From an optimization exercise on the open Yosys and OpenROAD flow, aimed at small area; shortcuts taken in it are not production practice. Only simulation tests tie the RTL to the original design; equivalence was not proved. Some runs may be left out. An edit can pass the tests and still lose a function that they never use. The clock port is modelled as an ideal driver; clocking choices that lean on that would not hold on a real chip. Power is estimated from default activity; no workload was simulated.

--- design/flow/run.sh ---
#!/bin/bash
# synth_recipe.tcl (not shown) runs the flow's synth.tcl, then flattens the netlist and writes it again
# the make line also repeats each setting of config.mk as NAME=value (left out here)
make -C /OpenROAD-flow-scripts/flow DESIGN_CONFIG=/design/flow/config.mk WORK_HOME=/design/flow/orfs CLKGATE_MAP_FILE= SYNTH_SCRIPT=/design/flow/synth_recipe.tcl finish
--- design/flow/config.mk ---
export PLATFORM = sky130hd
export DESIGN_NAME = wordle
export DESIGN_NICKNAME = wordle
export VERILOG_FILES = /design/flow/design.v
export SDC_FILE = /design/flow/constraint.sdc
export NUM_CORES = 4
export LEC_CHECK = 0
export ABC_AREA = 1
export CAP_MARGIN = 20
export CORE_MARGIN = 2
export CORE_UTILIZATION = 40
export PLACE_DENSITY = 0.6
export SLEW_MARGIN = 20
--- design/flow/constraint.sdc ---
create_clock -name core_clock -period 10.0 [get_ports {clk}]
set_input_delay 2.0000 -clock core_clock [delete_from_list [all_inputs] [get_ports {clk}]]
set_output_delay 2.0000 -clock core_clock [all_outputs]
set_load 0.01 [all_outputs]
--- design/flow/design.v ---
module wordle(switch_input, clk, enter, SS1, SS2, SS3, SS4, LED1, LED2, LED3, LED4, LED5, LED6, LED7, LED8, LED9, LED0, reset, rst);
	input [9:0] switch_input;  
	input clk, enter, reset; 
	input rst;  
	output reg[6:0] SS1, SS2, SS3, SS4;  
	output reg LED1, LED2, LED3, LED4;  
	output reg LED7, LED8, LED9, LED0;  
	output reg LED5, LED6;  
	reg[6:0] SW1, SW2, SW3, SW4;  
	reg[6:0] sevenSegment;  
	reg[9:0] UG1, UG2, UG3, UG4;  
	reg[31:0] flash_counter;  
	reg slow_clk;  
	reg [5:0] clk_counter;  
	reg enter_old, B, reset_old, led_state, led_state_next;  
	reg [1:0] S;  
	reg [4:0] state, next_state; 
	reg[3:0] count, next_count;
	parameter s0= 4'b0000, s1= 4'b0001, s2= 4'b0010, s3= 4'b0011,  
				 s4= 4'b0100, s5= 4'b0101, s6= 4'b0110, s7= 4'b0111,
				 s8= 4'b1000, s9= 4'b1001; 
	parameter c0= 3'b000, c1= 3'b001, c2= 3'b010, c3= 3'b011, c4= 3'b100, c5= 3'b101, c6= 3'b111;
	always @(posedge clk) begin
	  if (rst) begin
		UG1 <= 10'b0000000000; UG2 <= 10'b0000000000; UG3 <= 10'b0000000000; UG4 <= 10'b0000000000;
		B <= 0; S <= 0;
		state <= s0; next_state <= s0;
		count <= c0; next_count <= c0;
		SW1 <= 7'b1111111; SW2 <= 7'b1111111; SW3 <= 7'b1111111; SW4 <= 7'b1111111;
		flash_counter <= 0; slow_clk <= 0; clk_counter <= 0;
		enter_old <= 0; reset_old <= 0;
	  end else begin
		if (flash_counter == 7500000) begin  
			 flash_counter <= 0;
			 slow_clk <= ~slow_clk;  
		end else begin
			 flash_counter <= flash_counter + 1;  
		end
		if ((enter==0) && (enter_old==1)) begin
			B <= 1;  
		end
		if ((reset==0) && (reset_old==1)) begin
			UG1 <= 10'b0000000000; UG2 <= 10'b0000000000; UG3 <= 10'b0000000000; UG4 <= 10'b0000000000;
			next_state <= s0; 
			next_count <= c0;
			B <= 0;
			S <= 0;
		end
		if (state == s0) begin  
			if (clk_counter == 5'b10011) begin 
				clk_counter <= 5'b00000;  
			end else begin
				clk_counter <= clk_counter + 1;  
			end
		end
		if (B == 1) begin  
			B <= 0;  
			case (state)
				s0: begin  
					case(switch_input)  
						10'b1000000000 : S <= 1;  
						10'b0100000000 : S <= 2;  
						10'b0010000000 : S <= 3;  
					endcase
					if ( S == 1 ) begin
						next_state <= s1;  
						case (clk_counter)  
							5'b00000: begin  
									SW1<=7'b0110001;  
									SW2<=7'b0001000;  
									SW3<=7'b0000100;  
									SW4<=7'b0110000;  
								end
							5'b00001: begin  
									SW1<=7'b1100000;  
									SW2<=7'b0110000;  
									SW3<=7'b0001000;  
									SW4<=7'b1000010;  
								end
							5'b00010: begin  
									SW1<=7'b0110000;  
									SW2<=7'b1000010;  
									SW3<=7'b0000100;  
									SW4<=7'b0110000;  
								end
							5'b00011: begin  
									SW1<=7'b0111000;  
									SW2<=7'b0001000;  
									SW3<=7'b0110001;  
									SW4<=7'b0110000;  
								end
							5'b00100: begin  
									SW1<=7'b1000010;  
									SW2<=7'b0110000;  
									SW3<=7'b0001000;  
									SW4<=7'b1000010;  
								end
							5'b00101: begin  
									SW1<=7'b0111000;  
									SW2<=7'b0110000;  
									SW3<=7'b0110000;  
									SW4<=7'b1000010;  
								end
							5'b00110: begin  
									SW1<=7'b0001000;  
									SW2<=7'b0110001;  
									SW3<=7'b0110000;  
									SW4<=7'b1000010;  
								end
							5'b00111: begin  
									SW1<=7'b1000010;  
									SW2<=7'b0110000;  
									SW3<=7'b0001000;  
									SW4<=7'b0111000;  
								end
							5'b01000: begin  
									SW1<=7'b0001000;  
									SW2<=7'b0000100;  
									SW3<=7'b0110000;  
									SW4<=7'b1000010;  
								end
							5'b01001: begin  
									SW1<=7'b0111000;  
									SW2<=7'b0001000;  
									SW3<=7'b1000010;  
									SW4<=7'b0110000;  
								end
							5'b01010: begin  
									SW1<=7'b1000010;  
									SW2<=7'b0110000;  
									SW3<=7'b0110000;  
									SW4<=7'b1000010;  
								end
							5'b01011: begin  
									SW1<=7'b0110001;  
									SW2<=7'b0001000;  
									SW3<=7'b0000100;  
									SW4<=7'b0110000;  
								end
							5'b01100: begin  
									SW1<=7'b1100000;  
									SW2<=7'b0110000;  
									SW3<=7'b0001000;  
									SW4<=7'b1000010;  
								end
							5'b01101: begin  
									SW1<=7'b0110000;  
									SW2<=7'b1000010;  
									SW3<=7'b0000100;  
									SW4<=7'b0110000;  
								end
							5'b01110: begin  
									SW1<=7'b0111000;  
									SW2<=7'b0001000;  
									SW3<=7'b0110001;  
									SW4<=7'b0110000;  
								end
							5'b01111: begin  
									SW1<=7'b1000010;  
									SW2<=7'b0110000;  
									SW3<=7'b0001000;  
									SW4<=7'b1000010;  
								end
							5'b10000: begin  
									SW1<=7'b0111000;  
									SW2<=7'b0110000;  
									SW3<=7'b0110000;  
									SW4<=7'b1000010;  
								end
							5'b10001: begin  
									SW1<=7'b0001000;  
									SW2<=7'b0110001;  
									SW3<=7'b0110000;  
									SW4<=7'b1000010;  
								end
							5'b10010: begin  
									SW1<=7'b1000010;  
									SW2<=7'b0110000;  
									SW3<=7'b0001000;  
									SW4<=7'b0111000;  
								end
							5'b10011: begin  
									SW1<=7'b0111000;  
									SW2<=7'b0001000;  
									SW3<=7'b1000010;  
									SW4<=7'b0110000;  
								end
							endcase
					end else if ( S ==2 ) begin
						next_state <= s1;  
						case (clk_counter)  
							5'b00000: begin  
								SW1<=7'b0110001;  
								SW2<=7'b0001000;  
								SW3<=7'b1101010;  
								SW4<=7'b0110000;  
								end
							5'b00001: begin  
								SW1<=7'b1110001;  
								SW2<=7'b0001000;  
								SW3<=7'b1101010;  
								SW4<=7'b1000010;  
								end
							5'b00010: begin  
								SW1<=7'b1100000;  
								SW2<=7'b0110000;  
								SW3<=7'b0001000;  
								SW4<=7'b1101010;  
								end
							5'b00011: begin  
								SW1<=7'b1101010;  
								SW2<=7'b0001000;  
								SW3<=7'b1011010;  
								SW4<=7'b0110000;  
								end
							5'b00100: begin  
								SW1<=7'b1011010;  
								SW2<=7'b0001000;  
								SW3<=7'b1000010;  
								SW4<=7'b0110000;  
								end
							5'b00101: begin  
								SW1<=7'b1011010;  
								SW2<=7'b0001000;  
								SW3<=7'b1001111;  
								SW4<=7'b1000010;  
								end
							5'b00110: begin  
								SW1<=7'b1110001;  
								SW2<=7'b0001000;  
								SW3<=7'b1101010;  
								SW4<=7'b0110000;  
								end
							5'b00111: begin  
								SW1<=7'b1101000;  
								SW2<=7'b0001000;  
								SW3<=7'b1101010;  
								SW4<=7'b1000010;  
								end
							5'b01000: begin  
								SW1<=7'b1011010;  
								SW2<=7'b0001000;  
								SW3<=7'b1001111;  
								SW4<=7'b1101010;  
								end
							5'b01001: begin  
								SW1<=7'b1100000;  
								SW2<=7'b0001000;  
								SW3<=7'b1101010;  
								SW4<=7'b1000010;  
								end
							5'b01010: begin  
								SW1<=7'b0110001;  
								SW2<=7'b1110001;  
								SW3<=7'b0001000;  
								SW4<=7'b1101010;  
								end
							5'b01011: begin  
								SW1<=7'b1011010;  
								SW2<=7'b0001000;  
								SW3<=7'b1001111;  
								SW4<=7'b1110001;  
								end
							5'b01100: begin  
								SW1<=7'b1011010;  
								SW2<=7'b0110000;  
								SW3<=7'b1101010;  
								SW4<=7'b1000010;  
								end
							5'b01101: begin  
								SW1<=7'b0111000;  
								SW2<=7'b1001111;  
								SW3<=7'b1110001;  
								SW4<=7'b1011010;  
								end
							5'b01110: begin  
								SW1<=7'b1000010;  
								SW2<=7'b1001111;  
								SW3<=7'b0001000;  
								SW4<=7'b1110001;  
								end
							5'b01111: begin  
								SW1<=7'b1101010;  
								SW2<=7'b0110000;  
								SW3<=7'b0110000;  
								SW4<=7'b1000010;  
								end
							5'b10000: begin  
								SW1<=7'b1101010;  
								SW2<=7'b0001000;  
								SW3<=7'b1001111;  
								SW4<=7'b1110001;  
								end
							5'b10001: begin  
								SW1<=7'b1110001;  
								SW2<=7'b1001111;  
								SW3<=7'b1011010;  
								SW4<=7'b0001000;  
								end
							5'b10010: begin  
								SW1<=7'b1110001;  
								SW2<=7'b0001000;  
								SW3<=7'b1011010;  
								SW4<=7'b1100000;  
								end
							5'b10011: begin  
								SW1<=7'b0000100;  
								SW2<=7'b1110001;  
								SW3<=7'b0001000;  
								SW4<=7'b1011010;  
								end
							endcase
					end else if ( S==3 ) begin
						next_state <= s1;  
						case (clk_counter)  
							5'b00000: begin  
								SW1<=7'b0110001;  
								SW2<=7'b0000001;  
								SW3<=7'b1000010;  
								SW4<=7'b0110000;  
								end
							5'b00001: begin  
								SW1<=7'b1110001;  
								SW2<=7'b0000001;  
								SW3<=7'b1101011;  
								SW4<=7'b0110000;  
								end
							5'b00010: begin  
								SW1<=7'b0111000;  
								SW2<=7'b1110001;  
								SW3<=7'b1001111;  
								SW4<=7'b0011000;  
								end
							5'b00011: begin  
								SW1<=7'b0111000;  
								SW2<=7'b1110001;  
								SW3<=7'b0000001;  
								SW4<=7'b0011000;  
								end
							5'b00100: begin  
								SW1<=7'b0111000;  
								SW2<=7'b0011000;  
								SW3<=7'b0000100;  
								SW4<=7'b0001000;  
								end
							5'b00101: begin  
								SW1<=7'b1100000;  
								SW2<=7'b1110001;  
								SW3<=7'b1000001;  
								SW4<=7'b0110000;  
								end
							5'b00110: begin  
								SW1<=7'b0100100;  
								SW2<=7'b1001110;  
								SW3<=7'b0001000;  
								SW4<=7'b1111010;  
								end
							5'b00111: begin  
								SW1<=7'b0111000;  
								SW2<=7'b1001111;  
								SW3<=7'b1111010;  
								SW4<=7'b0110000;  
								end
							5'b01000: begin  
								SW1<=7'b0000100;  
								SW2<=7'b0000001;  
								SW3<=7'b1110001;  
								SW4<=7'b1000010;  
								end
							5'b01001: begin  
								SW1<=7'b1001001;  
								SW2<=7'b1001111;  
								SW3<=7'b1101010;  
								SW4<=7'b1000010;  
								end
							5'b01010: begin  
								SW1<=7'b0011000;  
								SW2<=7'b0001000;  
								SW3<=7'b1111010;  
								SW4<=7'b1111000;  
								end
							5'b01011: begin  
								SW1<=7'b1011010;  
								SW2<=7'b0000001;  
								SW3<=7'b0000001;  
								SW4<=7'b1101010;  
								end
							5'b01100: begin  
								SW1<=7'b1001001;  
								SW2<=7'b0001000;  
								SW3<=7'b1101011;  
								SW4<=7'b0110000;  
								end
							5'b01101: begin  
								SW1<=7'b1100000;  
								SW2<=7'b0000001;  
								SW3<=7'b0000001;  
								SW4<=7'b1111000;  
								end
							5'b01110: begin  
								SW1<=7'b1001110;  
								SW2<=7'b1111010;  
								SW3<=7'b0110000;  
								SW4<=7'b0110000;  
								end
							5'b01111: begin  
								SW1<=7'b0110001;  
								SW2<=7'b0001000;  
								SW3<=7'b1110001;  
								SW4<=7'b1011010;  
								end
							5'b10000: begin  
								SW1<=7'b1111010;  
								SW2<=7'b0001000;  
								SW3<=7'b1001111;  
								SW4<=7'b1101010;  
								end
							5'b10001: begin  
								SW1<=7'b1100000;  
								SW2<=7'b1111010;  
								SW3<=7'b1001111;  
								SW4<=7'b1011010;  
								end
							5'b10010: begin  
								SW1<=7'b0000100;  
								SW2<=7'b1110001;  
								SW3<=7'b0000001;  
								SW4<=7'b1001001;  
								end
							5'b10011: begin  
								SW1<=7'b1100000;  
								SW2<=7'b1001111;  
								SW3<=7'b1001110;  
								SW4<=7'b0100100;  
								end
							endcase
					end  
				end  
				s1: begin 
						UG1 <= sevenSegment;
						next_state <= s2;
					end  
				s2: begin 
						UG2 <= sevenSegment;
						next_state <= s3;
					end  
				s3: begin
						UG3 <= sevenSegment;
						next_state <= s4;
					end  
				s4: begin 
						UG4 <= sevenSegment;
						next_state <= s5;
					end  
				s5: begin 
						if ((count == c0) || (count == c1) || (count == c2) || (count == c3) || (count == c4))begin  
							if ((UG1==SW1)&&(UG2==SW2)&&(UG3==SW3)&&(UG4==SW4)) begin  
								next_state <= s7;  
							end 
							else begin
								next_state <= s6;  
							end
						end else if (count == c5)begin  
							next_state <= s8;  
						end
						case (count)
							c0: next_count <= c1;
							c1: next_count <= c2;
							c2: next_count <= c3;
							c3: next_count <= c4;
							c4: next_count <= c5;
							c5: next_count <= c0;
							default: next_count <= c0;
						endcase
					end  
				s6: next_state <= s1;
				s7: next_state <= s0;
				s8: next_state <= s9;
				s9: next_state <= s0; 
			endcase  
		end  
		state <= next_state;
		count <= next_count;
		enter_old <= enter;
		reset_old <= reset;
	  end  
	end  
	always @*  
		begin
			case(switch_input)  
			10'b1000000000 : sevenSegment = 7'b0001000;  
			10'b0100000000 : sevenSegment = 7'b1100000;  
			10'b0010000000 : sevenSegment = 7'b0110001;  
			10'b0001000000 : sevenSegment = 7'b1000010;  
			10'b0000100000 : sevenSegment = 7'b0110000;  
			10'b0000010000 : sevenSegment = 7'b0111000;  
			10'b0000001000 : sevenSegment = 7'b0000100;  
			10'b1000000001 : sevenSegment = 7'b1101000;  
			10'b0100000001 : sevenSegment = 7'b1001111;  
			10'b0010000001 : sevenSegment = 7'b1000111;  
			10'b0001000001 : sevenSegment = 7'b1111000;  
			10'b0000100001 : sevenSegment = 7'b1110001;  
			10'b0000010001 : sevenSegment = 7'b1011010;  
			10'b0000001001 : sevenSegment = 7'b1101010;  
			10'b1000000010 : sevenSegment = 7'b0000001;  
			10'b0100000010 : sevenSegment = 7'b0011000;  
			10'b0010000010 : sevenSegment = 7'b0001100;  
			10'b0001000010 : sevenSegment = 7'b1111010;  
			10'b0000100010 : sevenSegment = 7'b0100100;  
			10'b0000010010 : sevenSegment = 7'b1001110;  
			10'b0000001010 : sevenSegment = 7'b1000001;  
			10'b1000000100 : sevenSegment = 7'b1101011;  
			10'b0100000100 : sevenSegment = 7'b1001001;  
			10'b0010000100 : sevenSegment = 7'b1001000;  
			10'b0001000100 : sevenSegment = 7'b1000100;  
			10'b0000100100 : sevenSegment = 7'b0010010;  
			default : sevenSegment = 7'b0000000;  
		endcase	
	end  
	always @(posedge clk) begin
	  if (rst) begin
		SS1 <= 7'b1111111; SS2 <= 7'b1111111; SS3 <= 7'b1111111; SS4 <= 7'b1111111;
		LED1 <= 0; LED2 <= 0; LED3 <= 0; LED4 <= 0;
		LED5 <= 0; LED6 <= 0;
		LED7 <= 0; LED8 <= 0; LED9 <= 0; LED0 <= 0;
	  end else begin
		case (state)
        s0: begin
				LED5 <= 0; LED6 <= 0;
				case(switch_input)
					10'b1000000000 : begin  
						SS1 <= 7'b0110000;  
						SS2 <= 7'b0001000;  
						SS3 <= 7'b0100100;  
						SS4 <= 7'b1000100;  
						end
					10'b0100000000 : begin  
						SS1 <= 7'b1011010;  
						SS2 <= 7'b0110000;  
						SS3 <= 7'b1000010;  
						SS4 <= 7'b1111111;
						end
					10'b0010000000 : begin  
						SS1 <= 7'b1101000;  
						SS2 <= 7'b0001000;  
						SS3 <= 7'b1111010;  
						SS4 <= 7'b1000010;  
						end
					default: begin
						SS1 <= 7'b0100100;  
						SS2 <= 7'b0110000;  
						SS3 <= 7'b1110001;  
						SS4 <= 7'b0110000;  
						end
					endcase
				end  
        s1: begin 
				SS1 <= sevenSegment;  
				SS2 <= 7'b1111111;  
				SS3 <= 7'b1111111;  
				SS4 <= 7'b1111111;  
				end
		  s2: begin
				SS1 <= UG1;  
				SS2 <= sevenSegment;  
				SS3 <= 7'b1111111;  
				SS4 <= 7'b1111111;  
				end
        s3: begin
				SS1 <= UG1;  
				SS2 <= UG2;  
				SS3 <= sevenSegment;  
				SS4 <= 7'b1111111;  
				end
        s4: begin
				SS1 <= UG1;  
				SS2 <= UG2;  
				SS3 <= UG3;  
				SS4 <= sevenSegment;  
				end
		  s5: begin
				SS1 <= UG1;
				SS2 <= UG2;
				SS3 <= UG3; 
				SS4 <= UG4;
				end 
		  s6: begin
				SS1 <= 7'b1111111;  
            SS2 <= 7'b1111111; 
            SS3 <= 7'b1111111;
            SS4 <= 7'b1111111;
				if (UG1 == SW1) begin 
					LED1 <= 1;
				end else begin
					LED1 <= 0;
					end				
				if (UG2 == SW2) begin 
					LED2 <= 1;  
				end else begin
					LED2 <= 0;
					end
				if (UG3 == SW3) begin 
					LED3 <= 1;  
				end else begin
					LED3 <= 0;
					end
				if (UG4 == SW4) begin 
					LED4 <= 1;  
				end else begin
					LED4 <= 0;
					end
				case (count)
						c0: begin  
								LED7 <= 0;
								LED8 <= 0;
								LED9 <= 0; 
								LED0 <= 0; 
							end
						c1: begin  
								LED7 <= 0;
								LED8 <= 0;
								LED9 <= 0; 
								LED0 <= 1; 
							end
						c2: begin  
								LED7 <= 0;
								LED8 <= 0;
								LED9 <= 1; 
								LED0 <= 1;  
							end
						c3: begin  
								LED7 <= 0;
								LED8 <= 1;
								LED9 <= 1; 
								LED0 <= 1; 
							end
						c4: begin  
								LED7 <= 1;
								LED8 <= 1;
								LED9 <= 1; 
								LED0 <= 1; 
							end
						c5: begin  
								LED7 <= 1;
								LED8 <= 1;
								LED9 <= 1; 
								LED0 <= 1; 
							end
					endcase  
				end  
		  s7: begin
            SS1 <= 7'b1001001;  
            SS2 <= 7'b1001111;  
            SS3 <= 7'b1101010;  
            SS4 <= 7'b0100100;  
            LED1 <= slow_clk;
            LED2 <= slow_clk; 
				LED3 <= slow_clk;
            LED4 <= slow_clk;
				LED5 <= slow_clk;
            LED6 <= slow_clk;
				LED7 <= slow_clk;
            LED8 <= slow_clk;
				LED9 <= slow_clk;
            LED0 <= slow_clk;
				end
        s8: begin
            SS1 <= 7'b1110001;  
            SS2 <= 7'b0000001;  
            SS3 <= 7'b0100100;  
            SS4 <= 7'b0110000;  
				LED7 <= 0;
            LED8 <= 0; 
				LED9 <= 0;
            LED0 <= 0; 
				end
       s9: begin
            SS1 <= SW1;
            SS2 <= SW2;
            SS3 <= SW3;
            SS4 <= SW4;
				end
		endcase
	  end  
	end  
endmodule	
==> flow_results.xml, run 1 <==
<?xml version="1.0" encoding="UTF-8"?>
<metrics>
  <group name="clocking">
    <metric name="cts.repair.resized" unit="">0</metric>
    <metric name="cts_tree" unit="">yes</metric>
    <metric name="tritoncts.num_buffers" unit="">17</metric>
    <metric name="cts_hold_buffers" unit="">0</metric>
    <metric name="cts_sinks" unit="">167</metric>
    <metric name="clock-root-buffer" unit="">sky130_fd_sc_hd__clkbuf_16</metric>
  </group>
  <group name="die">
    <metric name="die_width" unit="um">164.4</metric>
    <metric name="floorplan.io_pins" unit="">52</metric>
    <metric name="floorplan.die_area" unit="mm^2">0.02702</metric>
    <metric name="initial_utilization" unit="">0.4075</metric>
  </group>
  <group name="logic_synthesis">
    <metric name="synth_edf_count" unit="">0</metric>
    <metric name="synthMostInstantiatedCell" unit="">sky130_fd_sc_hd__nand2_1</metric>
    <metric name="synth_area_leaders" unit="">sky130_fd_sc_hd__dfxtp_1 (32%), sky130_fd_sc_hd__nand2_1 (16%), sky130_fd_sc_hd__nand3_1 (9.0%)</metric>
    <metric name="synth_ff_type" unit="">sky130_fd_sc_hd__dfxtp_1</metric>
    <metric name="synth.distinct_cells" unit="">47</metric>
    <metric name="synth_commonest_cells" unit="">sky130_fd_sc_hd__nand2_1 (445), sky130_fd_sc_hd__nor2_1 (216), sky130_fd_sc_hd__inv_1 (199), sky130_fd_sc_hd__nand3_1 (185), sky130_fd_sc_hd__dfxtp_1 (167)</metric>
    <metric name="postSynthNetCount" unit="">1688</metric>
    <metric name="synth-async-reset-ratio" unit="">0</metric>
    <metric name="netlist_area" unit="mm^2">0.01029</metric>
  </group>
  <group name="detailed_routing">
    <metric name="topRoutingLayerUsed" unit="">met4</metric>
    <metric name="routed_wire_length_per_instance" unit="um">17.31</metric>
    <metric name="first_pass_iteration_count_of_the_detailed_router" unit="">6</metric>
    <metric name="routed-via-count" unit="">11030</metric>
  </group>
  <group name="timing">
    <metric name="final.hold.worst_slack" unit="ns">0.4212</metric>
    <metric name="period_needed" unit="ns">3.909</metric>
    <metric name="clock-skew-final" unit="ns">0.01315</metric>
    <metric name="worstMarginPinSlew" unit="ns">0.7394</metric>
    <metric name="tcrit_tclk_final" unit="">0.3909</metric>
    <metric name="rsz_0062_raised_after_global_routing" unit="">false</metric>
    <metric name="timing.slew.headroom" unit="">0.5055</metric>
    <metric name="maxClockFrequency" unit="GHz">0.2558</metric>
  </group>
  <group name="placement">
    <metric name="gp_congestion" unit="">1.034</metric>
    <metric name="detailedPlacementHpwl" unit="mm">27.43</metric>
  </group>
  <group name="layout">
    <metric name="buffers" unit="">56</metric>
    <metric name="multi_input_comb_area" unit="mm^2">0.005949</metric>
    <metric name="clockNetworkAreaShare" unit="">0.04850</metric>
    <metric name="fin_nets" unit="">1721</metric>
    <metric name="share_of_cells_above_drive_strength_1" unit="">0.05617</metric>
    <metric name="flops_and_latches" unit="">167</metric>
    <metric name="layout.area.seq" unit="mm^2">0.003343</metric>
    <metric name="num_antenna_cells" unit="">0</metric>
    <metric name="multi_input_gate_share_of_total_cell_area" unit="">0.5125</metric>
    <metric name="fillerInstances" unit="">2718</metric>
    <metric name="largest_cell_class" unit="">multi-input combinational cells</metric>
    <metric name="multi_input_gates" unit="">1243</metric>
  </group>
  <group name="critical_path">
    <metric name="timing.critical_path.mode_cell" unit="">sky130_fd_sc_hd__nand2_1</metric>
    <metric name="crit_path_start_kind" unit="">input port</metric>
    <metric name="critical_path_buf_inv_count" unit="">3</metric>
    <metric name="arrival_time_of_data_at_the_critical_path_endpoint" unit="ns">4.23</metric>
    <metric name="critical-path-max-stage-delay" unit="ns">0.53</metric>
    <metric name="r2r_end" unit="">next_state[0]</metric>
    <metric name="cp_num_cells" unit="">11</metric>
    <metric name="worst_setup_path_end_kind" unit="">flop</metric>
    <metric name="criticalPathCategory" unit="">in -&gt; reg</metric>
    <metric name="cp-endpoint" unit="">SS4[1]</metric>
    <metric name="cp_data_required_time" unit="ns">10.32</metric>
  </group>
  <group name="global_routing">
    <metric name="number_of_global_route_vias_before_repair" unit="">10310</metric>
    <metric name="global_route_wire_length_before_repair" unit="mm">55.71</metric>
    <metric name="number_of_antenna_violations_at_the_first_check_in_global_routing" unit="">0</metric>
  </group>
  <group name="outcome">
    <metric name="outcome" unit="">no timing/DRC/antenna violations</metric>
  </group>
  <group name="min_path">
    <metric name="min_delay_path_depth" unit="">2</metric>
  </group>
</metrics>
## run 1: flip-flops by register name (all words and copies together), names as in the netlist, 7 cells and up
signal,cells
SW3,7
SS2,7
SS3,7
UG1,10
SS4,7
SS1,7
UG4,10
SW1,7
flash_counter,32
UG3,10
SW2,7
UG2,10
SW4,7
## run 1: metrics by stage
stage               utilization  power [mW]  instances  area (um^2)  setup slack (ns)
floorplan                     -      0.8261       1663        10290             6.753
global placement         0.4373      0.8914       2007        11040             5.395
detailed placement       0.4373      0.8906       2007        11040             5.371
CTS                      0.4596       1.532       2039        11610             5.831
global route             0.4597       1.584       2039        11610             5.912
finish                   0.4597       1.526       2039        11610             6.091
## run 1: cell families (layout without fill, tap and decap cells)
family | Yosys count | after routing | synth area share
buf+inv | 253 | 299 | 0.09740
compound gates | 192 | 192 | 0.1057
flops | 167 | 167 | 0.3249
xor+xnor | 31 | 31 | 0.02639
fa+ha+maj | 11 | 11 | 0.01338
simple gates | 1009 | 1009 | 0.4323
## run 1: cell usage in the layout (no fill, tap or decap), drive strengths merged, types with 2 or more instances in the layout
master / Yosys / final
o211ai: 15 / 15
nand3: 190 / 190
o21ai: 78 / 78
o22ai: 6 / 6
inv: 208 / 216
nand2: 454 / 454
clkdlybuf4s50: 0 / 51
nand3b: 2 / 2
o2111ai: 2 / 2
nor4: 12 / 12
xor2: 15 / 15
a21oi: 65 / 65
clkinvlp: 0 / 2
nor3b: 4 / 4
ha: 11 / 11
nor2: 234 / 234
clkbuf: 22 / 18
a211oi: 5 / 5
or2: 14 / 14
o31ai: 3 / 3
a31oi: 4 / 4
a221oi: 8 / 8
nor3: 58 / 58
xnor2: 16 / 16
clkinv: 3 / 7
nand4: 38 / 38
buf: 20 / 5
dfxtp: 167 / 167
a22oi: 2 / 2
## run 1: power by group
group	internal (mW)	switching [mW]	total [mW]
clock	0.331	0.316	0.647
combinational	0.0639	0.132	0.196
sequential	0.675	0.00810	0.683
total	1.07	0.456	1.53
## run 1: per-layer routing
layer | up-vias | track usage
li1 | 5488 | -
met1 | 5039 | 0.3484
met2 | 404 | 0.4289
met3 | 95 | 0.04470
met4 | 0 | 0.1107
met5 | - | 0
## run 1: worst min-delay path, delay by kind of cell (launching register included)
family | cells | cell delay (ns)
simple gates | 1 | 0.04
buf+inv | 1 | 0.04
flops | 1 | 0.30
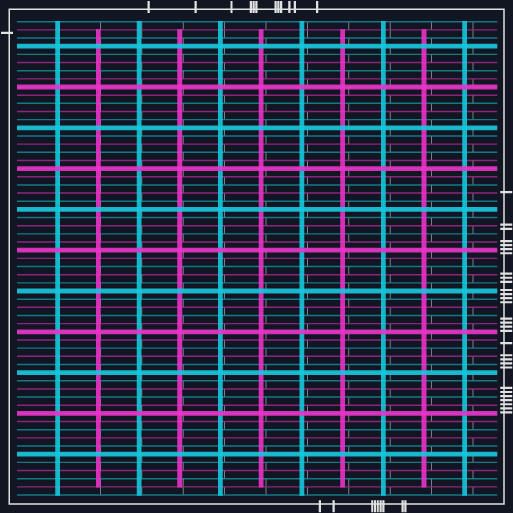
**Above:** run 1 (PDN straps and rails).
Scale: 3 px per um. Pins as bars on the die edge. Tap cells in grey.
legend:
  cyan:
    net: VSS
  magenta:
    net: VDD
rows: 58
signal pins: 52
met5 straps: 11
tap cells: 330
Die Ht: 164.4 um
core box area: 0.02525 mm^2
IR drop worst, VDD: 0.08047 mV

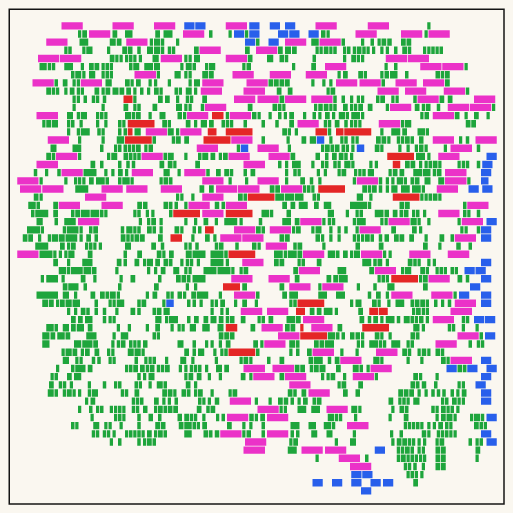
**Above:** run 1 (cells coloured by class).
Scale: 3 px per um.
legend:
  magenta:
    class: flops
    cells: 167
    share_of_their_area: 30%
  blue:
    class: other buffers and delay cells
    cells: 56
    share_of_their_area: 4.9%
  red:
    class: clock drivers and dummy loads
    cells: 32
    share_of_their_area: 5.0%
  green:
    class: combinational and other logic
    cells: 1454
    share_of_their_area: 60%
final cell utilization of the core: 0.4597
share of the final layout cell area in sequential cells: 0.2880
count of standard-cell rows: 58
finished layout cell area: 0.01161 mm^2

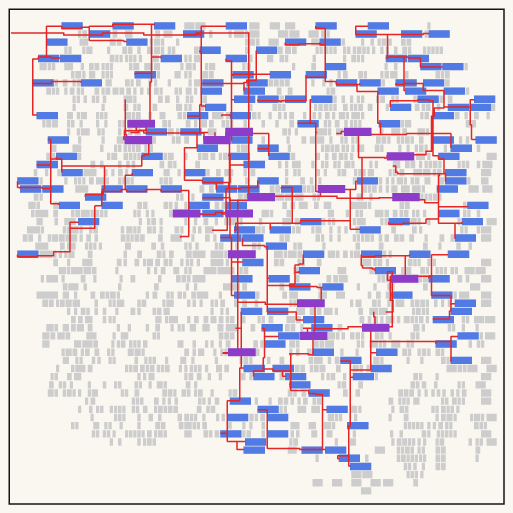
**Above:** run 1 (clock distribution).
Scale: 3 px per um.
legend:
  red:
    item: clock wires
    length: 2290 um
  purple:
    item: clock drivers
    count: 17
  blue:
    item: flip-flops
    count: 167
flops lie: all over the die
routed clock nets: 18

## Run 2: files that changed since run 1, shown whole
==> design/flow/design.v <==
module wordle(switch_input, clk, enter, SS1, SS2, SS3, SS4, LED1, LED2, LED3, LED4, LED5, LED6, LED7, LED8, LED9, LED0, reset, rst);
	input [9:0] switch_input;
	input clk, enter, reset;
	input rst;  
	output reg [6:0] SS1, SS2, SS3, SS4;
	output reg LED1, LED2, LED3, LED4;
	output reg LED7, LED8, LED9, LED0;
	output LED5, LED6;
	localparam S0 = 4'd0, S1 = 4'd1, S2 = 4'd2, S3 = 4'd3, S4 = 4'd4,
	           S5 = 4'd5, S6 = 4'd6, S7 = 4'd7, S8 = 4'd8, S9 = 4'd9;
	reg [3:0] state, next_state;
	reg [2:0] count, next_count;
	reg [6:0] UG1, UG2, UG3, UG4;    
	reg [1:0] S;                     
	reg [1:0] wm;                    
	reg [4:0] cc;                    
	reg [22:0] fc;                   
	reg slow_clk;
	reg enter_old, reset_old, B;
	reg led56;
	assign LED5 = led56;
	assign LED6 = led56;
	reg [6:0] seg;
	always @* begin
		case (switch_input)
		10'b1000000000 : seg = 7'b0001000;  
		10'b0100000000 : seg = 7'b1100000;  
		10'b0010000000 : seg = 7'b0110001;  
		10'b0001000000 : seg = 7'b1000010;  
		10'b0000100000 : seg = 7'b0110000;  
		10'b0000010000 : seg = 7'b0111000;  
		10'b0000001000 : seg = 7'b0000100;  
		10'b1000000001 : seg = 7'b1101000;  
		10'b0100000001 : seg = 7'b1001111;  
		10'b0010000001 : seg = 7'b1000111;  
		10'b0001000001 : seg = 7'b1111000;  
		10'b0000100001 : seg = 7'b1110001;  
		10'b0000010001 : seg = 7'b1011010;  
		10'b0000001001 : seg = 7'b1101010;  
		10'b1000000010 : seg = 7'b0000001;  
		10'b0100000010 : seg = 7'b0011000;  
		10'b0010000010 : seg = 7'b0001100;  
		10'b0001000010 : seg = 7'b1111010;  
		10'b0000100010 : seg = 7'b0100100;  
		10'b0000010010 : seg = 7'b1001110;  
		10'b0000001010 : seg = 7'b1000001;  
		10'b1000000100 : seg = 7'b1101011;  
		10'b0100000100 : seg = 7'b1001001;  
		10'b0010000100 : seg = 7'b1001000;  
		10'b0001000100 : seg = 7'b1000100;  
		10'b0000100100 : seg = 7'b0010010;  
		default        : seg = 7'b0000000;
		endcase
	end
	reg [27:0] w;
	always @* begin
		case ({wm, cc})
      7'd32: w = 28'b1000010011000000010000111000;
      7'd33: w = 28'b0111000000100010000100110000;
      7'd34: w = 28'b0110001000100000001000110000;
      7'd35: w = 28'b1100000011000000010001000010;
      7'd36: w = 28'b0110000100001000001000110000;
      7'd37: w = 28'b0111000000100001100010110000;
      7'd38: w = 28'b1000010011000000010001000010;
      7'd39: w = 28'b0111000011000001100001000010;
      7'd40: w = 28'b0001000011000101100001000010;
      7'd41: w = 28'b1000010011000000010000111000;
      7'd42: w = 28'b0001000000010001100001000010;
      7'd43: w = 28'b0111000000100010000100110000;
      7'd44: w = 28'b1000010011000001100001000010;
      7'd45: w = 28'b0110001000100000001000110000;
      7'd46: w = 28'b1100000011000000010001000010;
      7'd47: w = 28'b0110000100001000001000110000;
      7'd48: w = 28'b0111000000100001100010110000;
      7'd49: w = 28'b1000010011000000010001000010;
      7'd50: w = 28'b0111000011000001100001000010;
      7'd51: w = 28'b0001000011000101100001000010;
      7'd64: w = 28'b1110001000100010110101100000;
      7'd65: w = 28'b0000100111000100010001011010;
      7'd66: w = 28'b0110001000100011010100110000;
      7'd67: w = 28'b1110001000100011010101000010;
      7'd68: w = 28'b1100000011000000010001101010;
      7'd69: w = 28'b1101010000100010110100110000;
      7'd70: w = 28'b1011010000100010000100110000;
      7'd71: w = 28'b1011010000100010011111000010;
      7'd72: w = 28'b1110001000100011010100110000;
      7'd73: w = 28'b1101000000100011010101000010;
      7'd74: w = 28'b1011010000100010011111101010;
      7'd75: w = 28'b1100000000100011010101000010;
      7'd76: w = 28'b0110001111000100010001101010;
      7'd77: w = 28'b1011010000100010011111110001;
      7'd78: w = 28'b1011010011000011010101000010;
      7'd79: w = 28'b0111000100111111100011011010;
      7'd80: w = 28'b1000010100111100010001110001;
      7'd81: w = 28'b1101010011000001100001000010;
      7'd82: w = 28'b1101010000100010011111110001;
      7'd83: w = 28'b1110001100111110110100001000;
      7'd96: w = 28'b0000100111000100000011001001;
      7'd97: w = 28'b1100000100111110011100100100;
      7'd98: w = 28'b0110001000000110000100110000;
      7'd99: w = 28'b1110001000000111010110110000;
      7'd100: w = 28'b0111000111000110011110011000;
      7'd101: w = 28'b0111000111000100000010011000;
      7'd102: w = 28'b0111000001100000001000001000;
      7'd103: w = 28'b1100000111000110000010110000;
      7'd104: w = 28'b0100100100111000010001111010;
      7'd105: w = 28'b0111000100111111110100110000;
      7'd106: w = 28'b0000100000000111100011000010;
      7'd107: w = 28'b1001001100111111010101000010;
      7'd108: w = 28'b0011000000100011110101111000;
      7'd109: w = 28'b1011010000000100000011101010;
      7'd110: w = 28'b1001001000100011010110110000;
      7'd111: w = 28'b1100000000000100000011111000;
      7'd112: w = 28'b1001110111101001100000110000;
      7'd113: w = 28'b0110001000100011100011011010;
      7'd114: w = 28'b1111010000100010011111101010;
      7'd115: w = 28'b1100000111101010011111011010;
		default: w = 28'b0;
		endcase
	end
	wire [6:0] SW1 = w[27:21], SW2 = w[20:14], SW3 = w[13:7], SW4 = w[6:0];
	wire m1 = (UG1 == SW1), m2 = (UG2 == SW2), m3 = (UG3 == SW3), m4 = (UG4 == SW4);
	reg [4:0] cc_next;
	always @* begin
		case (cc)
      5'd0: cc_next = 5'd1;
      5'd1: cc_next = 5'd2;
      5'd2: cc_next = 5'd3;
      5'd3: cc_next = 5'd4;
      5'd4: cc_next = 5'd5;
      5'd5: cc_next = 5'd6;
      5'd6: cc_next = 5'd7;
      5'd7: cc_next = 5'd8;
      5'd8: cc_next = 5'd9;
      5'd9: cc_next = 5'd10;
      5'd10: cc_next = 5'd11;
      5'd11: cc_next = 5'd12;
      5'd12: cc_next = 5'd13;
      5'd13: cc_next = 5'd14;
      5'd14: cc_next = 5'd15;
      5'd15: cc_next = 5'd16;
      5'd16: cc_next = 5'd17;
      5'd17: cc_next = 5'd18;
      5'd18: cc_next = 5'd19;
      5'd19: cc_next = 5'd0;
		default: cc_next = 5'd0;
		endcase
	end
	wire tc = (fc == 23'h4aeebd);
	wire ep = ~enter & enter_old;
	wire rp = ~reset & reset_old;
	reg [3:0] ns;
	reg [2:0] nc;
	always @* begin
		ns = rp ? S0 : next_state;
		nc = rp ? 3'd0 : next_count;
		if (B) begin
			case (state)
			S0: if (S != 2'd0) ns = S1;
			S1: ns = S2;
			S2: ns = S3;
			S3: ns = S4;
			S4: ns = S5;
			S5: begin
				ns = (count == 3'd5) ? S8 : ((m1 & m2 & m3 & m4) ? S7 : S6);
				nc = (count == 3'd5) ? 3'd0 : count + 3'd1;
			end
			S6: ns = S1;
			S7: ns = S0;
			S8: ns = S9;
			S9: ns = S0;
			default: ;
			endcase
		end
	end
	always @(posedge clk) begin
		if (rst) begin
			state <= S0; next_state <= S0;
			count <= 3'd0; next_count <= 3'd0;
			UG1 <= 7'd0; UG2 <= 7'd0; UG3 <= 7'd0; UG4 <= 7'd0;
			S <= 2'd0; wm <= 2'd0; cc <= 5'd0;
			fc <= 23'd0; slow_clk <= 1'b0;
			enter_old <= 1'b0; reset_old <= 1'b0; B <= 1'b0;
		end else begin
			if (tc) begin
				fc <= 23'd0;
				slow_clk <= ~slow_clk;
			end else
				fc <= {fc[21:0], ~(fc[22] ^ fc[17])};
			enter_old <= enter;
			reset_old <= reset;
			B <= ep & ~rp & ~B;
			if (state == S0) cc <= cc_next;
			if (rp) begin
				UG1 <= 7'd0; UG2 <= 7'd0; UG3 <= 7'd0; UG4 <= 7'd0;
				S <= 2'd0;
			end
			if (B) begin
				case (state)
				S0: begin
					case (switch_input)
					10'b1000000000: S <= 2'd1;
					10'b0100000000: S <= 2'd2;
					10'b0010000000: S <= 2'd3;
					default: ;
					endcase
					if (S != 2'd0) wm <= S;
				end
				S1: UG1 <= seg;
				S2: UG2 <= seg;
				S3: UG3 <= seg;
				S4: UG4 <= seg;
				default: ;
				endcase
			end
			next_state <= ns;
			state <= next_state;
			next_count <= nc;
			count <= next_count;
		end
	end
	always @(posedge clk) begin
		if (rst) begin
			SS1 <= 7'b1111111; SS2 <= 7'b1111111; SS3 <= 7'b1111111; SS4 <= 7'b1111111;
			LED1 <= 0; LED2 <= 0; LED3 <= 0; LED4 <= 0;
			led56 <= 0;
			LED7 <= 0; LED8 <= 0; LED9 <= 0; LED0 <= 0;
		end else begin
			case (state)
			S0: begin
				led56 <= 0;
				case (switch_input)
				10'b1000000000: begin SS1 <= 7'b0110000; SS2 <= 7'b0001000; SS3 <= 7'b0100100; SS4 <= 7'b1000100; end
				10'b0100000000: begin SS1 <= 7'b1011010; SS2 <= 7'b0110000; SS3 <= 7'b1000010; SS4 <= 7'b1111111; end
				10'b0010000000: begin SS1 <= 7'b1101000; SS2 <= 7'b0001000; SS3 <= 7'b1111010; SS4 <= 7'b1000010; end
				default:        begin SS1 <= 7'b0100100; SS2 <= 7'b0110000; SS3 <= 7'b1110001; SS4 <= 7'b0110000; end
				endcase
			end
			S1: begin SS1 <= seg; SS2 <= 7'b1111111; SS3 <= 7'b1111111; SS4 <= 7'b1111111; end
			S2: begin SS1 <= UG1; SS2 <= seg; SS3 <= 7'b1111111; SS4 <= 7'b1111111; end
			S3: begin SS1 <= UG1; SS2 <= UG2; SS3 <= seg; SS4 <= 7'b1111111; end
			S4: begin SS1 <= UG1; SS2 <= UG2; SS3 <= UG3; SS4 <= seg; end
			S5: begin SS1 <= UG1; SS2 <= UG2; SS3 <= UG3; SS4 <= UG4; end
			S6: begin
				SS1 <= 7'b1111111; SS2 <= 7'b1111111; SS3 <= 7'b1111111; SS4 <= 7'b1111111;
				LED1 <= m1; LED2 <= m2; LED3 <= m3; LED4 <= m4;
				LED0 <= (count != 3'd0);
				LED9 <= (count >= 3'd2);
				LED8 <= (count >= 3'd3);
				LED7 <= (count >= 3'd4);
			end
			S7: begin
				SS1 <= 7'b1001001; SS2 <= 7'b1001111; SS3 <= 7'b1101010; SS4 <= 7'b0100100;
				LED1 <= slow_clk; LED2 <= slow_clk; LED3 <= slow_clk; LED4 <= slow_clk;
				led56 <= slow_clk;
				LED7 <= slow_clk; LED8 <= slow_clk; LED9 <= slow_clk; LED0 <= slow_clk;
			end
			S8: begin
				SS1 <= 7'b1110001; SS2 <= 7'b0000001; SS3 <= 7'b0100100; SS4 <= 7'b0110000;
				LED7 <= 0; LED8 <= 0; LED9 <= 0; LED0 <= 0;
			end
			S9: begin SS1 <= SW1; SS2 <= SW2; SS3 <= SW3; SS4 <= SW4; end
			default: ;
			endcase
		end
	end
endmodule
==> flow_results.xml, run 2 <==
<?xml version="1.0" encoding="UTF-8"?>
<metrics>
  <group name="logic_synthesis">
    <metric name="synth_top_cell_area_share" unit="">0.2869</metric>
    <metric name="postSynthNetCount" unit="">1391</metric>
    <metric name="synth_commonest_cells" unit="">sky130_fd_sc_hd__nand2_1 (399), sky130_fd_sc_hd__nor2_1 (169), sky130_fd_sc_hd__inv_1 (151), sky130_fd_sc_hd__nand3_1 (140), sky130_fd_sc_hd__dfxtp_1 (115)</metric>
    <metric name="synth.distinct_cells" unit="">45</metric>
    <metric name="mean_post_synth_cell_area" unit="um^2">5.892</metric>
    <metric name="postSynthRegisterBits" unit="">115</metric>
    <metric name="synth_ff_type" unit="">sky130_fd_sc_hd__dfxtp_1</metric>
    <metric name="synthMostInstantiatedCell" unit="">sky130_fd_sc_hd__nand2_1</metric>
    <metric name="synthDominantAreaCellType" unit="">sky130_fd_sc_hd__dfxtp_1</metric>
    <metric name="netlist_area" unit="mm^2">0.008025</metric>
    <metric name="synth_area_leaders" unit="">sky130_fd_sc_hd__dfxtp_1 (29%), sky130_fd_sc_hd__nand2_1 (19%), sky130_fd_sc_hd__nand3_1 (8.7%)</metric>
    <metric name="synth_edf_count" unit="">0</metric>
    <metric name="synth-async-reset-ratio" unit="">0</metric>
    <metric name="post_synth_inst_count" unit="">1362</metric>
    <metric name="yosysSeqAreaShare" unit="">0.2869</metric>
    <metric name="synthesis.yosys.warnings" unit="">1</metric>
  </group>
  <group name="power_and_ir_drop">
    <metric name="power.leakage" unit="nW">4.345</metric>
    <metric name="power-per-cell-area" unit="mW/mm^2">138.5</metric>
    <metric name="p_int" unit="uW">900.1</metric>
    <metric name="maxPowerGroup" unit="">the clock network</metric>
    <metric name="power.sequential.fraction" unit="">0.368</metric>
    <metric name="power_sequential" unit="uW">474</metric>
    <metric name="combinationalPower" unit="uW">179</metric>
    <metric name="share_comb_of_total_power" unit="">0.139</metric>
    <metric name="switching_power" unit="uW">388.1</metric>
    <metric name="powerClk" unit="uW">636</metric>
    <metric name="max-vdd-ir-drop" unit="mV">0.1238</metric>
    <metric name="switching_share" unit="">0.3013</metric>
    <metric name="clock_power_share" unit="">0.494</metric>
  </group>
  <group name="clocking">
    <metric name="cts_hold_buffers" unit="">0</metric>
    <metric name="cts_tree" unit="">yes</metric>
    <metric name="cts_sinks" unit="">115</metric>
    <metric name="cts_max_path_buffers" unit="">2</metric>
    <metric name="worst_path_clk_slew" unit="ns">0.06</metric>
    <metric name="tritoncts.num_buffers" unit="">17</metric>
    <metric name="post-cts-setup-buffer-count" unit="">0</metric>
    <metric name="clock_latency" unit="ns">0.43</metric>
    <metric name="cts.repair.resized" unit="">0</metric>
    <metric name="htreeDepth" unit="">4</metric>
    <metric name="clock-root-buffer" unit="">sky130_fd_sc_hd__clkbuf_16</metric>
  </group>
  <group name="detailed_routing">
    <metric name="routed_via_density" unit="">5.589</metric>
    <metric name="first_pass_iteration_count_of_the_detailed_router" unit="">7</metric>
    <metric name="detail_route.wirelength" unit="mm">31.49</metric>
    <metric name="routed-via-count" unit="">9345</metric>
    <metric name="drc" unit="">0</metric>
    <metric name="routed_wire_length_per_instance" unit="um">18.83</metric>
    <metric name="detail-route-antenna-nets" unit="">0</metric>
    <metric name="dr.first_iter.drc_count" unit="">1065</metric>
  </group>
  <group name="placement">
    <metric name="pre_cts_ws" unit="ns">5.476</metric>
    <metric name="dp_cells" unit="">1640</metric>
    <metric name="gp_congestion" unit="">1.009</metric>
    <metric name="place.port_buffers" unit="">51</metric>
    <metric name="detailedPlacementHpwl" unit="mm">22.99</metric>
  </group>
  <group name="critical_path">
    <metric name="critical_path.slowest_cell" unit="">sky130_fd_sc_hd__nor2_1</metric>
    <metric name="timing.critical_path.mode_cell" unit="">sky130_fd_sc_hd__nor2_1</metric>
    <metric name="path_cells" unit="">clkdlybuf4s50_1 -&gt; nor2_1 -&gt; nand2_1 -&gt; inv_1 -&gt; nand3_1 -&gt; o21ai_0 -&gt; nor2_1 -&gt; nand2_1 -&gt; nor2_1 -&gt; nor2_1 -&gt; a211oi_1 -&gt; o21bai_1</metric>
    <metric name="worst_setup_path_end_kind" unit="">flop</metric>
    <metric name="worst-path-max-fanout" unit="">8</metric>
    <metric name="cp_data_required_time" unit="ns">10.31</metric>
    <metric name="criticalPathCategory" unit="">in -&gt; reg</metric>
    <metric name="crit_path_start_kind" unit="">input port</metric>
    <metric name="arrival_time_of_data_at_the_critical_path_endpoint" unit="ns">4.50</metric>
    <metric name="critical-path-max-stage-delay" unit="ns">0.75</metric>
  </group>
  <group name="timing">
    <metric name="timing.slew.headroom" unit="">0.3035</metric>
    <metric name="worstMarginPinSlew" unit="ns">1.044</metric>
    <metric name="maxClockFrequency" unit="GHz">0.2383</metric>
    <metric name="drv_slew" unit="">0</metric>
    <metric name="clock-skew-final" unit="ns">0.009916</metric>
    <metric name="setup_tns" unit="ns">0</metric>
    <metric name="hold_viol_final" unit="">0</metric>
    <metric name="setup_viol" unit="">0</metric>
    <metric name="period_needed" unit="ns">4.197</metric>
    <metric name="tcrit_tclk_final" unit="">0.4197</metric>
    <metric name="rsz_0062_raised_after_global_routing" unit="">false</metric>
    <metric name="final.setup.worst_slack" unit="ns">5.803</metric>
  </group>
  <group name="global_routing">
    <metric name="number_of_antenna_violations_at_the_first_check_in_global_routing" unit="">0</metric>
    <metric name="total_global_routing_overflow" unit="">0</metric>
    <metric name="number_of_global_route_vias_before_repair" unit="">8556</metric>
    <metric name="grtUsageTotal" unit="">0.2898</metric>
    <metric name="grt_start_max_net_pins" unit="">51</metric>
    <metric name="global_route_wire_length_before_repair" unit="mm">48.13</metric>
  </group>
  <group name="outcome">
    <metric name="outcome" unit="">no timing/DRC/antenna violations</metric>
  </group>
  <group name="layout">
    <metric name="final_common_cell" unit="">sky130_fd_sc_hd__nand2_1</metric>
    <metric name="layout_common_cells" unit="">sky130_fd_sc_hd__nand2_1 (399), sky130_fd_sc_hd__nor2_1 (169), sky130_fd_sc_hd__inv_1 (151)</metric>
    <metric name="final_cells" unit="">1672</metric>
    <metric name="areaGrowthSynthToFinish" unit="%">15.89</metric>
    <metric name="registers.top_by_ff_count" unit="">fc</metric>
    <metric name="fin_nets" unit="">1423</metric>
    <metric name="share_of_cells_above_drive_strength_1" unit="">0.06254</metric>
    <metric name="num_antenna_cells" unit="">0</metric>
    <metric name="largest_reg_flops" unit="">23</metric>
  </group>
  <group name="die">
    <metric name="die_h" unit="um">145.6</metric>
    <metric name="floorplan.io_pins" unit="">52</metric>
    <metric name="initial_utilization" unit="">0.4097</metric>
    <metric name="floorplan.die_area" unit="mm^2">0.02121</metric>
    <metric name="die_width" unit="um">145.6</metric>
  </group>
  <group name="flow_run">
    <metric name="timing.max_cap.violations" unit="">0</metric>
  </group>
  <group name="min_path">
    <metric name="hold_class" unit="">reg -&gt; reg</metric>
  </group>
</metrics>
==> run 2: changes by cell type after synthesis, moves of 20 or more <==
cell | before | now
sky130_fd_sc_hd__inv_1 | 199 | 151
sky130_fd_sc_hd__nand3_1 | 185 | 140
sky130_fd_sc_hd__nor2_1 | 216 | 169
sky130_fd_sc_hd__nor3_1 | 57 | 17
sky130_fd_sc_hd__dfxtp_1 | 167 | 115
sky130_fd_sc_hd__nand2_1 | 445 | 399
sky130_fd_sc_hd__nand4_1 | 36 | 16
==> run 2: layer usage <==
layer  GRT usage  wire (um)  vias up
li1            -          -     4505
met1      0.3847      13100     4208
met2      0.4434      13720      545
met3     0.08433       3454       87
met4      0.1147       1213        0
met5           0          0        -
==> run 2: stage by stage <==
stage                     utilization  total power [mW]  hold slack [ns]  area [um^2]
after floorplan                     -            0.5930           0.3986         8025
after global placement         0.4437            0.6558           0.4119         8692
after detailed placement       0.4437            0.6546           0.4193         8692
after CTS                      0.4747             1.285           0.4232         9300
after global routing           0.4747             1.327           0.4475         9300
final                          0.4747             1.288           0.4246         9300
==> run 2: cell families (layout without fill, tap and decap cells) <==
| kind of cell | count (synthesis) | after routing | synth area share |
|---|---|---|---|
| and+or+nand+nor | 783 | 783 | 0.4122 |
| AOI/OAI and AO/OA | 228 | 228 | 0.1632 |
| buffers and inverters | 217 | 262 | 0.1099 |
| DFF | 115 | 115 | 0.2869 |
| adders and majority gates | 15 | 15 | 0.02339 |
| xor gates and xnor gates | 4 | 4 | 0.004365 |
==> run 2: worst paths after layout <==
kind / end / startpoint / cells after the start / slack (ns)
max: SS2[3] / switch_input[0] / 12 / 5.80
min: state[1] / next_state[1] / 2 / 0.42
max reg2reg: next_state[0] / cc[1] / 15 / 6.42
min reg2reg: state[1] / next_state[1] / 2 / 0.42
==> run 2: worst max-delay path: cells and delay by family <==
family	cells	cell delay (ns)
AND/OR/NAND/NOR	7	1.36
buffers and inverters	2	0.62
AO/OA/AOI/OAI	3	0.51
==> run 2: area by class of cell <==
type / instances / area, um^2
multi-input cells: 1030 / 4841
clock buffers: 17 / 425.4
inverters: 169 / 636.9
repair buffers: 61 / 580.6
fillers: 2135 / 10290
flip-flops and latches: 115 / 2302
clock inverters: 15 / 182.7
well taps: 265 / 331.6
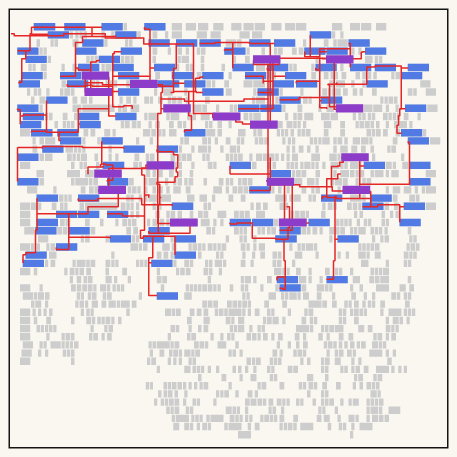
**Above:** run 2 (clock distribution).
Scale: 3 px per um.
legend:
  purple:
    item: clock drivers
    count: 17
  red:
    item: clock wires
    length: 1660 um
  blue:
    item: flip-flops
    count: 115
routed clock nets: 18

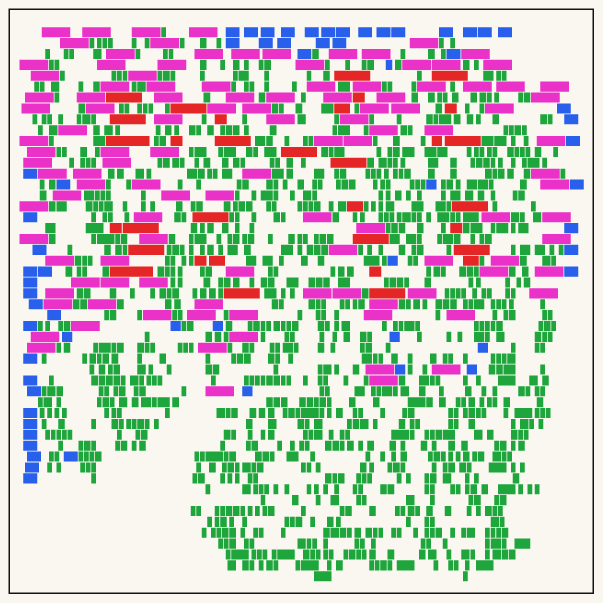
**Above:** run 2 (cells coloured by class).
Scale: 4 px per um.
legend:
  blue:
    class: other buffers and delay cells
    cells: 61
    share_of_their_area: 6.5%
  magenta:
    class: flops
    cells: 115
    share_of_their_area: 26%
  green:
    class: combinational and other logic
    cells: 1199
    share_of_their_area: 61%
  red:
    class: clock drivers and dummy loads
    cells: 32
    share_of_their_area: 6.8%
share of the final layout cell area in sequential cells: 0.2475
count of standard-cell rows: 51
core box area: 0.01959 mm^2
finished layout cell area: 0.009300 mm^2
final cell utilization of the core: 0.4747

==> run 3: changes to the inputs <==
==> design/flow/flow/run.sh (new file) <==
#!/bin/bash
# Layout flow: the standard flow (standard.sh) with three changes that only
# affect how the layout is made:
#  - synthesis maps the logic with an area-driven ABC script (area.abc) instead of
#    ORFS's delay-biased abc_area.script; everything else in synthesis is the standard flow's own
#    script (synth_recipe.tcl), so the registers and their names are unchanged;
#  - port buffers use sky130_fd_sc_hd__buf_1;
#  - CTS does not insert dummy loads.
# Each tool's output goes to its own log under orfs/logs (ORFS), plus flow.log here.
set -euo pipefail
W=$PWD
cp flow/area.abc $W/area.abc
{
  printf 'proc abc {args} {\n'
  printf '  set i [lsearch -exact $args -script]\n'
  printf '  if {$i >= 0} { lset args [expr {$i + 1}] %s }\n' "$W/area.abc"
  printf '  yosys abc {*}$args\n'
  printf '}\n'
  cat synth_recipe.tcl
} > $W/area_synth.tcl
CTS="-sink_clustering_enable -repair_clock_nets -dont_use_dummy_load"
if [[ -f flow/cts_args ]]; then CTS=$(cat flow/cts_args); fi
sed -e "s#SYNTH_SCRIPT=[^ ]*#SYNTH_SCRIPT=$W/area_synth.tcl#" \
    -e "s#\"\${@:-finish}\"#BUFFER_PORTS_ARGS='-buffer_cell sky130_fd_sc_hd__buf_1' CTS_ARGS='$CTS' \"\${@:-finish}\"#" \
    standard.sh > $W/area_standard.sh
bash $W/area_standard.sh > $W/flow.log 2>&1
==> design/flow/flow/area.abc (new file) <==
strash; &get -n; &deepsyn -T 60; &dch -f; &nf -R 1000; &put; topo
==> design/flow/standard.sh (new file) <==
#!/bin/bash
# synth_recipe.tcl (not shown) runs the flow's synth.tcl, then flattens the netlist and writes it again
# the make line also repeats each setting of config.mk as NAME=value (left out here)
make -C /OpenROAD-flow-scripts/flow DESIGN_CONFIG=/design/flow/config.mk WORK_HOME=/design/flow/orfs CLKGATE_MAP_FILE= SYNTH_SCRIPT=/design/flow/synth_recipe.tcl "${@:-finish}"
removed: design/flow/run.sh
==> flow_results.xml, run 3 <==
<?xml version="1.0" encoding="UTF-8"?>
<metrics>
  <group name="layout">
    <metric name="final_common_cell" unit="">sky130_fd_sc_hd__nand2_1</metric>
    <metric name="fin_nets" unit="">971</metric>
    <metric name="areaGrowthSynthToFinish" unit="%">15.26</metric>
    <metric name="finish.instance_area" unit="mm^2">0.007522</metric>
    <metric name="final_cells" unit="">1157</metric>
    <metric name="share_of_cells_above_drive_strength_1" unit="">0.03511</metric>
    <metric name="largest_reg_flops" unit="">23</metric>
  </group>
  <group name="timing">
    <metric name="clock-skew-final" unit="ns">0.02538</metric>
    <metric name="hold_viol_final" unit="">0</metric>
    <metric name="setup_tns" unit="ns">0</metric>
    <metric name="tcrit_tclk_final" unit="">0.4520</metric>
    <metric name="drv_slew" unit="">0</metric>
    <metric name="setup_viol" unit="">0</metric>
    <metric name="maxClockFrequency" unit="GHz">0.2212</metric>
    <metric name="timing.slew.headroom" unit="">0.3272</metric>
    <metric name="worstMarginPinSlew" unit="ns">1.005</metric>
    <metric name="rsz_0062_raised_after_global_routing" unit="">false</metric>
    <metric name="final.hold.worst_slack" unit="ns">0.4448</metric>
    <metric name="period_needed" unit="ns">4.520</metric>
  </group>
  <group name="clocking">
    <metric name="clock_latency" unit="ns">0.41</metric>
    <metric name="worst_path_clk_slew" unit="ns">0.05</metric>
    <metric name="clock-root-buffer" unit="">sky130_fd_sc_hd__clkbuf_16</metric>
    <metric name="cts_sinks" unit="">115</metric>
    <metric name="cts_tree" unit="">yes</metric>
    <metric name="cts_max_path_buffers" unit="">2</metric>
    <metric name="htreeDepth" unit="">4</metric>
    <metric name="tritoncts.num_buffers" unit="">17</metric>
  </group>
  <group name="detailed_routing">
    <metric name="routed-via-count" unit="">7530</metric>
    <metric name="topRoutingLayerUsed" unit="">met4</metric>
    <metric name="detail_route.wirelength" unit="mm">26.63</metric>
    <metric name="dr.first_iter.drc_count" unit="">1130</metric>
    <metric name="first_pass_iteration_count_of_the_detailed_router" unit="">9</metric>
    <metric name="met3_length" unit="mm">3.482</metric>
    <metric name="route.met2.wl" unit="mm">10.63</metric>
    <metric name="routed_via_density" unit="">6.508</metric>
    <metric name="detail-route-antenna-nets" unit="">0</metric>
    <metric name="m1WireLength" unit="mm">11.20</metric>
    <metric name="routed_wire_length_per_instance" unit="um">23.01</metric>
  </group>
  <group name="logic_synthesis">
    <metric name="synth_area_leaders" unit="">sky130_fd_sc_hd__dfxtp_1 (35%), sky130_fd_sc_hd__nand2_1 (7.9%), sky130_fd_sc_hd__nor2_1 (6.2%)</metric>
    <metric name="synthesis.yosys.warnings" unit="">1</metric>
    <metric name="synth-async-reset-ratio" unit="">0</metric>
    <metric name="netlist_area" unit="mm^2">0.006526</metric>
    <metric name="synth_commonest_cells" unit="">sky130_fd_sc_hd__nand2_1 (138), sky130_fd_sc_hd__dfxtp_1 (115), sky130_fd_sc_hd__nor2_1 (107), sky130_fd_sc_hd__o21ai_0 (72), sky130_fd_sc_hd__a21oi_1 (63)</metric>
    <metric name="synth_ff_type" unit="">sky130_fd_sc_hd__dfxtp_1</metric>
    <metric name="postSynthNetCount" unit="">887</metric>
    <metric name="post_synth_inst_count" unit="">858</metric>
    <metric name="synth_top_cell_area_share" unit="">0.3528</metric>
    <metric name="synthMostInstantiatedCell" unit="">sky130_fd_sc_hd__nand2_1</metric>
    <metric name="postSynthRegisterBits" unit="">115</metric>
  </group>
  <group name="placement">
    <metric name="pre_cts_ws" unit="ns">5.291</metric>
    <metric name="dp_cells" unit="">1139</metric>
    <metric name="detailedPlacementHpwl" unit="mm">19.51</metric>
    <metric name="placedInstanceArea" unit="mm^2">0.007094</metric>
    <metric name="place.port_buffers" unit="">51</metric>
  </group>
  <group name="flow_run">
    <metric name="timing.max_cap.violations" unit="">0</metric>
  </group>
  <group name="critical_path">
    <metric name="critical_path.slowest_cell" unit="">sky130_fd_sc_hd__nor2_1</metric>
    <metric name="critical-path-max-stage-delay" unit="ns">0.79</metric>
    <metric name="worst_setup_path_end_kind" unit="">flop</metric>
    <metric name="path_delay_family" unit="">simple AND/OR/NAND/NOR gates</metric>
    <metric name="arrival_time_of_data_at_the_critical_path_endpoint" unit="ns">4.84</metric>
    <metric name="criticalPathCategory" unit="">reg -&gt; reg</metric>
    <metric name="critical_path_buf_inv_count" unit="">1</metric>
    <metric name="worst-path-max-fanout" unit="">26</metric>
    <metric name="path_cells" unit="">buf_4 -&gt; nor2_1 -&gt; nand2_1 -&gt; a221oi_1 -&gt; a21oi_1 -&gt; a41oi_1 -&gt; xor2_1 -&gt; a21oi_1 -&gt; o2111ai_1 -&gt; nor4_1 -&gt; nand4_1 -&gt; or3_1 -&gt; a221oi_1</metric>
  </group>
  <group name="die">
    <metric name="floorplan.die_area" unit="mm^2">0.01735</metric>
    <metric name="die_width" unit="um">131.7</metric>
    <metric name="floorplan.io_pins" unit="">52</metric>
    <metric name="design.core.area" unit="mm^2">0.01594</metric>
    <metric name="initial_utilization" unit="">0.4094</metric>
    <metric name="placement_rows" unit="">46</metric>
  </group>
  <group name="global_routing">
    <metric name="grtUsageTotal" unit="">0.3036</metric>
    <metric name="number_of_antenna_violations_at_the_first_check_in_global_routing" unit="">1</metric>
    <metric name="total_global_routing_overflow" unit="">0</metric>
    <metric name="global_route_wire_length_before_repair" unit="mm">41.16</metric>
  </group>
  <group name="power_and_ir_drop">
    <metric name="total_power" unit="mW">1.037</metric>
  </group>
  <group name="min_path">
    <metric name="hold_class" unit="">reg -&gt; reg</metric>
  </group>
  <group name="outcome">
    <metric name="outcome" unit="">no timing/DRC/antenna violations</metric>
  </group>
</metrics>
[run 3: cell types whose count changed after synthesis, moves of 23 or more]
cell                      delta
sky130_fd_sc_hd__inv_1     -151
sky130_fd_sc_hd__and2_0     +23
sky130_fd_sc_hd__nand2_1   -261
sky130_fd_sc_hd__nor2b_1    +23
sky130_fd_sc_hd__nand3_1   -109
sky130_fd_sc_hd__nor2_1     -62
[run 3: where the power goes]
| group | internal [mW] | total, mW | switching, mW | leakage (nW) |
|---|---|---|---|---|
| sequential | 0.466 | 0.470 | 0.00398 | 0.935 |
| combinational | 0.0261 | 0.0943 | 0.0682 | 1.56 |
| clock | 0.292 | 0.473 | 0.181 | 0.210 |
[run 3: final cells by class]
cell class	instances	area (um^2)
sequential	115	2302
clock buffer	17	425.4
fill	1645	8421
multi-input combinational	729	4168
antenna	1	2.502
inverter	13	48.80
timing repair buffer	66	305.3
tap	216	270.3
[run 3: logic make-up (layout without fill, tap and decap cells)]
family	Yosys count	in the layout	share of synthesized area
adder cells (fa/ha/maj)	15	15	0.02876
flip-flops	115	115	0.3528
AND/OR/NAND/NOR	411	411	0.2916
buffers and inverters	14	96	0.008628
other	0	1	0
XOR/XNOR	25	25	0.03355
AO/OA/AOI/OAI	278	278	0.2847
[run 3: path summary, 6_finish.rpt]
check | slack, ns | to | cells past startpoint | from
setup reg to reg | 5.48 | next_state[0] | 13 | cc[3]
hold reg to reg | 0.44 | next_count[0] | 2 | next_count[0]
hold / removal | 0.44 | next_count[0] | 2 | next_count[0]
setup / recovery | 5.48 | next_state[0] | 13 | cc[3]
[run 3: metal layers]
| metal | up-vias | track usage |
|---|---|---|
| met5 | - | 0 |
| met2 | 576 | 0.4270 |
| met4 | 0 | 0.1449 |
| met3 | 109 | 0.09958 |
| li1 | 3385 | - |
| met1 | 3460 | 0.4176 |
[run 3: worst min-delay path, delay by kind of cell (launching register included)]
kind	cells	cell delay, ns
flip-flops	1	0.32
AO/OA/AOI/OAI	1	0.05
AND/OR/NAND/NOR	1	0.04
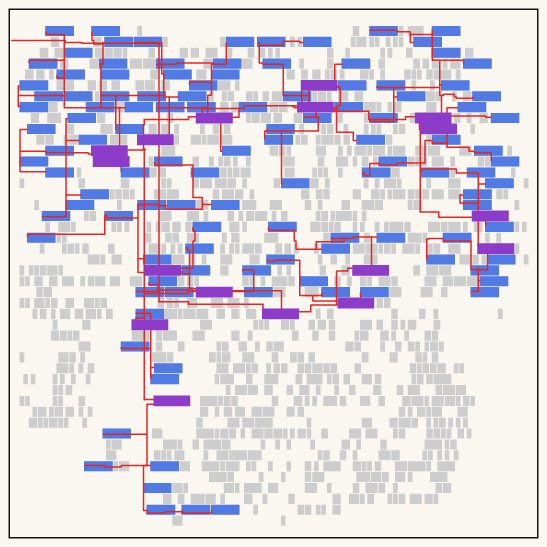
**Above:** run 3 (clock distribution).
Scale: 4 px per um.
legend:
  purple:
    item: clock drivers
    count: 17
  blue:
    item: flip-flops
    count: 115
  red:
    item: clock wires
    length: 1520 um
routed clock nets: 18

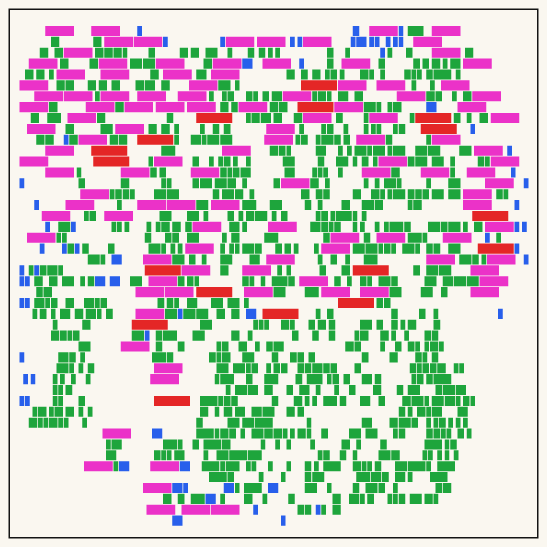
**Above:** run 3 (cells coloured by class).
Scale: 4 px per um.
legend:
  magenta:
    class: flops
    cells: 115
    share_of_their_area: 32%
  green:
    class: combinational and other logic
    cells: 742
    share_of_their_area: 58%
  blue:
    class: other buffers and delay cells
    cells: 66
    share_of_their_area: 4.2%
  red:
    class: clock drivers
    cells: 17
    share_of_their_area: 5.9%

==> run 4: changes to the inputs <==
--- a/design/flow/flow/run.sh
+++ b/design/flow/flow/run.sh
@@ -6,5 +6,6 @@
 #    script (synth_recipe.tcl), so the registers and their names are unchanged;
 #  - port buffers use sky130_fd_sc_hd__buf_1;
-#  - CTS does not insert dummy loads.
+#  - CTS uses smaller clock buffers and inserts no dummy loads;
+#  - no adder extraction before ABC.
 # Each tool's output goes to its own log under orfs/logs (ORFS), plus flow.log here.
 set -euo pipefail
@@ -17,7 +18,9 @@
   printf '  yosys abc {*}$args\n'
   printf '}\n'
+  # no half/full-adder extraction: abc maps that logic better than fixed adder cells
+  printf 'proc extract_fa {args} {}\n'
   cat synth_recipe.tcl
 } > $W/area_synth.tcl
-CTS="-sink_clustering_enable -repair_clock_nets -dont_use_dummy_load"
+CTS="-sink_clustering_enable -repair_clock_nets -dont_use_dummy_load -root_buf sky130_fd_sc_hd__clkbuf_4 -buf_list sky130_fd_sc_hd__clkbuf_8"
 if [[ -f flow/cts_args ]]; then CTS=$(cat flow/cts_args); fi
 sed -e "s#SYNTH_SCRIPT=[^ ]*#SYNTH_SCRIPT=$W/area_synth.tcl#" \
==> flow_results.xml, run 4 <==
<?xml version="1.0" encoding="UTF-8"?>
<metrics>
  <group name="power_and_ir_drop">
    <metric name="clock_power_share" unit="">0.347</metric>
    <metric name="power.sequential.fraction" unit="">0.544</metric>
    <metric name="max-vdd-ir-drop" unit="mV">0.07147</metric>
    <metric name="power.leakage" unit="nW">2.440</metric>
    <metric name="total_power" unit="uW">871.6</metric>
    <metric name="power-per-cell-area" unit="mW/mm^2">125.6</metric>
    <metric name="share_comb_of_total_power" unit="">0.110</metric>
    <metric name="switching_power" unit="uW">236.2</metric>
    <metric name="p_int" unit="uW">635.4</metric>
    <metric name="switching_share" unit="">0.2710</metric>
  </group>
  <group name="logic_synthesis">
    <metric name="post_synth_inst_count" unit="">828</metric>
    <metric name="simple_gate_portion_of_the_synthesized_area" unit="">0.3151</metric>
    <metric name="synth-async-reset-ratio" unit="">0</metric>
    <metric name="postSynthNetCount" unit="">842</metric>
    <metric name="synthesis.yosys.warnings" unit="">1</metric>
    <metric name="synth-adder-area-share" unit="">0</metric>
    <metric name="synth_commonest_cells" unit="">sky130_fd_sc_hd__nand2_1 (122), sky130_fd_sc_hd__nor2_1 (118), sky130_fd_sc_hd__dfxtp_1 (115), sky130_fd_sc_hd__o21ai_0 (70), sky130_fd_sc_hd__a21oi_1 (63)</metric>
    <metric name="synthMostInstantiatedCell" unit="">sky130_fd_sc_hd__nand2_1</metric>
    <metric name="synth.distinct_cells" unit="">53</metric>
    <metric name="synth-compound-area-share" unit="">0.2725</metric>
    <metric name="mean_post_synth_cell_area" unit="um^2">7.475</metric>
    <metric name="postSynthRegisterBits" unit="">115</metric>
    <metric name="synth_xor_xnor_area_share" unit="">0.02830</metric>
    <metric name="synth.mux.area_fraction" unit="">0.001819</metric>
    <metric name="synth_edf_count" unit="">0</metric>
    <metric name="synthDominantAreaCellType" unit="">sky130_fd_sc_hd__dfxtp_1</metric>
    <metric name="synth_ff_type" unit="">sky130_fd_sc_hd__dfxtp_1</metric>
    <metric name="dominant_combinational_cell_family_by_area_after_synthesis" unit="">simple AND/OR/NAND/NOR gates</metric>
    <metric name="netlist_area" unit="mm^2">0.006190</metric>
    <metric name="synth_area_leaders" unit="">sky130_fd_sc_hd__dfxtp_1 (37%), sky130_fd_sc_hd__nand2_1 (7.4%), sky130_fd_sc_hd__nor2_1 (7.2%)</metric>
  </group>
  <group name="timing">
    <metric name="timing.slew.headroom" unit="">0.2521</metric>
    <metric name="drv_slew" unit="">0</metric>
    <metric name="hold_viol_final" unit="">0</metric>
    <metric name="worstMarginPinSlew" unit="ns">1.113</metric>
    <metric name="period_needed" unit="ns">5.455</metric>
    <metric name="final.hold.worst_slack" unit="ns">0.4376</metric>
    <metric name="setup_tns" unit="ns">0</metric>
    <metric name="clock-skew-final" unit="ns">0.02616</metric>
    <metric name="setup_viol" unit="">0</metric>
    <metric name="final.setup.worst_slack" unit="ns">4.545</metric>
    <metric name="rsz_0062_raised_after_global_routing" unit="">false</metric>
    <metric name="maxClockFrequency" unit="GHz">0.1833</metric>
  </group>
  <group name="clocking">
    <metric name="post-cts-setup-buffer-count" unit="">0</metric>
    <metric name="cts_hold_buffers" unit="">0</metric>
    <metric name="cts.repair.resized" unit="">0</metric>
    <metric name="cts_max_path_buffers" unit="">2</metric>
    <metric name="clock_latency" unit="ns">0.59</metric>
    <metric name="htreeDepth" unit="">4</metric>
    <metric name="cts_sinks" unit="">115</metric>
    <metric name="cts_tree" unit="">yes</metric>
    <metric name="tritoncts.num_buffers" unit="">17</metric>
    <metric name="clock-root-buffer" unit="">sky130_fd_sc_hd__clkbuf_4</metric>
  </group>
  <group name="placement">
    <metric name="pre_cts_ws" unit="ns">4.727</metric>
    <metric name="detailedPlacementHpwl" unit="mm">17.23</metric>
    <metric name="gp_congestion" unit="">1.054</metric>
  </group>
  <group name="detailed_routing">
    <metric name="detail-route-antenna-nets" unit="">0</metric>
    <metric name="dr.first_iter.drc_count" unit="">857</metric>
    <metric name="first_pass_iteration_count_of_the_detailed_router" unit="">8</metric>
    <metric name="drc" unit="">0</metric>
    <metric name="routed_via_density" unit="">6.339</metric>
  </group>
  <group name="critical_path">
    <metric name="critical-path-max-stage-delay" unit="ns">0.83</metric>
    <metric name="worst_setup_path_end_kind" unit="">flop</metric>
    <metric name="arrival_time_of_data_at_the_critical_path_endpoint" unit="ns">5.92</metric>
    <metric name="critical_path_buf_inv_count" unit="">1</metric>
    <metric name="path_cells" unit="">clkinv_1 -&gt; nor2_1 -&gt; a21oi_1 -&gt; a32o_1 -&gt; a21oi_1 -&gt; o21ai_0 -&gt; nand2b_1 -&gt; o21a_1 -&gt; o31ai_1 -&gt; a221oi_1 -&gt; o311ai_0 -&gt; nand3_1 -&gt; o2111ai_1 -&gt; xor2_1 -&gt; nor4_1 -&gt; nand4_1 -&gt; a221oi_1</metric>
    <metric name="criticalPathCategory" unit="">reg -&gt; reg</metric>
    <metric name="crit_path_start_kind" unit="">flop</metric>
    <metric name="critical_path.slowest_cell" unit="">sky130_fd_sc_hd__dfxtp_1</metric>
    <metric name="cp_data_required_time" unit="ns">10.47</metric>
    <metric name="path_delay_family" unit="">compound AO/OA/AOI/OAI gates</metric>
  </group>
  <group name="die">
    <metric name="initial_utilization" unit="">0.4087</metric>
    <metric name="floorplan.io_pins" unit="">52</metric>
    <metric name="die_h" unit="um">128.4</metric>
    <metric name="floorplan.die_area" unit="mm^2">0.01649</metric>
    <metric name="die_width" unit="um">128.4</metric>
    <metric name="placement_rows" unit="">45</metric>
  </group>
  <group name="flow_run">
    <metric name="timing.max_cap.violations" unit="">0</metric>
  </group>
  <group name="layout">
    <metric name="fin_nets" unit="">924</metric>
    <metric name="registers.top_by_ff_count" unit="">fc</metric>
    <metric name="final_common_cell" unit="">sky130_fd_sc_hd__nand2_1</metric>
    <metric name="layout_common_cells" unit="">sky130_fd_sc_hd__nand2_1 (122), sky130_fd_sc_hd__nor2_1 (118), sky130_fd_sc_hd__dfxtp_1 (115)</metric>
    <metric name="largest_reg_flops" unit="">23</metric>
    <metric name="areaGrowthSynthToFinish" unit="%">12.07</metric>
  </group>
  <group name="global_routing">
    <metric name="global_route_wire_length_before_repair" unit="mm">36.74</metric>
    <metric name="grt_start_max_net_pins" unit="">37</metric>
    <metric name="number_of_global_route_vias_before_repair" unit="">6495</metric>
    <metric name="number_of_antenna_violations_at_the_first_check_in_global_routing" unit="">1</metric>
  </group>
  <group name="min_path">
    <metric name="hold_class" unit="">reg -&gt; reg</metric>
  </group>
  <group name="outcome">
    <metric name="outcome" unit="">no timing/DRC/antenna violations</metric>
  </group>
</metrics>
## run 4: logic make-up after synthesis
| family | count (synthesis) |
|---|---|
| mux | 1 |
| xor+xnor | 20 |
| simple gates | 417 |
| flops | 115 |
| buf+inv | 16 |
| compound gates | 259 |
## run 4: final timing paths
path | start | depth (start not counted) | slack (ns) | end
setup / recovery | cc[0] | 17 | 4.54 | next_state[0]
hold / removal | LED3 | 2 | 0.44 | LED3
setup reg to reg | cc[0] | 17 | 4.54 | next_state[0]
hold reg to reg | LED3 | 2 | 0.44 | LED3
## run 4: metal layers
layer  wire length (um)  global-route usage  up-vias
li1                   -                   -     3228
met1              10120              0.4031     3183
met2               9752              0.4158      451
met3               2489             0.08274       92
met4                985              0.1312        0
met5                  0                   0        -
## run 4: power groups by stage
stage	Combinational (mW)	Clock (mW)	Sequential, mW
2_1_floorplan	0.0526	0	0.484
3_3_place_gp	0.0959	0	0.484
3_5_place_dp	0.0915	0	0.483
4_1_cts	0.0919	0.307	0.473
5_1_grt	0.103	0.328	0.475
6_report	0.0956	0.302	0.474
## run 4: cell type report
type	instances	area, um^2
fill	1553	8209
sequential	115	2302
tap	188	235.2
multi-input combinational	697	3824
timing repair buffer	64	289.0
antenna	1	2.502
inverter	15	56.30
clock buffer	17	227.7
## run 4: through the flow
stage,utilization,area (um^2),std cells
after global routing,0.4580,6937,1097
final,0.4580,6937,1097
after floorplan,-,6190,828
after global placement,0.4428,6706,1079
after detailed placement,0.4428,6706,1079
after CTS,0.4578,6934,1096
## run 4: worst reg2reg max path, cell delays in order, from the launching register on
cell	delay [ns]
sky130_fd_sc_hd__dfxtp_1	0.83
sky130_fd_sc_hd__clkinv_1	0.46
sky130_fd_sc_hd__nor2_1	0.62
sky130_fd_sc_hd__a21oi_1	0.23
sky130_fd_sc_hd__a32o_1	0.34
sky130_fd_sc_hd__a21oi_1	0.14
sky130_fd_sc_hd__o21ai_0	0.24
sky130_fd_sc_hd__nand2b_1	0.19
sky130_fd_sc_hd__o21a_1	0.16
sky130_fd_sc_hd__o31ai_1	0.12
sky130_fd_sc_hd__a221oi_1	0.50
sky130_fd_sc_hd__o311ai_0	0.22
sky130_fd_sc_hd__nand3_1	0.15
sky130_fd_sc_hd__o2111ai_1	0.22
sky130_fd_sc_hd__xor2_1	0.22
sky130_fd_sc_hd__nor4_1	0.29
sky130_fd_sc_hd__nand4_1	0.14
sky130_fd_sc_hd__a221oi_1	0.29
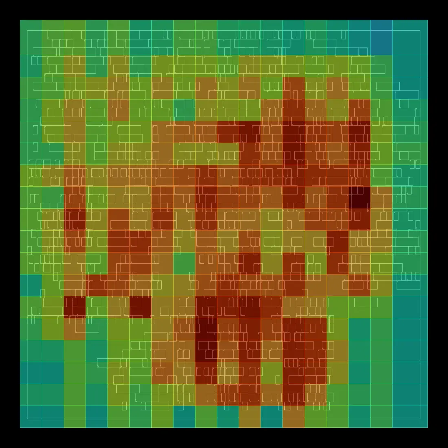
**Above:** run 4 (congestion heat map).
average routed wire per standard cell: 21.28 um
final cell utilization of the core: 0.4580
met1 Resource Use GR: 0.4031
most used routing layer in global routing: met2

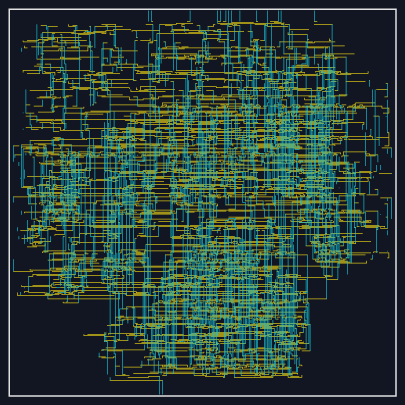
**Above:** run 4 (signal wires by layer).
Scale: 3 px per um. Two of the layers only.
legend:
  cyan:
    layer: metal 2
    wire_length: 9750 um
  yellow:
    layer: metal 1
    wire_length: 10100 um
final wirelength: 23.34 mm
global-route usage over all layers: 0.2898
vias post-DR: 6954

==> run 5: changes to the inputs <==
--- a/design/flow/design.v
+++ b/design/flow/design.v
@@ -10,5 +10,6 @@
 	           S5 = 4'd5, S6 = 4'd6, S7 = 4'd7, S8 = 4'd8, S9 = 4'd9;
 	reg [3:0] state, next_state;
-	reg [2:0] count, next_count;
+	reg [2:0] count;                 
+	reg rpd;                         
 	reg [6:0] UG1, UG2, UG3, UG4;    
 	reg [1:0] S;                     
@@ -154,5 +155,5 @@
 	always @* begin
 		ns = rp ? S0 : next_state;
-		nc = rp ? 3'd0 : next_count;
+		nc = rpd ? 3'd0 : count;
 		if (B) begin
 			case (state)
@@ -177,5 +178,5 @@
 		if (rst) begin
 			state <= S0; next_state <= S0;
-			count <= 3'd0; next_count <= 3'd0;
+			count <= 3'd0; rpd <= 1'b0;
 			UG1 <= 7'd0; UG2 <= 7'd0; UG3 <= 7'd0; UG4 <= 7'd0;
 			S <= 2'd0; wm <= 2'd0; cc <= 5'd0;
@@ -216,6 +217,6 @@
 			next_state <= ns;
 			state <= next_state;
-			next_count <= nc;
-			count <= next_count;
+			count <= nc;
+			rpd <= rp & ~(B & (state == S5));
 		end
 	end
--- a/design/flow/flow/run.sh
+++ b/design/flow/flow/run.sh
@@ -1,4 +1,4 @@
 #!/bin/bash
-# Layout flow: the standard flow (standard.sh) with three changes that only
+# Layout flow: the standard flow (standard.sh) with a few changes that only
 # affect how the layout is made:
 #  - synthesis maps the logic with an area-driven ABC script (area.abc) instead of
@@ -7,6 +7,5 @@
 #  - port buffers use sky130_fd_sc_hd__buf_1;
 #  - CTS uses smaller clock buffers and inserts no dummy loads;
-#  - no adder extraction before ABC.
-# Each tool's output goes to its own log under orfs/logs (ORFS), plus flow.log here.
+#  - no adder extraction before ABC;
 set -euo pipefail
 W=$PWD
@@ -25,5 +24,5 @@
 if [[ -f flow/cts_args ]]; then CTS=$(cat flow/cts_args); fi
 sed -e "s#SYNTH_SCRIPT=[^ ]*#SYNTH_SCRIPT=$W/area_synth.tcl#" \
-    -e "s#\"\${@:-finish}\"#BUFFER_PORTS_ARGS='-buffer_cell sky130_fd_sc_hd__buf_1' CTS_ARGS='$CTS' \"\${@:-finish}\"#" \
+    -e "s#\"\${@:-finish}\"#BUFFER_PORTS_ARGS='-buffer_cell sky130_fd_sc_hd__buf_1' CTS_ARGS='$CTS' POST_CTS_TCL=$W/flow/post_cts.tcl \"\${@:-finish}\"#" \
     standard.sh > $W/area_standard.sh
 bash $W/area_standard.sh > $W/flow.log 2>&1
==> design/flow/flow/area.abc (replaced) <==
strash; &get -n; &deepsyn -T 180; &dch -f; &nf -R 1000; &put; topo
==> design/flow/flow/post_cts.tcl (new file) <==
set clk_slew_limit 0.100
proc max_ff_clk_slew {} {
  set ms 0
  foreach p [get_pins -hierarchical */CLK] {
    set v [get_property $p slew_max]
    if {$v > $ms} { set ms $v }
  }
  return $ms
}
set sizes {sky130_fd_sc_hd__clkbuf_1 sky130_fd_sc_hd__clkbuf_2 sky130_fd_sc_hd__clkbuf_4 sky130_fd_sc_hd__clkbuf_8 sky130_fd_sc_hd__clkbuf_16}
estimate_parasitics -placement
puts "post_cts: max flip-flop clock slew before: [max_ff_clk_slew]"
foreach inst [get_cells clkbuf_*] {
  set orig [get_property $inst ref_name]
  set oi [lsearch -exact $sizes $orig]
  if {$oi < 0} { continue }
  for {set i 0} {$i < $oi} {incr i} {
    replace_cell $inst [lindex $sizes $i]
    estimate_parasitics -placement
    if {[max_ff_clk_slew] <= $clk_slew_limit} { break }
    replace_cell $inst $orig
    estimate_parasitics -placement
  }
  puts "post_cts: [get_full_name $inst] $orig -> [get_property $inst ref_name]"
}
puts "post_cts: max flip-flop clock slew after: [max_ff_clk_slew]"
detailed_placement
check_placement -verbose
estimate_parasitics -placement
--- a/design/flow/config.mk
+++ b/design/flow/config.mk
@@ -10,4 +10,5 @@
 export CORE_MARGIN = 2
 export CORE_UTILIZATION = 40
+export GPL_TIMING_DRIVEN = 0
 export PLACE_DENSITY = 0.6
 export SLEW_MARGIN = 20
==> flow_results.xml, run 5 <==
<?xml version="1.0" encoding="UTF-8"?>
<metrics>
  <group name="outcome">
    <metric name="outcome" unit="">no timing/DRC/antenna violations</metric>
  </group>
  <group name="layout">
    <metric name="multi_input_comb_area" unit="mm^2">0.003835</metric>
    <metric name="layout_common_cells" unit="">sky130_fd_sc_hd__nand2_1 (120), sky130_fd_sc_hd__dfxtp_1 (113), sky130_fd_sc_hd__nor2_1 (103)</metric>
    <metric name="fillerInstances" unit="">1551</metric>
    <metric name="share_of_cells_above_drive_strength_1" unit="">0.02497</metric>
    <metric name="largest_reg_flops" unit="">23</metric>
    <metric name="final_common_cell" unit="">sky130_fd_sc_hd__nand2_1</metric>
    <metric name="fin_nets" unit="">897</metric>
    <metric name="areaGrowthSynthToFinish" unit="%">10.10</metric>
    <metric name="registers.top_by_ff_count" unit="">fc</metric>
    <metric name="finish.instance_area" unit="mm^2">0.006725</metric>
    <metric name="layout.area.seq" unit="mm^2">0.002262</metric>
  </group>
  <group name="critical_path">
    <metric name="path_cells" unit="">or2_0 -&gt; nand2_1 -&gt; and2_0 -&gt; a21oi_1 -&gt; a22o_1 -&gt; and3_1 -&gt; o21ai_0 -&gt; a2111oi_0 -&gt; a21oi_1 -&gt; a211oi_1 -&gt; a32o_1 -&gt; nor2_1 -&gt; nor2_1 -&gt; xor2_1 -&gt; and4b_1 -&gt; nand4b_1 -&gt; o21ai_0</metric>
    <metric name="crit_path_start_kind" unit="">flop</metric>
    <metric name="criticalPathCategory" unit="">reg -&gt; reg</metric>
    <metric name="worst-path-max-fanout" unit="">31</metric>
    <metric name="path_delay_family" unit="">compound AO/OA/AOI/OAI gates</metric>
    <metric name="arrival_time_of_data_at_the_critical_path_endpoint" unit="ns">7.32</metric>
    <metric name="worst-r2r-setup-slack" unit="ns">3.31</metric>
    <metric name="worst_setup_path_end_kind" unit="">flop</metric>
    <metric name="cp_data_required_time" unit="ns">10.63</metric>
    <metric name="critical_path_buf_inv_count" unit="">0</metric>
    <metric name="critical_path.slowest_cell" unit="">sky130_fd_sc_hd__dfxtp_1</metric>
    <metric name="critical-path-max-stage-delay" unit="ns">1.00</metric>
  </group>
  <group name="clocking">
    <metric name="cts_tree" unit="">yes</metric>
    <metric name="cts_sinks" unit="">113</metric>
    <metric name="clock_latency" unit="ns">0.74</metric>
    <metric name="worst_path_clk_slew" unit="ns">0.09</metric>
  </group>
  <group name="placement">
    <metric name="placedInstanceArea" unit="mm^2">0.006571</metric>
    <metric name="gp_congestion" unit="">0.9960</metric>
    <metric name="pre_cts_ws" unit="ns">3.661</metric>
    <metric name="detailedPlacementHpwl" unit="mm">15.61</metric>
    <metric name="place.port_buffers" unit="">51</metric>
  </group>
  <group name="logic_synthesis">
    <metric name="synth-async-reset-ratio" unit="">0</metric>
    <metric name="synth_ff_type" unit="">sky130_fd_sc_hd__dfxtp_1</metric>
    <metric name="postSynthNetCount" unit="">825</metric>
    <metric name="synth_area_leaders" unit="">sky130_fd_sc_hd__dfxtp_1 (37%), sky130_fd_sc_hd__nand2_1 (7.4%), sky130_fd_sc_hd__nor2_1 (6.3%)</metric>
    <metric name="mean_post_synth_cell_area" unit="um^2">7.532</metric>
    <metric name="synthDominantAreaCellType" unit="">sky130_fd_sc_hd__dfxtp_1</metric>
    <metric name="synth.distinct_cells" unit="">55</metric>
    <metric name="postSynthRegisterBits" unit="">113</metric>
    <metric name="synth_top_cell_area_share" unit="">0.3703</metric>
    <metric name="synthMostInstantiatedCell" unit="">sky130_fd_sc_hd__nand2_1</metric>
    <metric name="netlist_area" unit="mm^2">0.006108</metric>
    <metric name="yosysSeqAreaShare" unit="">0.3703</metric>
    <metric name="synth_commonest_cells" unit="">sky130_fd_sc_hd__nand2_1 (120), sky130_fd_sc_hd__dfxtp_1 (113), sky130_fd_sc_hd__nor2_1 (103), sky130_fd_sc_hd__o21ai_0 (77), sky130_fd_sc_hd__a21oi_1 (68)</metric>
    <metric name="post_synth_inst_count" unit="">811</metric>
    <metric name="synth_edf_count" unit="">0</metric>
    <metric name="synthesis.yosys.warnings" unit="">1</metric>
  </group>
  <group name="timing">
    <metric name="rsz_0062_raised_after_global_routing" unit="">false</metric>
    <metric name="clock-skew-final" unit="ns">0.05813</metric>
    <metric name="hold_viol_final" unit="">0</metric>
    <metric name="setup_tns" unit="ns">0</metric>
    <metric name="final.setup.worst_slack" unit="ns">3.309</metric>
    <metric name="setup_viol" unit="">0</metric>
    <metric name="timing.slew.headroom" unit="">0.2503</metric>
    <metric name="maxClockFrequency" unit="GHz">0.1495</metric>
    <metric name="worstMarginPinSlew" unit="ns">1.123</metric>
    <metric name="final.hold.worst_slack" unit="ns">0.4437</metric>
    <metric name="tcrit_tclk_final" unit="">0.6691</metric>
    <metric name="drv_slew" unit="">0</metric>
    <metric name="period_needed" unit="ns">6.691</metric>
  </group>
  <group name="min_path">
    <metric name="hold_class" unit="">reg -&gt; reg</metric>
  </group>
  <group name="power_and_ir_drop">
    <metric name="power.leakage" unit="nW">2.358</metric>
    <metric name="power-per-cell-area" unit="mW/mm^2">115.5</metric>
    <metric name="total_power" unit="uW">776.7</metric>
  </group>
  <group name="global_routing">
    <metric name="number_of_global_route_vias_before_repair" unit="">6141</metric>
    <metric name="total_global_routing_overflow" unit="">0</metric>
    <metric name="grtUsageTotal" unit="">0.2682</metric>
    <metric name="global_route_wire_length_before_repair" unit="mm">33.93</metric>
    <metric name="grt_start_max_net_pins" unit="">40</metric>
    <metric name="number_of_antenna_violations_at_the_first_check_in_global_routing" unit="">1</metric>
  </group>
  <group name="flow_run">
    <metric name="timing.max_cap.violations" unit="">0</metric>
  </group>
  <group name="die">
    <metric name="floorplan.io_pins" unit="">52</metric>
    <metric name="initial_utilization" unit="">0.4063</metric>
    <metric name="placement_rows" unit="">45</metric>
    <metric name="floorplan.die_area" unit="mm^2">0.01628</metric>
  </group>
  <group name="detailed_routing">
    <metric name="routed_wire_length_per_instance" unit="um">20.31</metric>
    <metric name="detail_route.wirelength" unit="mm">21.73</metric>
    <metric name="routed_via_density" unit="">6.240</metric>
    <metric name="routed-via-count" unit="">6677</metric>
    <metric name="drc" unit="">0</metric>
    <metric name="detail-route-antenna-nets" unit="">0</metric>
    <metric name="dr.first_iter.drc_count" unit="">1068</metric>
    <metric name="first_pass_iteration_count_of_the_detailed_router" unit="">6</metric>
  </group>
</metrics>
[run 5: cells by family (layout without fill, tap and decap cells)]
logic type / after synthesis / in the layout / synth area share
mux: 1 / 1 / 0.001639
flops: 113 / 113 / 0.3703
other cells: 0 / 1 / 0
compound gates: 259 / 259 / 0.2696
simple gates: 414 / 414 / 0.3267
xor+xnor: 20 / 20 / 0.02868
buf+inv: 4 / 74 / 0.003073
[run 5: worst paths after layout]
path                       from       endpoint  cells past startpoint
hold / removal    next_state[0]       state[0]                      1
hold reg to reg   next_state[0]       state[0]                      1
setup reg to reg          cc[2]  next_state[0]                     17
setup / recovery          cc[2]  next_state[0]                     17
[run 5: final cells by class]
class                   count  share of cell area
plain buffers               1            0.001116
well taps                 188             0.03498
inverters                   3            0.001674
flip-flops and latches    113              0.3364
repair buffers             53             0.03274
multi-input cells         694              0.5702
clock buffers              17             0.02251
diodes                      1           0.0003721
[run 5: power breakdown]
| group | internal (mW) | switching, mW | total [mW] |
|---|---|---|---|
| clock network | 0.0924 | 0.156 | 0.248 |
| registers | 0.456 | 0.0101 | 0.466 |
| logic | 0.0197 | 0.0428 | 0.0625 |
[run 5: per-layer routing]
metal | GRT usage | wire (um)
met1 | 0.3656 | 9544
met5 | 0 | 0
met3 | 0.04816 | 1869
met2 | 0.4159 | 9558
met4 | 0.1183 | 757
[run 5: through the flow]
step                        util  cells
after floorplan                -    811
after global placement    0.4347   1050
after detailed placement  0.4371   1052
after global routing      0.4474   1070
final                     0.4474   1070
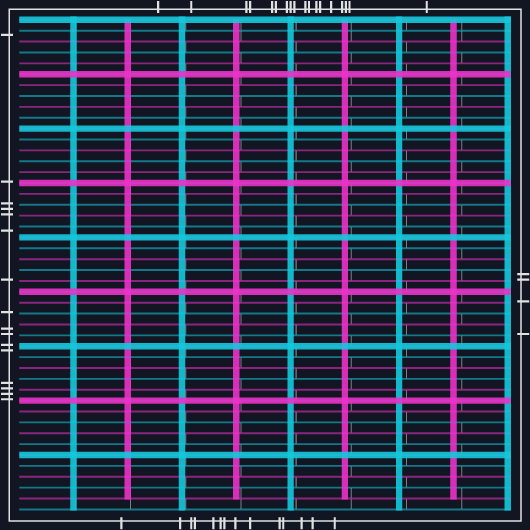
**Above:** run 5 (PDN straps and rails).
Scale: 4 px per um. Pins as bars on the die edge. Tap cells in grey.
legend:
  magenta:
    net: VDD
  cyan:
    net: VSS
signal pins: 52
met1 rails: 46
core box area: 0.01503 mm^2
Die Ht: 127.6 um
die extent in x: 127.6 um
IR drop worst, VDD: 0.05531 mV

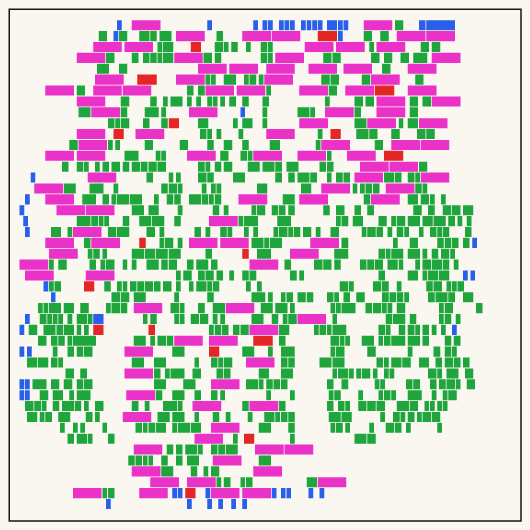
**Above:** run 5 (cells coloured by class).
Scale: 4 px per um.
legend:
  green:
    class: combinational and other logic
    cells: 697
    share_of_their_area: 59%
  blue:
    class: other buffers and delay cells
    cells: 54
    share_of_their_area: 3.5%
  red:
    class: clock drivers
    cells: 17
    share_of_their_area: 2.3%
  magenta:
    class: flops
    cells: 113
    share_of_their_area: 35%

--- run 6 (changed files replaced; the others as in run 5) ---
==> design/flow/design.v <==
module wordle(switch_input, clk, enter, SS1, SS2, SS3, SS4, LED1, LED2, LED3, LED4, LED5, LED6, LED7, LED8, LED9, LED0, reset, rst);
	input [9:0] switch_input;
	input clk, enter, reset;
	input rst;  
	output reg [6:0] SS1, SS2, SS3, SS4;
	output reg LED1, LED2, LED3, LED4;
	output reg LED7, LED8, LED9, LED0;
	output LED5, LED6;
	localparam S0 = 4'd0, S1 = 4'd1, S2 = 4'd2, S3 = 4'd3, S4 = 4'd4,
	           S5 = 4'd5, S6 = 4'd6, S7 = 4'd7, S8 = 4'd8, S9 = 4'd9;
	reg [3:0] state, next_state;
	reg [2:0] count;                 
	reg rpd;                         
	reg [6:0] UG1, UG2, UG3, UG4;    
	reg [1:0] S;                     
	reg [1:0] wm;                    
	reg [4:0] cc;                    
	reg [22:0] fc;                   
	reg slow_clk;
	reg enter_old, reset_old, B;
	reg led56;
	assign LED5 = led56;
	assign LED6 = led56;
	reg [6:0] seg;
	always @* begin
		case (switch_input)
		10'b1000000000 : seg = 7'b0001000;  
		10'b0100000000 : seg = 7'b1100000;  
		10'b0010000000 : seg = 7'b0110001;  
		10'b0001000000 : seg = 7'b1000010;  
		10'b0000100000 : seg = 7'b0110000;  
		10'b0000010000 : seg = 7'b0111000;  
		10'b0000001000 : seg = 7'b0000100;  
		10'b1000000001 : seg = 7'b1101000;  
		10'b0100000001 : seg = 7'b1001111;  
		10'b0010000001 : seg = 7'b1000111;  
		10'b0001000001 : seg = 7'b1111000;  
		10'b0000100001 : seg = 7'b1110001;  
		10'b0000010001 : seg = 7'b1011010;  
		10'b0000001001 : seg = 7'b1101010;  
		10'b1000000010 : seg = 7'b0000001;  
		10'b0100000010 : seg = 7'b0011000;  
		10'b0010000010 : seg = 7'b0001100;  
		10'b0001000010 : seg = 7'b1111010;  
		10'b0000100010 : seg = 7'b0100100;  
		10'b0000010010 : seg = 7'b1001110;  
		10'b0000001010 : seg = 7'b1000001;  
		10'b1000000100 : seg = 7'b1101011;  
		10'b0100000100 : seg = 7'b1001001;  
		10'b0010000100 : seg = 7'b1001000;  
		10'b0001000100 : seg = 7'b1000100;  
		10'b0000100100 : seg = 7'b0010010;  
		default        : seg = 7'b0000000;
		endcase
	end
	reg [27:0] w;
	always @* begin
		w = 28'b0;
		casez ({wm, cc})
		7'b0?00000: w = 28'b1000010011000000010000111000;
		7'b0?00001: w = 28'b0111000000100010000100110000;
		7'b0?00010: w = 28'b0110001000100000001000110000;
		7'b0?00011: w = 28'b1100000011000000010001000010;
		7'b0?00100: w = 28'b0110000100001000001000110000;
		7'b0?00101: w = 28'b0111000000100001100010110000;
		7'b0?00110: w = 28'b1000010011000000010001000010;
		7'b0?00111: w = 28'b0111000011000001100001000010;
		7'b0?01000: w = 28'b0001000011000101100001000010;
		7'b0?01001: w = 28'b1000010011000000010000111000;
		7'b0?01010: w = 28'b0001000000010001100001000010;
		7'b0?01011: w = 28'b0111000000100010000100110000;
		7'b0?01100: w = 28'b1000010011000001100001000010;
		7'b0?01101: w = 28'b0110001000100000001000110000;
		7'b0?01110: w = 28'b1100000011000000010001000010;
		7'b0?01111: w = 28'b0110000100001000001000110000;
		7'b0?1??00: w = 28'b0111000000100001100010110000;
		7'b0?1??01: w = 28'b1000010011000000010001000010;
		7'b0?1??10: w = 28'b0111000011000001100001000010;
		7'b0?1??11: w = 28'b0001000011000101100001000010;
		7'b1000000: w = 28'b1110001000100010110101100000;
		7'b1000001: w = 28'b0000100111000100010001011010;
		7'b1000010: w = 28'b0110001000100011010100110000;
		7'b1000011: w = 28'b1110001000100011010101000010;
		7'b1000100: w = 28'b1100000011000000010001101010;
		7'b1000101: w = 28'b1101010000100010110100110000;
		7'b1000110: w = 28'b1011010000100010000100110000;
		7'b1000111: w = 28'b1011010000100010011111000010;
		7'b1001000: w = 28'b1110001000100011010100110000;
		7'b1001001: w = 28'b1101000000100011010101000010;
		7'b1001010: w = 28'b1011010000100010011111101010;
		7'b1001011: w = 28'b1100000000100011010101000010;
		7'b1001100: w = 28'b0110001111000100010001101010;
		7'b1001101: w = 28'b1011010000100010011111110001;
		7'b1001110: w = 28'b1011010011000011010101000010;
		7'b1001111: w = 28'b0111000100111111100011011010;
		7'b101??00: w = 28'b1000010100111100010001110001;
		7'b101??01: w = 28'b1101010011000001100001000010;
		7'b101??10: w = 28'b1101010000100010011111110001;
		7'b101??11: w = 28'b1110001100111110110100001000;
		7'b1100000: w = 28'b0000100111000100000011001001;
		7'b1100001: w = 28'b1100000100111110011100100100;
		7'b1100010: w = 28'b0110001000000110000100110000;
		7'b1100011: w = 28'b1110001000000111010110110000;
		7'b1100100: w = 28'b0111000111000110011110011000;
		7'b1100101: w = 28'b0111000111000100000010011000;
		7'b1100110: w = 28'b0111000001100000001000001000;
		7'b1100111: w = 28'b1100000111000110000010110000;
		7'b1101000: w = 28'b0100100100111000010001111010;
		7'b1101001: w = 28'b0111000100111111110100110000;
		7'b1101010: w = 28'b0000100000000111100011000010;
		7'b1101011: w = 28'b1001001100111111010101000010;
		7'b1101100: w = 28'b0011000000100011110101111000;
		7'b1101101: w = 28'b1011010000000100000011101010;
		7'b1101110: w = 28'b1001001000100011010110110000;
		7'b1101111: w = 28'b1100000000000100000011111000;
		7'b111??00: w = 28'b1001110111101001100000110000;
		7'b111??01: w = 28'b0110001000100011100011011010;
		7'b111??10: w = 28'b1111010000100010011111101010;
		7'b111??11: w = 28'b1100000111101010011111011010;
		endcase
	end
	wire [6:0] SW1 = w[27:21], SW2 = w[20:14], SW3 = w[13:7], SW4 = w[6:0];
	wire m1 = (UG1 == SW1), m2 = (UG2 == SW2), m3 = (UG3 == SW3), m4 = (UG4 == SW4);
	wire [4:0] cc_next = (cc[4] & cc[1] & cc[0]) ? 5'd0 : cc + 5'd1;
	wire tc = (fc == 23'h4aeebd);
	wire ep = ~enter & enter_old;
	wire rp = ~reset & reset_old;
	reg [3:0] ns;
	reg [2:0] nc;
	always @* begin
		ns = rp ? S0 : next_state;
		nc = rpd ? 3'd0 : count;
		if (B) begin
			casez (state)
			S0: if (S != 2'd0) ns = S1;
			S1: ns = S2;
			S2: ns = S3;
			S3: ns = S4;
			S4: ns = S5;
			S5: begin
				ns = (count[2] & count[0]) ? S8 : ((m1 & m2 & m3 & m4) ? S7 : S6);
				nc = (count[2] & count[0]) ? 3'd0 : count + 3'd1;
			end
			S6: ns = S1;
			S7: ns = S0;
			4'b1??0: ns = S9;
			4'b1??1: ns = S0;
			endcase
		end
	end
	always @(posedge clk) begin
		if (rst) begin
			state <= S0; next_state <= S0;
			count <= 3'd0; rpd <= 1'b0;
			UG1 <= 7'd0; UG2 <= 7'd0; UG3 <= 7'd0; UG4 <= 7'd0;
			S <= 2'd0; wm <= 2'd0; cc <= 5'd0;
			fc <= 23'd0; slow_clk <= 1'b0;
			enter_old <= 1'b0; reset_old <= 1'b0; B <= 1'b0;
		end else begin
			if (tc) begin
				fc <= 23'd0;
				slow_clk <= ~slow_clk;
			end else
				fc <= {fc[21:0], ~(fc[22] ^ fc[17])};
			enter_old <= enter;
			reset_old <= reset;
			B <= ep & ~rp & ~B;
			if (state == S0) cc <= cc_next;
			if (rp) begin
				UG1 <= 7'd0; UG2 <= 7'd0; UG3 <= 7'd0; UG4 <= 7'd0;
				S <= 2'd0;
			end
			if (B) begin
				case (state)
				S0: begin
					case (switch_input)
					10'b1000000000: S <= 2'd1;
					10'b0100000000: S <= 2'd2;
					10'b0010000000: S <= 2'd3;
					default: ;
					endcase
					if (S != 2'd0) wm <= S;
				end
				S1: UG1 <= seg;
				S2: UG2 <= seg;
				S3: UG3 <= seg;
				S4: UG4 <= seg;
				default: ;
				endcase
			end
			next_state <= ns;
			state <= next_state;
			count <= nc;
			rpd <= rp & ~(B & (state == S5));
		end
	end
	always @(posedge clk) begin
		if (rst) begin
			SS1 <= 7'b1111111; SS2 <= 7'b1111111; SS3 <= 7'b1111111; SS4 <= 7'b1111111;
			LED1 <= 0; LED2 <= 0; LED3 <= 0; LED4 <= 0;
			led56 <= 0;
			LED7 <= 0; LED8 <= 0; LED9 <= 0; LED0 <= 0;
		end else begin
			casez (state)
			S0: begin
				led56 <= 0;
				case (switch_input)
				10'b1000000000: begin SS1 <= 7'b0110000; SS2 <= 7'b0001000; SS3 <= 7'b0100100; SS4 <= 7'b1000100; end
				10'b0100000000: begin SS1 <= 7'b1011010; SS2 <= 7'b0110000; SS3 <= 7'b1000010; SS4 <= 7'b1111111; end
				10'b0010000000: begin SS1 <= 7'b1101000; SS2 <= 7'b0001000; SS3 <= 7'b1111010; SS4 <= 7'b1000010; end
				default:        begin SS1 <= 7'b0100100; SS2 <= 7'b0110000; SS3 <= 7'b1110001; SS4 <= 7'b0110000; end
				endcase
			end
			S1: begin SS1 <= seg; SS2 <= 7'b1111111; SS3 <= 7'b1111111; SS4 <= 7'b1111111; end
			S2: begin SS1 <= UG1; SS2 <= seg; SS3 <= 7'b1111111; SS4 <= 7'b1111111; end
			S3: begin SS1 <= UG1; SS2 <= UG2; SS3 <= seg; SS4 <= 7'b1111111; end
			S4: begin SS1 <= UG1; SS2 <= UG2; SS3 <= UG3; SS4 <= seg; end
			S5: begin SS1 <= UG1; SS2 <= UG2; SS3 <= UG3; SS4 <= UG4; end
			S6: begin
				SS1 <= 7'b1111111; SS2 <= 7'b1111111; SS3 <= 7'b1111111; SS4 <= 7'b1111111;
				LED1 <= m1; LED2 <= m2; LED3 <= m3; LED4 <= m4;
				LED0 <= (count != 3'd0);
				LED9 <= (count >= 3'd2);
				LED8 <= (count >= 3'd3);
				LED7 <= (count >= 3'd4);
			end
			S7: begin
				SS1 <= 7'b1001001; SS2 <= 7'b1001111; SS3 <= 7'b1101010; SS4 <= 7'b0100100;
				LED1 <= slow_clk; LED2 <= slow_clk; LED3 <= slow_clk; LED4 <= slow_clk;
				led56 <= slow_clk;
				LED7 <= slow_clk; LED8 <= slow_clk; LED9 <= slow_clk; LED0 <= slow_clk;
			end
			4'b1??0: begin
				SS1 <= 7'b1110001; SS2 <= 7'b0000001; SS3 <= 7'b0100100; SS4 <= 7'b0110000;
				LED7 <= 0; LED8 <= 0; LED9 <= 0; LED0 <= 0;
			end
			4'b1??1: begin SS1 <= SW1; SS2 <= SW2; SS3 <= SW3; SS4 <= SW4; end
			endcase
		end
	end
endmodule
==> design/flow/flow/post_cts.tcl <==
set clk_slew_limit 0.105
proc max_ff_clk_slew {} {
  set ms 0
  foreach p [get_pins -hierarchical */CLK] {
    set v [get_property $p slew_max]
    if {$v > $ms} { set ms $v }
  }
  return $ms
}
set sizes {sky130_fd_sc_hd__clkbuf_1 sky130_fd_sc_hd__clkbuf_2 sky130_fd_sc_hd__clkbuf_4 sky130_fd_sc_hd__clkbuf_8 sky130_fd_sc_hd__clkbuf_16}
estimate_parasitics -placement
puts "post_cts: max flip-flop clock slew before: [max_ff_clk_slew]"
foreach inst [get_cells clkbuf_*] {
  set orig [get_property $inst ref_name]
  set oi [lsearch -exact $sizes $orig]
  if {$oi < 0} { continue }
  for {set i 0} {$i < $oi} {incr i} {
    replace_cell $inst [lindex $sizes $i]
    estimate_parasitics -placement
    if {[max_ff_clk_slew] <= $clk_slew_limit} { break }
    replace_cell $inst $orig
    estimate_parasitics -placement
  }
  puts "post_cts: [get_full_name $inst] $orig -> [get_property $inst ref_name]"
}
puts "post_cts: max flip-flop clock slew after: [max_ff_clk_slew]"
detailed_placement
check_placement -verbose
estimate_parasitics -placement
==> flow_results.xml, run 6 <==
<?xml version="1.0" encoding="UTF-8"?>
<metrics>
  <group name="outcome">
    <metric name="outcome" unit="">no timing/DRC/antenna violations</metric>
  </group>
  <group name="critical_path">
    <metric name="r2r_cells" unit="">29</metric>
    <metric name="critical-path-max-stage-delay" unit="ns">1.02</metric>
    <metric name="critical_path.slowest_cell" unit="">sky130_fd_sc_hd__dfxtp_1</metric>
    <metric name="cp_data_required_time" unit="ns">10.65</metric>
    <metric name="r2r_end" unit="">next_state[0]</metric>
    <metric name="reg2reg_from" unit="">cc[0]</metric>
    <metric name="crit_path_start_kind" unit="">flop</metric>
    <metric name="arrival_time_of_data_at_the_critical_path_endpoint" unit="ns">8.12</metric>
    <metric name="worst-r2r-setup-slack" unit="ns">2.52</metric>
    <metric name="worst_setup_path_end_kind" unit="">flop</metric>
    <metric name="worst-path-max-fanout" unit="">30</metric>
    <metric name="criticalPathCategory" unit="">reg -&gt; reg</metric>
  </group>
  <group name="detailed_routing">
    <metric name="detail_route.wirelength" unit="mm">21.04</metric>
    <metric name="dr.first_iter.drc_count" unit="">887</metric>
    <metric name="detail-route-antenna-nets" unit="">0</metric>
    <metric name="routed_via_density" unit="">6.378</metric>
    <metric name="drc" unit="">0</metric>
    <metric name="routed_wire_length_per_instance" unit="um">21.17</metric>
    <metric name="first_pass_iteration_count_of_the_detailed_router" unit="">6</metric>
    <metric name="routed-via-count" unit="">6340</metric>
  </group>
  <group name="timing">
    <metric name="setup_viol" unit="">0</metric>
    <metric name="timing.slew.headroom" unit="">0.1607</metric>
    <metric name="clock-skew-final" unit="ns">0.06569</metric>
    <metric name="worstMarginPinSlew" unit="ns">1.249</metric>
    <metric name="hold_viol_final" unit="">0</metric>
    <metric name="rsz_0062_raised_after_global_routing" unit="">false</metric>
    <metric name="setup_tns" unit="ns">0</metric>
    <metric name="drv_slew" unit="">0</metric>
    <metric name="final.hold.worst_slack" unit="ns">0.4466</metric>
    <metric name="tcrit_tclk_final" unit="">0.7476</metric>
    <metric name="period_needed" unit="ns">7.476</metric>
    <metric name="maxClockFrequency" unit="GHz">0.1338</metric>
  </group>
  <group name="logic_synthesis">
    <metric name="synth_top_cell_area_share" unit="">0.3905</metric>
    <metric name="postSynthNetCount" unit="">758</metric>
    <metric name="synth_area_leaders" unit="">sky130_fd_sc_hd__dfxtp_1 (39%), sky130_fd_sc_hd__nand2_1 (6.5%), sky130_fd_sc_hd__nor2_1 (6.5%)</metric>
    <metric name="netlist_area" unit="mm^2">0.005793</metric>
    <metric name="synthMostInstantiatedCell" unit="">sky130_fd_sc_hd__dfxtp_1</metric>
    <metric name="synthDominantAreaCellType" unit="">sky130_fd_sc_hd__dfxtp_1</metric>
    <metric name="mean_post_synth_cell_area" unit="um^2">7.786</metric>
    <metric name="postSynthRegisterBits" unit="">113</metric>
    <metric name="synth-async-reset-ratio" unit="">0</metric>
    <metric name="synth.distinct_cells" unit="">54</metric>
    <metric name="yosysSeqAreaShare" unit="">0.3905</metric>
    <metric name="synth_edf_count" unit="">0</metric>
    <metric name="synthesis.yosys.warnings" unit="">1</metric>
    <metric name="synth_ff_type" unit="">sky130_fd_sc_hd__dfxtp_1</metric>
    <metric name="synth_commonest_cells" unit="">sky130_fd_sc_hd__dfxtp_1 (113), sky130_fd_sc_hd__nand2_1 (100), sky130_fd_sc_hd__nor2_1 (100), sky130_fd_sc_hd__o21ai_0 (57), sky130_fd_sc_hd__a21oi_1 (52)</metric>
    <metric name="post_synth_inst_count" unit="">744</metric>
  </group>
  <group name="power_and_ir_drop">
    <metric name="power-per-cell-area" unit="mW/mm^2">129.5</metric>
    <metric name="p_int" unit="uW">583.6</metric>
    <metric name="power.leakage" unit="nW">2.260</metric>
    <metric name="clock_power_share" unit="">0.289</metric>
    <metric name="max-vdd-ir-drop" unit="mV">0.08898</metric>
    <metric name="switching_power" unit="uW">245.4</metric>
    <metric name="share_comb_of_total_power" unit="">0.146</metric>
    <metric name="switching_share" unit="">0.2960</metric>
    <metric name="power.sequential.fraction" unit="">0.565</metric>
  </group>
  <group name="global_routing">
    <metric name="number_of_antenna_violations_at_the_first_check_in_global_routing" unit="">1</metric>
    <metric name="number_of_global_route_vias_before_repair" unit="">5953</metric>
    <metric name="global_route_wire_length_before_repair" unit="mm">32.91</metric>
    <metric name="total_global_routing_overflow" unit="">0</metric>
    <metric name="grt_start_max_net_pins" unit="">40</metric>
  </group>
  <group name="placement">
    <metric name="dp_cells" unit="">976</metric>
    <metric name="placedInstanceArea" unit="mm^2">0.006245</metric>
    <metric name="detailedPlacementHpwl" unit="mm">15.55</metric>
    <metric name="place.port_buffers" unit="">51</metric>
    <metric name="gp_congestion" unit="">1.000</metric>
  </group>
  <group name="die">
    <metric name="floorplan.die_area" unit="mm^2">0.01546</metric>
    <metric name="design.core.area" unit="mm^2">0.01399</metric>
    <metric name="initial_utilization" unit="">0.4141</metric>
    <metric name="floorplan.io_pins" unit="">52</metric>
    <metric name="placement_rows" unit="">43</metric>
    <metric name="die_h" unit="um">124.3</metric>
    <metric name="die_width" unit="um">124.3</metric>
  </group>
  <group name="layout">
    <metric name="layout_common_cells" unit="">sky130_fd_sc_hd__dfxtp_1 (112), sky130_fd_sc_hd__nor2_1 (100), sky130_fd_sc_hd__nand2_1 (100)</metric>
    <metric name="fin_nets" unit="">829</metric>
    <metric name="registers.top_by_ff_count" unit="">fc</metric>
    <metric name="final_cells" unit="">994</metric>
    <metric name="areaGrowthSynthToFinish" unit="%">10.48</metric>
    <metric name="largest_reg_flops" unit="">23</metric>
    <metric name="share_of_cells_above_drive_strength_1" unit="">0.03198</metric>
    <metric name="fillerInstances" unit="">1449</metric>
    <metric name="finish.instance_area" unit="mm^2">0.006400</metric>
    <metric name="final_common_cell" unit="">sky130_fd_sc_hd__dfxtp_1</metric>
  </group>
  <group name="clocking">
    <metric name="clock_latency" unit="ns">0.71</metric>
    <metric name="cts_tree" unit="">yes</metric>
    <metric name="cts_sinks" unit="">113</metric>
    <metric name="worst_path_clk_slew" unit="ns">0.09</metric>
  </group>
  <group name="min_path">
    <metric name="min_delay_path_depth" unit="">1</metric>
    <metric name="min_from" unit="">enter_old</metric>
    <metric name="hold_class" unit="">reg -&gt; reg</metric>
    <metric name="worst_hold_path.endpoint" unit="">B</metric>
  </group>
  <group name="flow_run">
    <metric name="timing.max_cap.violations" unit="">0</metric>
  </group>
</metrics>
==> run 6: logic make-up after synthesis <==
| group | count (synthesis) | synth area share |
|---|---|---|
| buf+inv | 9 | 0.006480 |
| simple gates | 382 | 0.3205 |
| flops | 113 | 0.3905 |
| mux | 2 | 0.003672 |
| compound gates | 219 | 0.2501 |
| xor+xnor | 19 | 0.02873 |
==> run 6: critical path: cells and delay by family (launching register included) <==
kind | cells | cell delay, ns
DFF | 1 | 1.02
AOI/OAI and AO/OA | 14 | 3.15
and+or+nand+nor | 13 | 2.88
xor gates and xnor gates | 2 | 0.40
==> run 6: routing by layer <==
layer | global-route usage | routed length (um) | vias to the layer above
met1 | 0.3642 | 8979 | 2963
met4 | 0.1368 | 853 | 0
met2 | 0.3967 | 9038 | 414
met3 | 0.07345 | 2169 | 70
li1 | - | - | 2893
met5 | 0 | 0 | -
==> run 6: metrics by stage <==
step / worst slack, ns / utilization / power [mW]
final: 2.524 / 0.4575 / 0.8290
after global routing: 1.965 / 0.4575 / 0.8665
after detailed placement: 2.709 / 0.4464 / 0.5958
after global placement: 2.471 / 0.4439 / 0.5967
after floorplan: 4.527 / - / 0.5492
==> run 6: how the worst max path moves through the flow <==
| stage | start | to | slack (ns) |
|---|---|---|---|
| 2_1_floorplan | cc[0] | next_state[0] | 4.53 |
| 3_3_place_gp | cc[0] | next_state[0] | 2.47 |
| 3_5_place_dp | cc[0] | next_state[0] | 2.71 |
| 5_1_grt | cc[0] | next_state[0] | 1.96 |
| 6_report | cc[0] | next_state[0] | 2.52 |
==> run 6: power by group through the flow <==
stage          logic [mW]  registers (mW)  clock network (mW)
6_report            0.121           0.469               0.239
5_1_grt             0.130           0.470               0.266
2_1_floorplan      0.0712           0.478                   0
3_3_place_gp        0.118           0.479                   0
3_5_place_dp        0.117           0.479                   0
==> run 6: layout make-up <==
type	count	area, um^2	area share
timing repair buffer	52	200.2	0.03128
antenna	1	2.502	0.0003910
tap	180	225.2	0.03519
sequential	113	2263	0.3537
buffer	1	7.507	0.001173
multi-input combinational	622	3526	0.5509
clock buffer	17	145.1	0.02268
inverter	8	30.03	0.004692
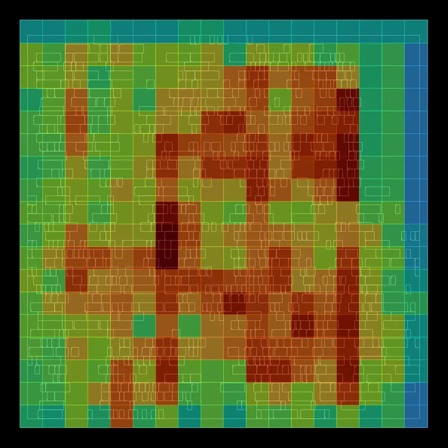
**Above:** run 6 (congestion heat map).
global-route usage over all layers: 0.2704
met3 Usage GRT: 0.07345
met2 track utilization from global routing: 0.3967
met1 Resource Use GR: 0.3642

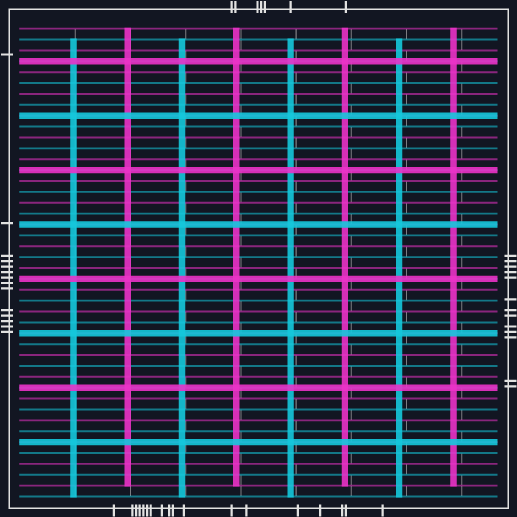
**Above:** run 6 (PDN straps and rails).
Scale: 4 px per um. Pins as bars on the die edge. Tap cells in grey.
legend:
  magenta:
    net: VDD
  cyan:
    net: VSS
rows: 43
met1 rails: 44
met4 straps: 8
signal pins: 52
tap cells: 180

==> run 7: changes to the inputs <==
--- a/design/flow/design.v
+++ b/design/flow/design.v
@@ -58,24 +58,24 @@
 		w = 28'b0;
 		casez ({wm, cc})
-		7'b0?00000: w = 28'b1000010011000000010000111000;
-		7'b0?00001: w = 28'b0111000000100010000100110000;
-		7'b0?00010: w = 28'b0110001000100000001000110000;
-		7'b0?00011: w = 28'b1100000011000000010001000010;
-		7'b0?00100: w = 28'b0110000100001000001000110000;
-		7'b0?00101: w = 28'b0111000000100001100010110000;
-		7'b0?00110: w = 28'b1000010011000000010001000010;
-		7'b0?00111: w = 28'b0111000011000001100001000010;
-		7'b0?01000: w = 28'b0001000011000101100001000010;
-		7'b0?01001: w = 28'b1000010011000000010000111000;
-		7'b0?01010: w = 28'b0001000000010001100001000010;
-		7'b0?01011: w = 28'b0111000000100010000100110000;
-		7'b0?01100: w = 28'b1000010011000001100001000010;
-		7'b0?01101: w = 28'b0110001000100000001000110000;
-		7'b0?01110: w = 28'b1100000011000000010001000010;
-		7'b0?01111: w = 28'b0110000100001000001000110000;
-		7'b0?1??00: w = 28'b0111000000100001100010110000;
-		7'b0?1??01: w = 28'b1000010011000000010001000010;
-		7'b0?1??10: w = 28'b0111000011000001100001000010;
-		7'b0?1??11: w = 28'b0001000011000101100001000010;
+		7'b0100000: w = 28'b1000010011000000010000111000;
+		7'b0100001: w = 28'b0111000000100010000100110000;
+		7'b0100010: w = 28'b0110001000100000001000110000;
+		7'b0100011: w = 28'b1100000011000000010001000010;
+		7'b0100100: w = 28'b0110000100001000001000110000;
+		7'b0100101: w = 28'b0111000000100001100010110000;
+		7'b0100110: w = 28'b1000010011000000010001000010;
+		7'b0100111: w = 28'b0111000011000001100001000010;
+		7'b0101000: w = 28'b0001000011000101100001000010;
+		7'b0101001: w = 28'b1000010011000000010000111000;
+		7'b0101010: w = 28'b0001000000010001100001000010;
+		7'b0101011: w = 28'b0111000000100010000100110000;
+		7'b0101100: w = 28'b1000010011000001100001000010;
+		7'b0101101: w = 28'b0110001000100000001000110000;
+		7'b0101110: w = 28'b1100000011000000010001000010;
+		7'b0101111: w = 28'b0110000100001000001000110000;
+		7'b011??00: w = 28'b0111000000100001100010110000;
+		7'b011??01: w = 28'b1000010011000000010001000010;
+		7'b011??10: w = 28'b0111000011000001100001000010;
+		7'b011??11: w = 28'b0001000011000101100001000010;
 		7'b1000000: w = 28'b1110001000100010110101100000;
 		7'b1000001: w = 28'b0000100111000100010001011010;
@@ -98,24 +98,24 @@
 		7'b101??10: w = 28'b1101010000100010011111110001;
 		7'b101??11: w = 28'b1110001100111110110100001000;
-		7'b1100000: w = 28'b0000100111000100000011001001;
-		7'b1100001: w = 28'b1100000100111110011100100100;
-		7'b1100010: w = 28'b0110001000000110000100110000;
-		7'b1100011: w = 28'b1110001000000111010110110000;
-		7'b1100100: w = 28'b0111000111000110011110011000;
-		7'b1100101: w = 28'b0111000111000100000010011000;
-		7'b1100110: w = 28'b0111000001100000001000001000;
-		7'b1100111: w = 28'b1100000111000110000010110000;
-		7'b1101000: w = 28'b0100100100111000010001111010;
-		7'b1101001: w = 28'b0111000100111111110100110000;
-		7'b1101010: w = 28'b0000100000000111100011000010;
-		7'b1101011: w = 28'b1001001100111111010101000010;
-		7'b1101100: w = 28'b0011000000100011110101111000;
-		7'b1101101: w = 28'b1011010000000100000011101010;
-		7'b1101110: w = 28'b1001001000100011010110110000;
-		7'b1101111: w = 28'b1100000000000100000011111000;
-		7'b111??00: w = 28'b1001110111101001100000110000;
-		7'b111??01: w = 28'b0110001000100011100011011010;
-		7'b111??10: w = 28'b1111010000100010011111101010;
-		7'b111??11: w = 28'b1100000111101010011111011010;
+		7'b?100000: w = 28'b0000100111000100000011001001;
+		7'b?100001: w = 28'b1100000100111110011100100100;
+		7'b?100010: w = 28'b0110001000000110000100110000;
+		7'b?100011: w = 28'b1110001000000111010110110000;
+		7'b?100100: w = 28'b0111000111000110011110011000;
+		7'b?100101: w = 28'b0111000111000100000010011000;
+		7'b?100110: w = 28'b0111000001100000001000001000;
+		7'b?100111: w = 28'b1100000111000110000010110000;
+		7'b?101000: w = 28'b0100100100111000010001111010;
+		7'b?101001: w = 28'b0111000100111111110100110000;
+		7'b?101010: w = 28'b0000100000000111100011000010;
+		7'b?101011: w = 28'b1001001100111111010101000010;
+		7'b?101100: w = 28'b0011000000100011110101111000;
+		7'b?101101: w = 28'b1011010000000100000011101010;
+		7'b?101110: w = 28'b1001001000100011010110110000;
+		7'b?101111: w = 28'b1100000000000100000011111000;
+		7'b?11??00: w = 28'b1001110111101001100000110000;
+		7'b?11??01: w = 28'b0110001000100011100011011010;
+		7'b?11??10: w = 28'b1111010000100010011111101010;
+		7'b?11??11: w = 28'b1100000111101010011111011010;
 		endcase
 	end
==> design/flow/flow/area.abc (replaced) <==
strash; &get -n; &deepsyn -T 90; &put; strash; &get -n; &deepsyn -T 90 -S 3; &dch -f; &nf -R 1000; &put; topo
==> flow_results.xml, run 7 <==
<?xml version="1.0" encoding="UTF-8"?>
<metrics>
  <group name="outcome">
    <metric name="outcome" unit="">no timing/DRC/antenna violations</metric>
  </group>
  <group name="critical_path">
    <metric name="worst-path-max-fanout" unit="">28</metric>
    <metric name="criticalPathCategory" unit="">reg -&gt; reg</metric>
    <metric name="worst_setup_path_end_kind" unit="">flop</metric>
  </group>
  <group name="power_and_ir_drop">
    <metric name="power-per-cell-area" unit="mW/mm^2">119.4</metric>
    <metric name="share_comb_of_total_power" unit="">0.079</metric>
  </group>
  <group name="timing">
    <metric name="final.hold.worst_slack" unit="ns">0.4342</metric>
    <metric name="tcrit_tclk_final" unit="">0.8159</metric>
    <metric name="timing.slew.headroom" unit="">0.2457</metric>
    <metric name="setup_viol" unit="">0</metric>
    <metric name="setup_tns" unit="ns">0</metric>
    <metric name="worstMarginPinSlew" unit="ns">1.126</metric>
  </group>
  <group name="logic_synthesis">
    <metric name="synth_ff_type" unit="">sky130_fd_sc_hd__dfxtp_1</metric>
    <metric name="synth_top_cell_area_share" unit="">0.3942</metric>
    <metric name="synthDominantAreaCellType" unit="">sky130_fd_sc_hd__dfxtp_1</metric>
    <metric name="synthesis.yosys.warnings" unit="">1</metric>
    <metric name="synth_xor_xnor_area_share" unit="">0.04578</metric>
  </group>
  <group name="detailed_routing">
    <metric name="routed_via_density" unit="">6.226</metric>
    <metric name="first_pass_iteration_count_of_the_detailed_router" unit="">5</metric>
  </group>
  <group name="placement">
    <metric name="detailedPlacementHpwl" unit="mm">15.49</metric>
  </group>
  <group name="die">
    <metric name="placement_rows" unit="">43</metric>
    <metric name="die_h" unit="um">123.8</metric>
    <metric name="floorplan.io_pins" unit="">52</metric>
  </group>
  <group name="layout">
    <metric name="fillerInstances" unit="">1473</metric>
    <metric name="layout_common_cells" unit="">sky130_fd_sc_hd__dfxtp_1 (113), sky130_fd_sc_hd__nand2_1 (99), sky130_fd_sc_hd__nor2_1 (90)</metric>
  </group>
</metrics>
[run 7: cell count changes in the layout (fill, tap and decap cells not counted), moves of 6 or more]
cell | previous run | this run
sky130_fd_sc_hd__xnor2_1 | 7 | 21
sky130_fd_sc_hd__and3_1 | 11 | 0
sky130_fd_sc_hd__nor2_1 | 100 | 90
sky130_fd_sc_hd__nand3_1 | 29 | 38
sky130_fd_sc_hd__nor3_1 | 24 | 32
sky130_fd_sc_hd__a21o_1 | 3 | 9
sky130_fd_sc_hd__or3_1 | 9 | 3
[run 7: cell families after synthesis]
kind of cell	count (synthesis)
xor+xnor	30
simple gates	363
buf+inv	11
compound gates	215
flops	113
[run 7: through the flow]
stage | cells | worst slack (ns)
floorplan | 732 | 3.834
global placement | 963 | 1.120
finish | 985 | 1.841
global route | 985 | 1.330
detailed placement | 966 | 2.145
[run 7: critical path, delay by kind of cell, from the launching register on]
kind                   cells  cell delay, ns
flip-flops                 1            0.98
AO/OA/AOI/OAI             10            2.45
AND/OR/NAND/NOR           13            4.36
XOR/XNOR                   1            0.14
buffers and inverters      1            0.12
[run 7: final cells by class]
class	instances	area (um^2)	area share
antenna	1	2.502	0.0003941
buffer	1	7.507	0.001182
clock buffer	17	136.4	0.02148
inverter	10	37.54	0.005911
multi-input combinational	608	3446	0.5427
sequential	113	2262	0.3563
tap	180	225.2	0.03547
timing repair buffer	55	232.7	0.03665
[run 7: per-layer routing]
metal | GRT usage | wire length [um] | vias to the layer above
li1 | - | - | 2857
met1 | 0.3877 | 9183 | 2892
met2 | 0.4499 | 9561 | 328
met3 | 0.05082 | 1591 | 56
met4 | 0.1200 | 710 | 0
met5 | 0 | 0 | -
[run 7: worst paths after layout]
check	end	from	cells after the start
setup / recovery	next_state[0]	cc[1]	25
hold / removal	fc[7]	fc[6]	1
setup reg to reg	next_state[0]	cc[1]	25
hold reg to reg	fc[7]	fc[6]	1
[run 7: power groups by stage]
stage          clock [mW]  sequential (mW)  combinational, mW
2_1_floorplan           0            0.474             0.0317
3_3_place_gp            0            0.475             0.0569
3_5_place_dp            0            0.475             0.0581
5_1_grt             0.256            0.466             0.0657
6_report            0.234            0.465             0.0599
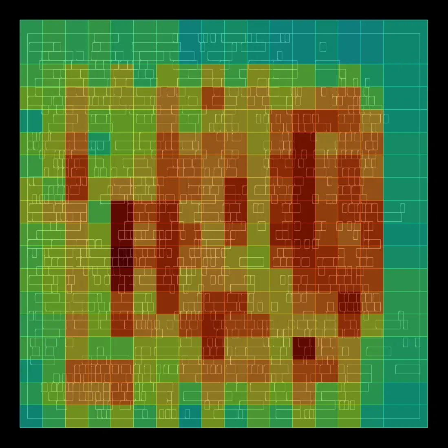
**Above:** run 7 (congestion heat map).
global-route usage over all layers: 0.2865
met2 track utilization from global routing: 0.4499

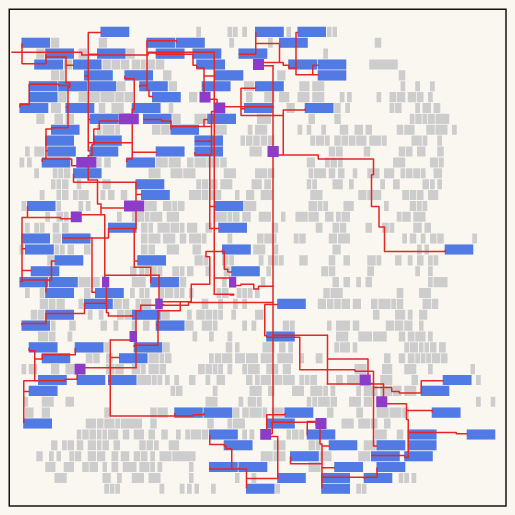
**Above:** run 7 (clock distribution).
Scale: 4 px per um.
legend:
  blue:
    item: flip-flops
    count: 113
  purple:
    item: clock drivers
    count: 17
  red:
    item: clock wires
    length: 1530 um
flops lie: all over the die


==> screenshots <==
Signal wires by layer.
image #1
Scale: 2 px per um. Two of the layers only.
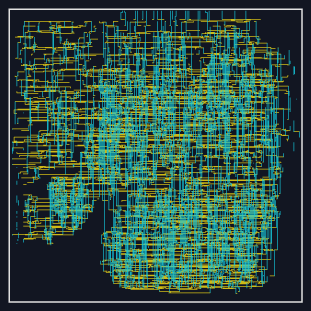
image #2
Scale: 3 px per um. Two of the layers only.
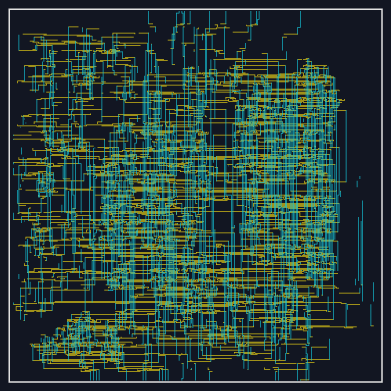
image #3
Scale: 3 px per um. Two of the layers only.
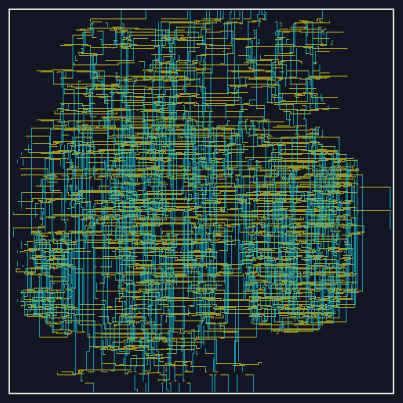
image #4
Scale: 3 px per um. Two of the layers only.
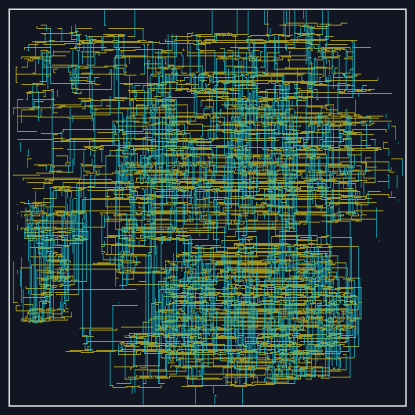
image #5
Scale: 2 px per um. Two of the layers only.
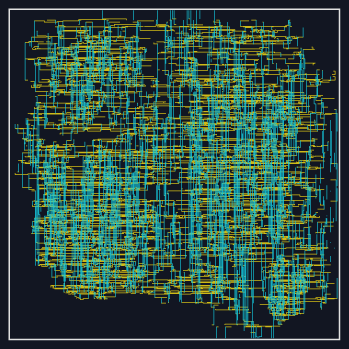
image #6
Scale: 3 px per um. Two of the layers only.
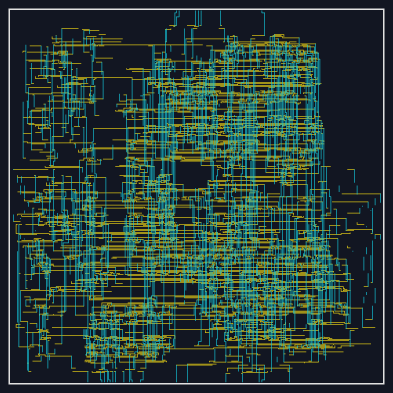
run 2: image #1
run 7: image #2
run 5: image #3
run 1: image #5
run 3: image #4
run 6: image #6
Of these, largest die: image #5

Key to image #1:
legend:
  cyan:
    layer: metal 2
    wire_length: 13700 um
  yellow:
    layer: metal 1
    wire_length: 13100 um


==> gallery <==
PDN straps and rails.
panel A
Scale: 4 px per um. Pins as bars on the die edge. Tap cells in grey.
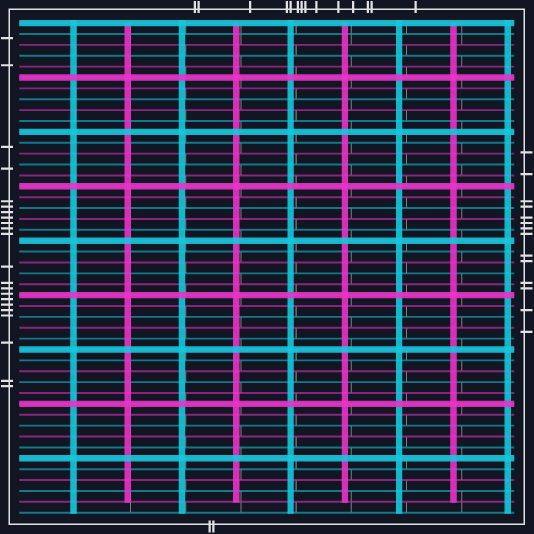
panel B
Scale: 3 px per um. Pins as bars on the die edge. Tap cells in grey.
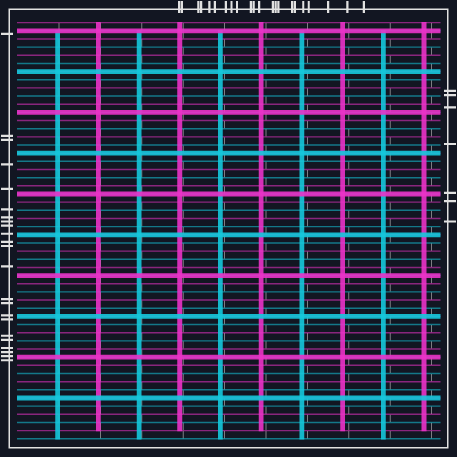
panel C
Scale: 4 px per um. Pins as bars on the die edge. Tap cells in grey.
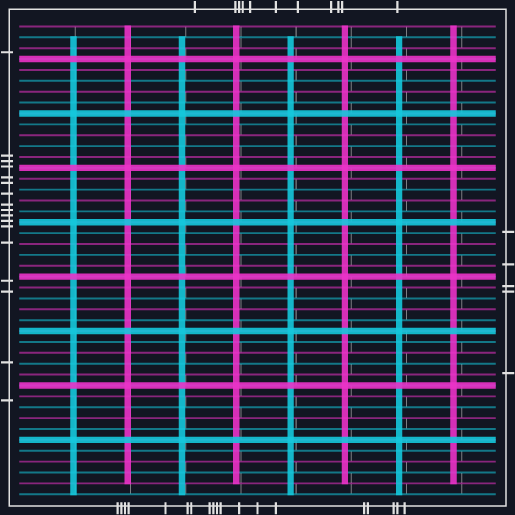
panel B: run 2
panel C: run 7
panel A: run 4
The one with the largest die is panel B.

## separate check: timing with driven ports
In the flow no input, the clock included, has a driving cell. The finished layouts below were timed again as built, in two steps.
Step 1, drivers: a clkbuf_16 drives clk and a buf_2 each remaining input, both assumed.
Step 2 adds t to the input delays and takes it off the output delays; t is the mean of the earliest and latest rising clock arrival at the registers after step 1. Input paths then give back, and output paths get back, about the clock's delay inside the block.
Three values: ideal ports, drivers, drivers and shift; two values: the first two.
run	shift t [ns]	slack for setup (ns)	worst setup path at the end	latest minus earliest clock arrival (ns)	worst data-port slew with drivers (ns)
run 1	0.476	6.091 / 6.098 / 5.622	input to register	0.016 / 0.016	0.04
run 2	0.462	5.803 / 5.819 / 5.357	input to register	0.010 / 0.010	0.03
run 3	0.448	5.480 / 5.480 / 5.145	input to register	0.029 / 0.028	0.03
run 4	0.611	4.545 / 4.545 / 4.545	register to register	0.030 / 0.030	0.03
run 5	0.750	3.309 / 3.309 / 3.309	register to register	0.058 / 0.058	0.04
run 6	0.717	2.524 / 2.524 / 2.524	register to register	0.068 / 0.068	0.04
run 7	0.732	1.841 / 1.841 / 1.841	register to register	0.062 / 0.061	0.03
After both steps every run listed still meets setup and hold. For run 1, which loses most, drivers alone change the setup slack by +0.007 ns; drivers and shift together by -0.469 ns.
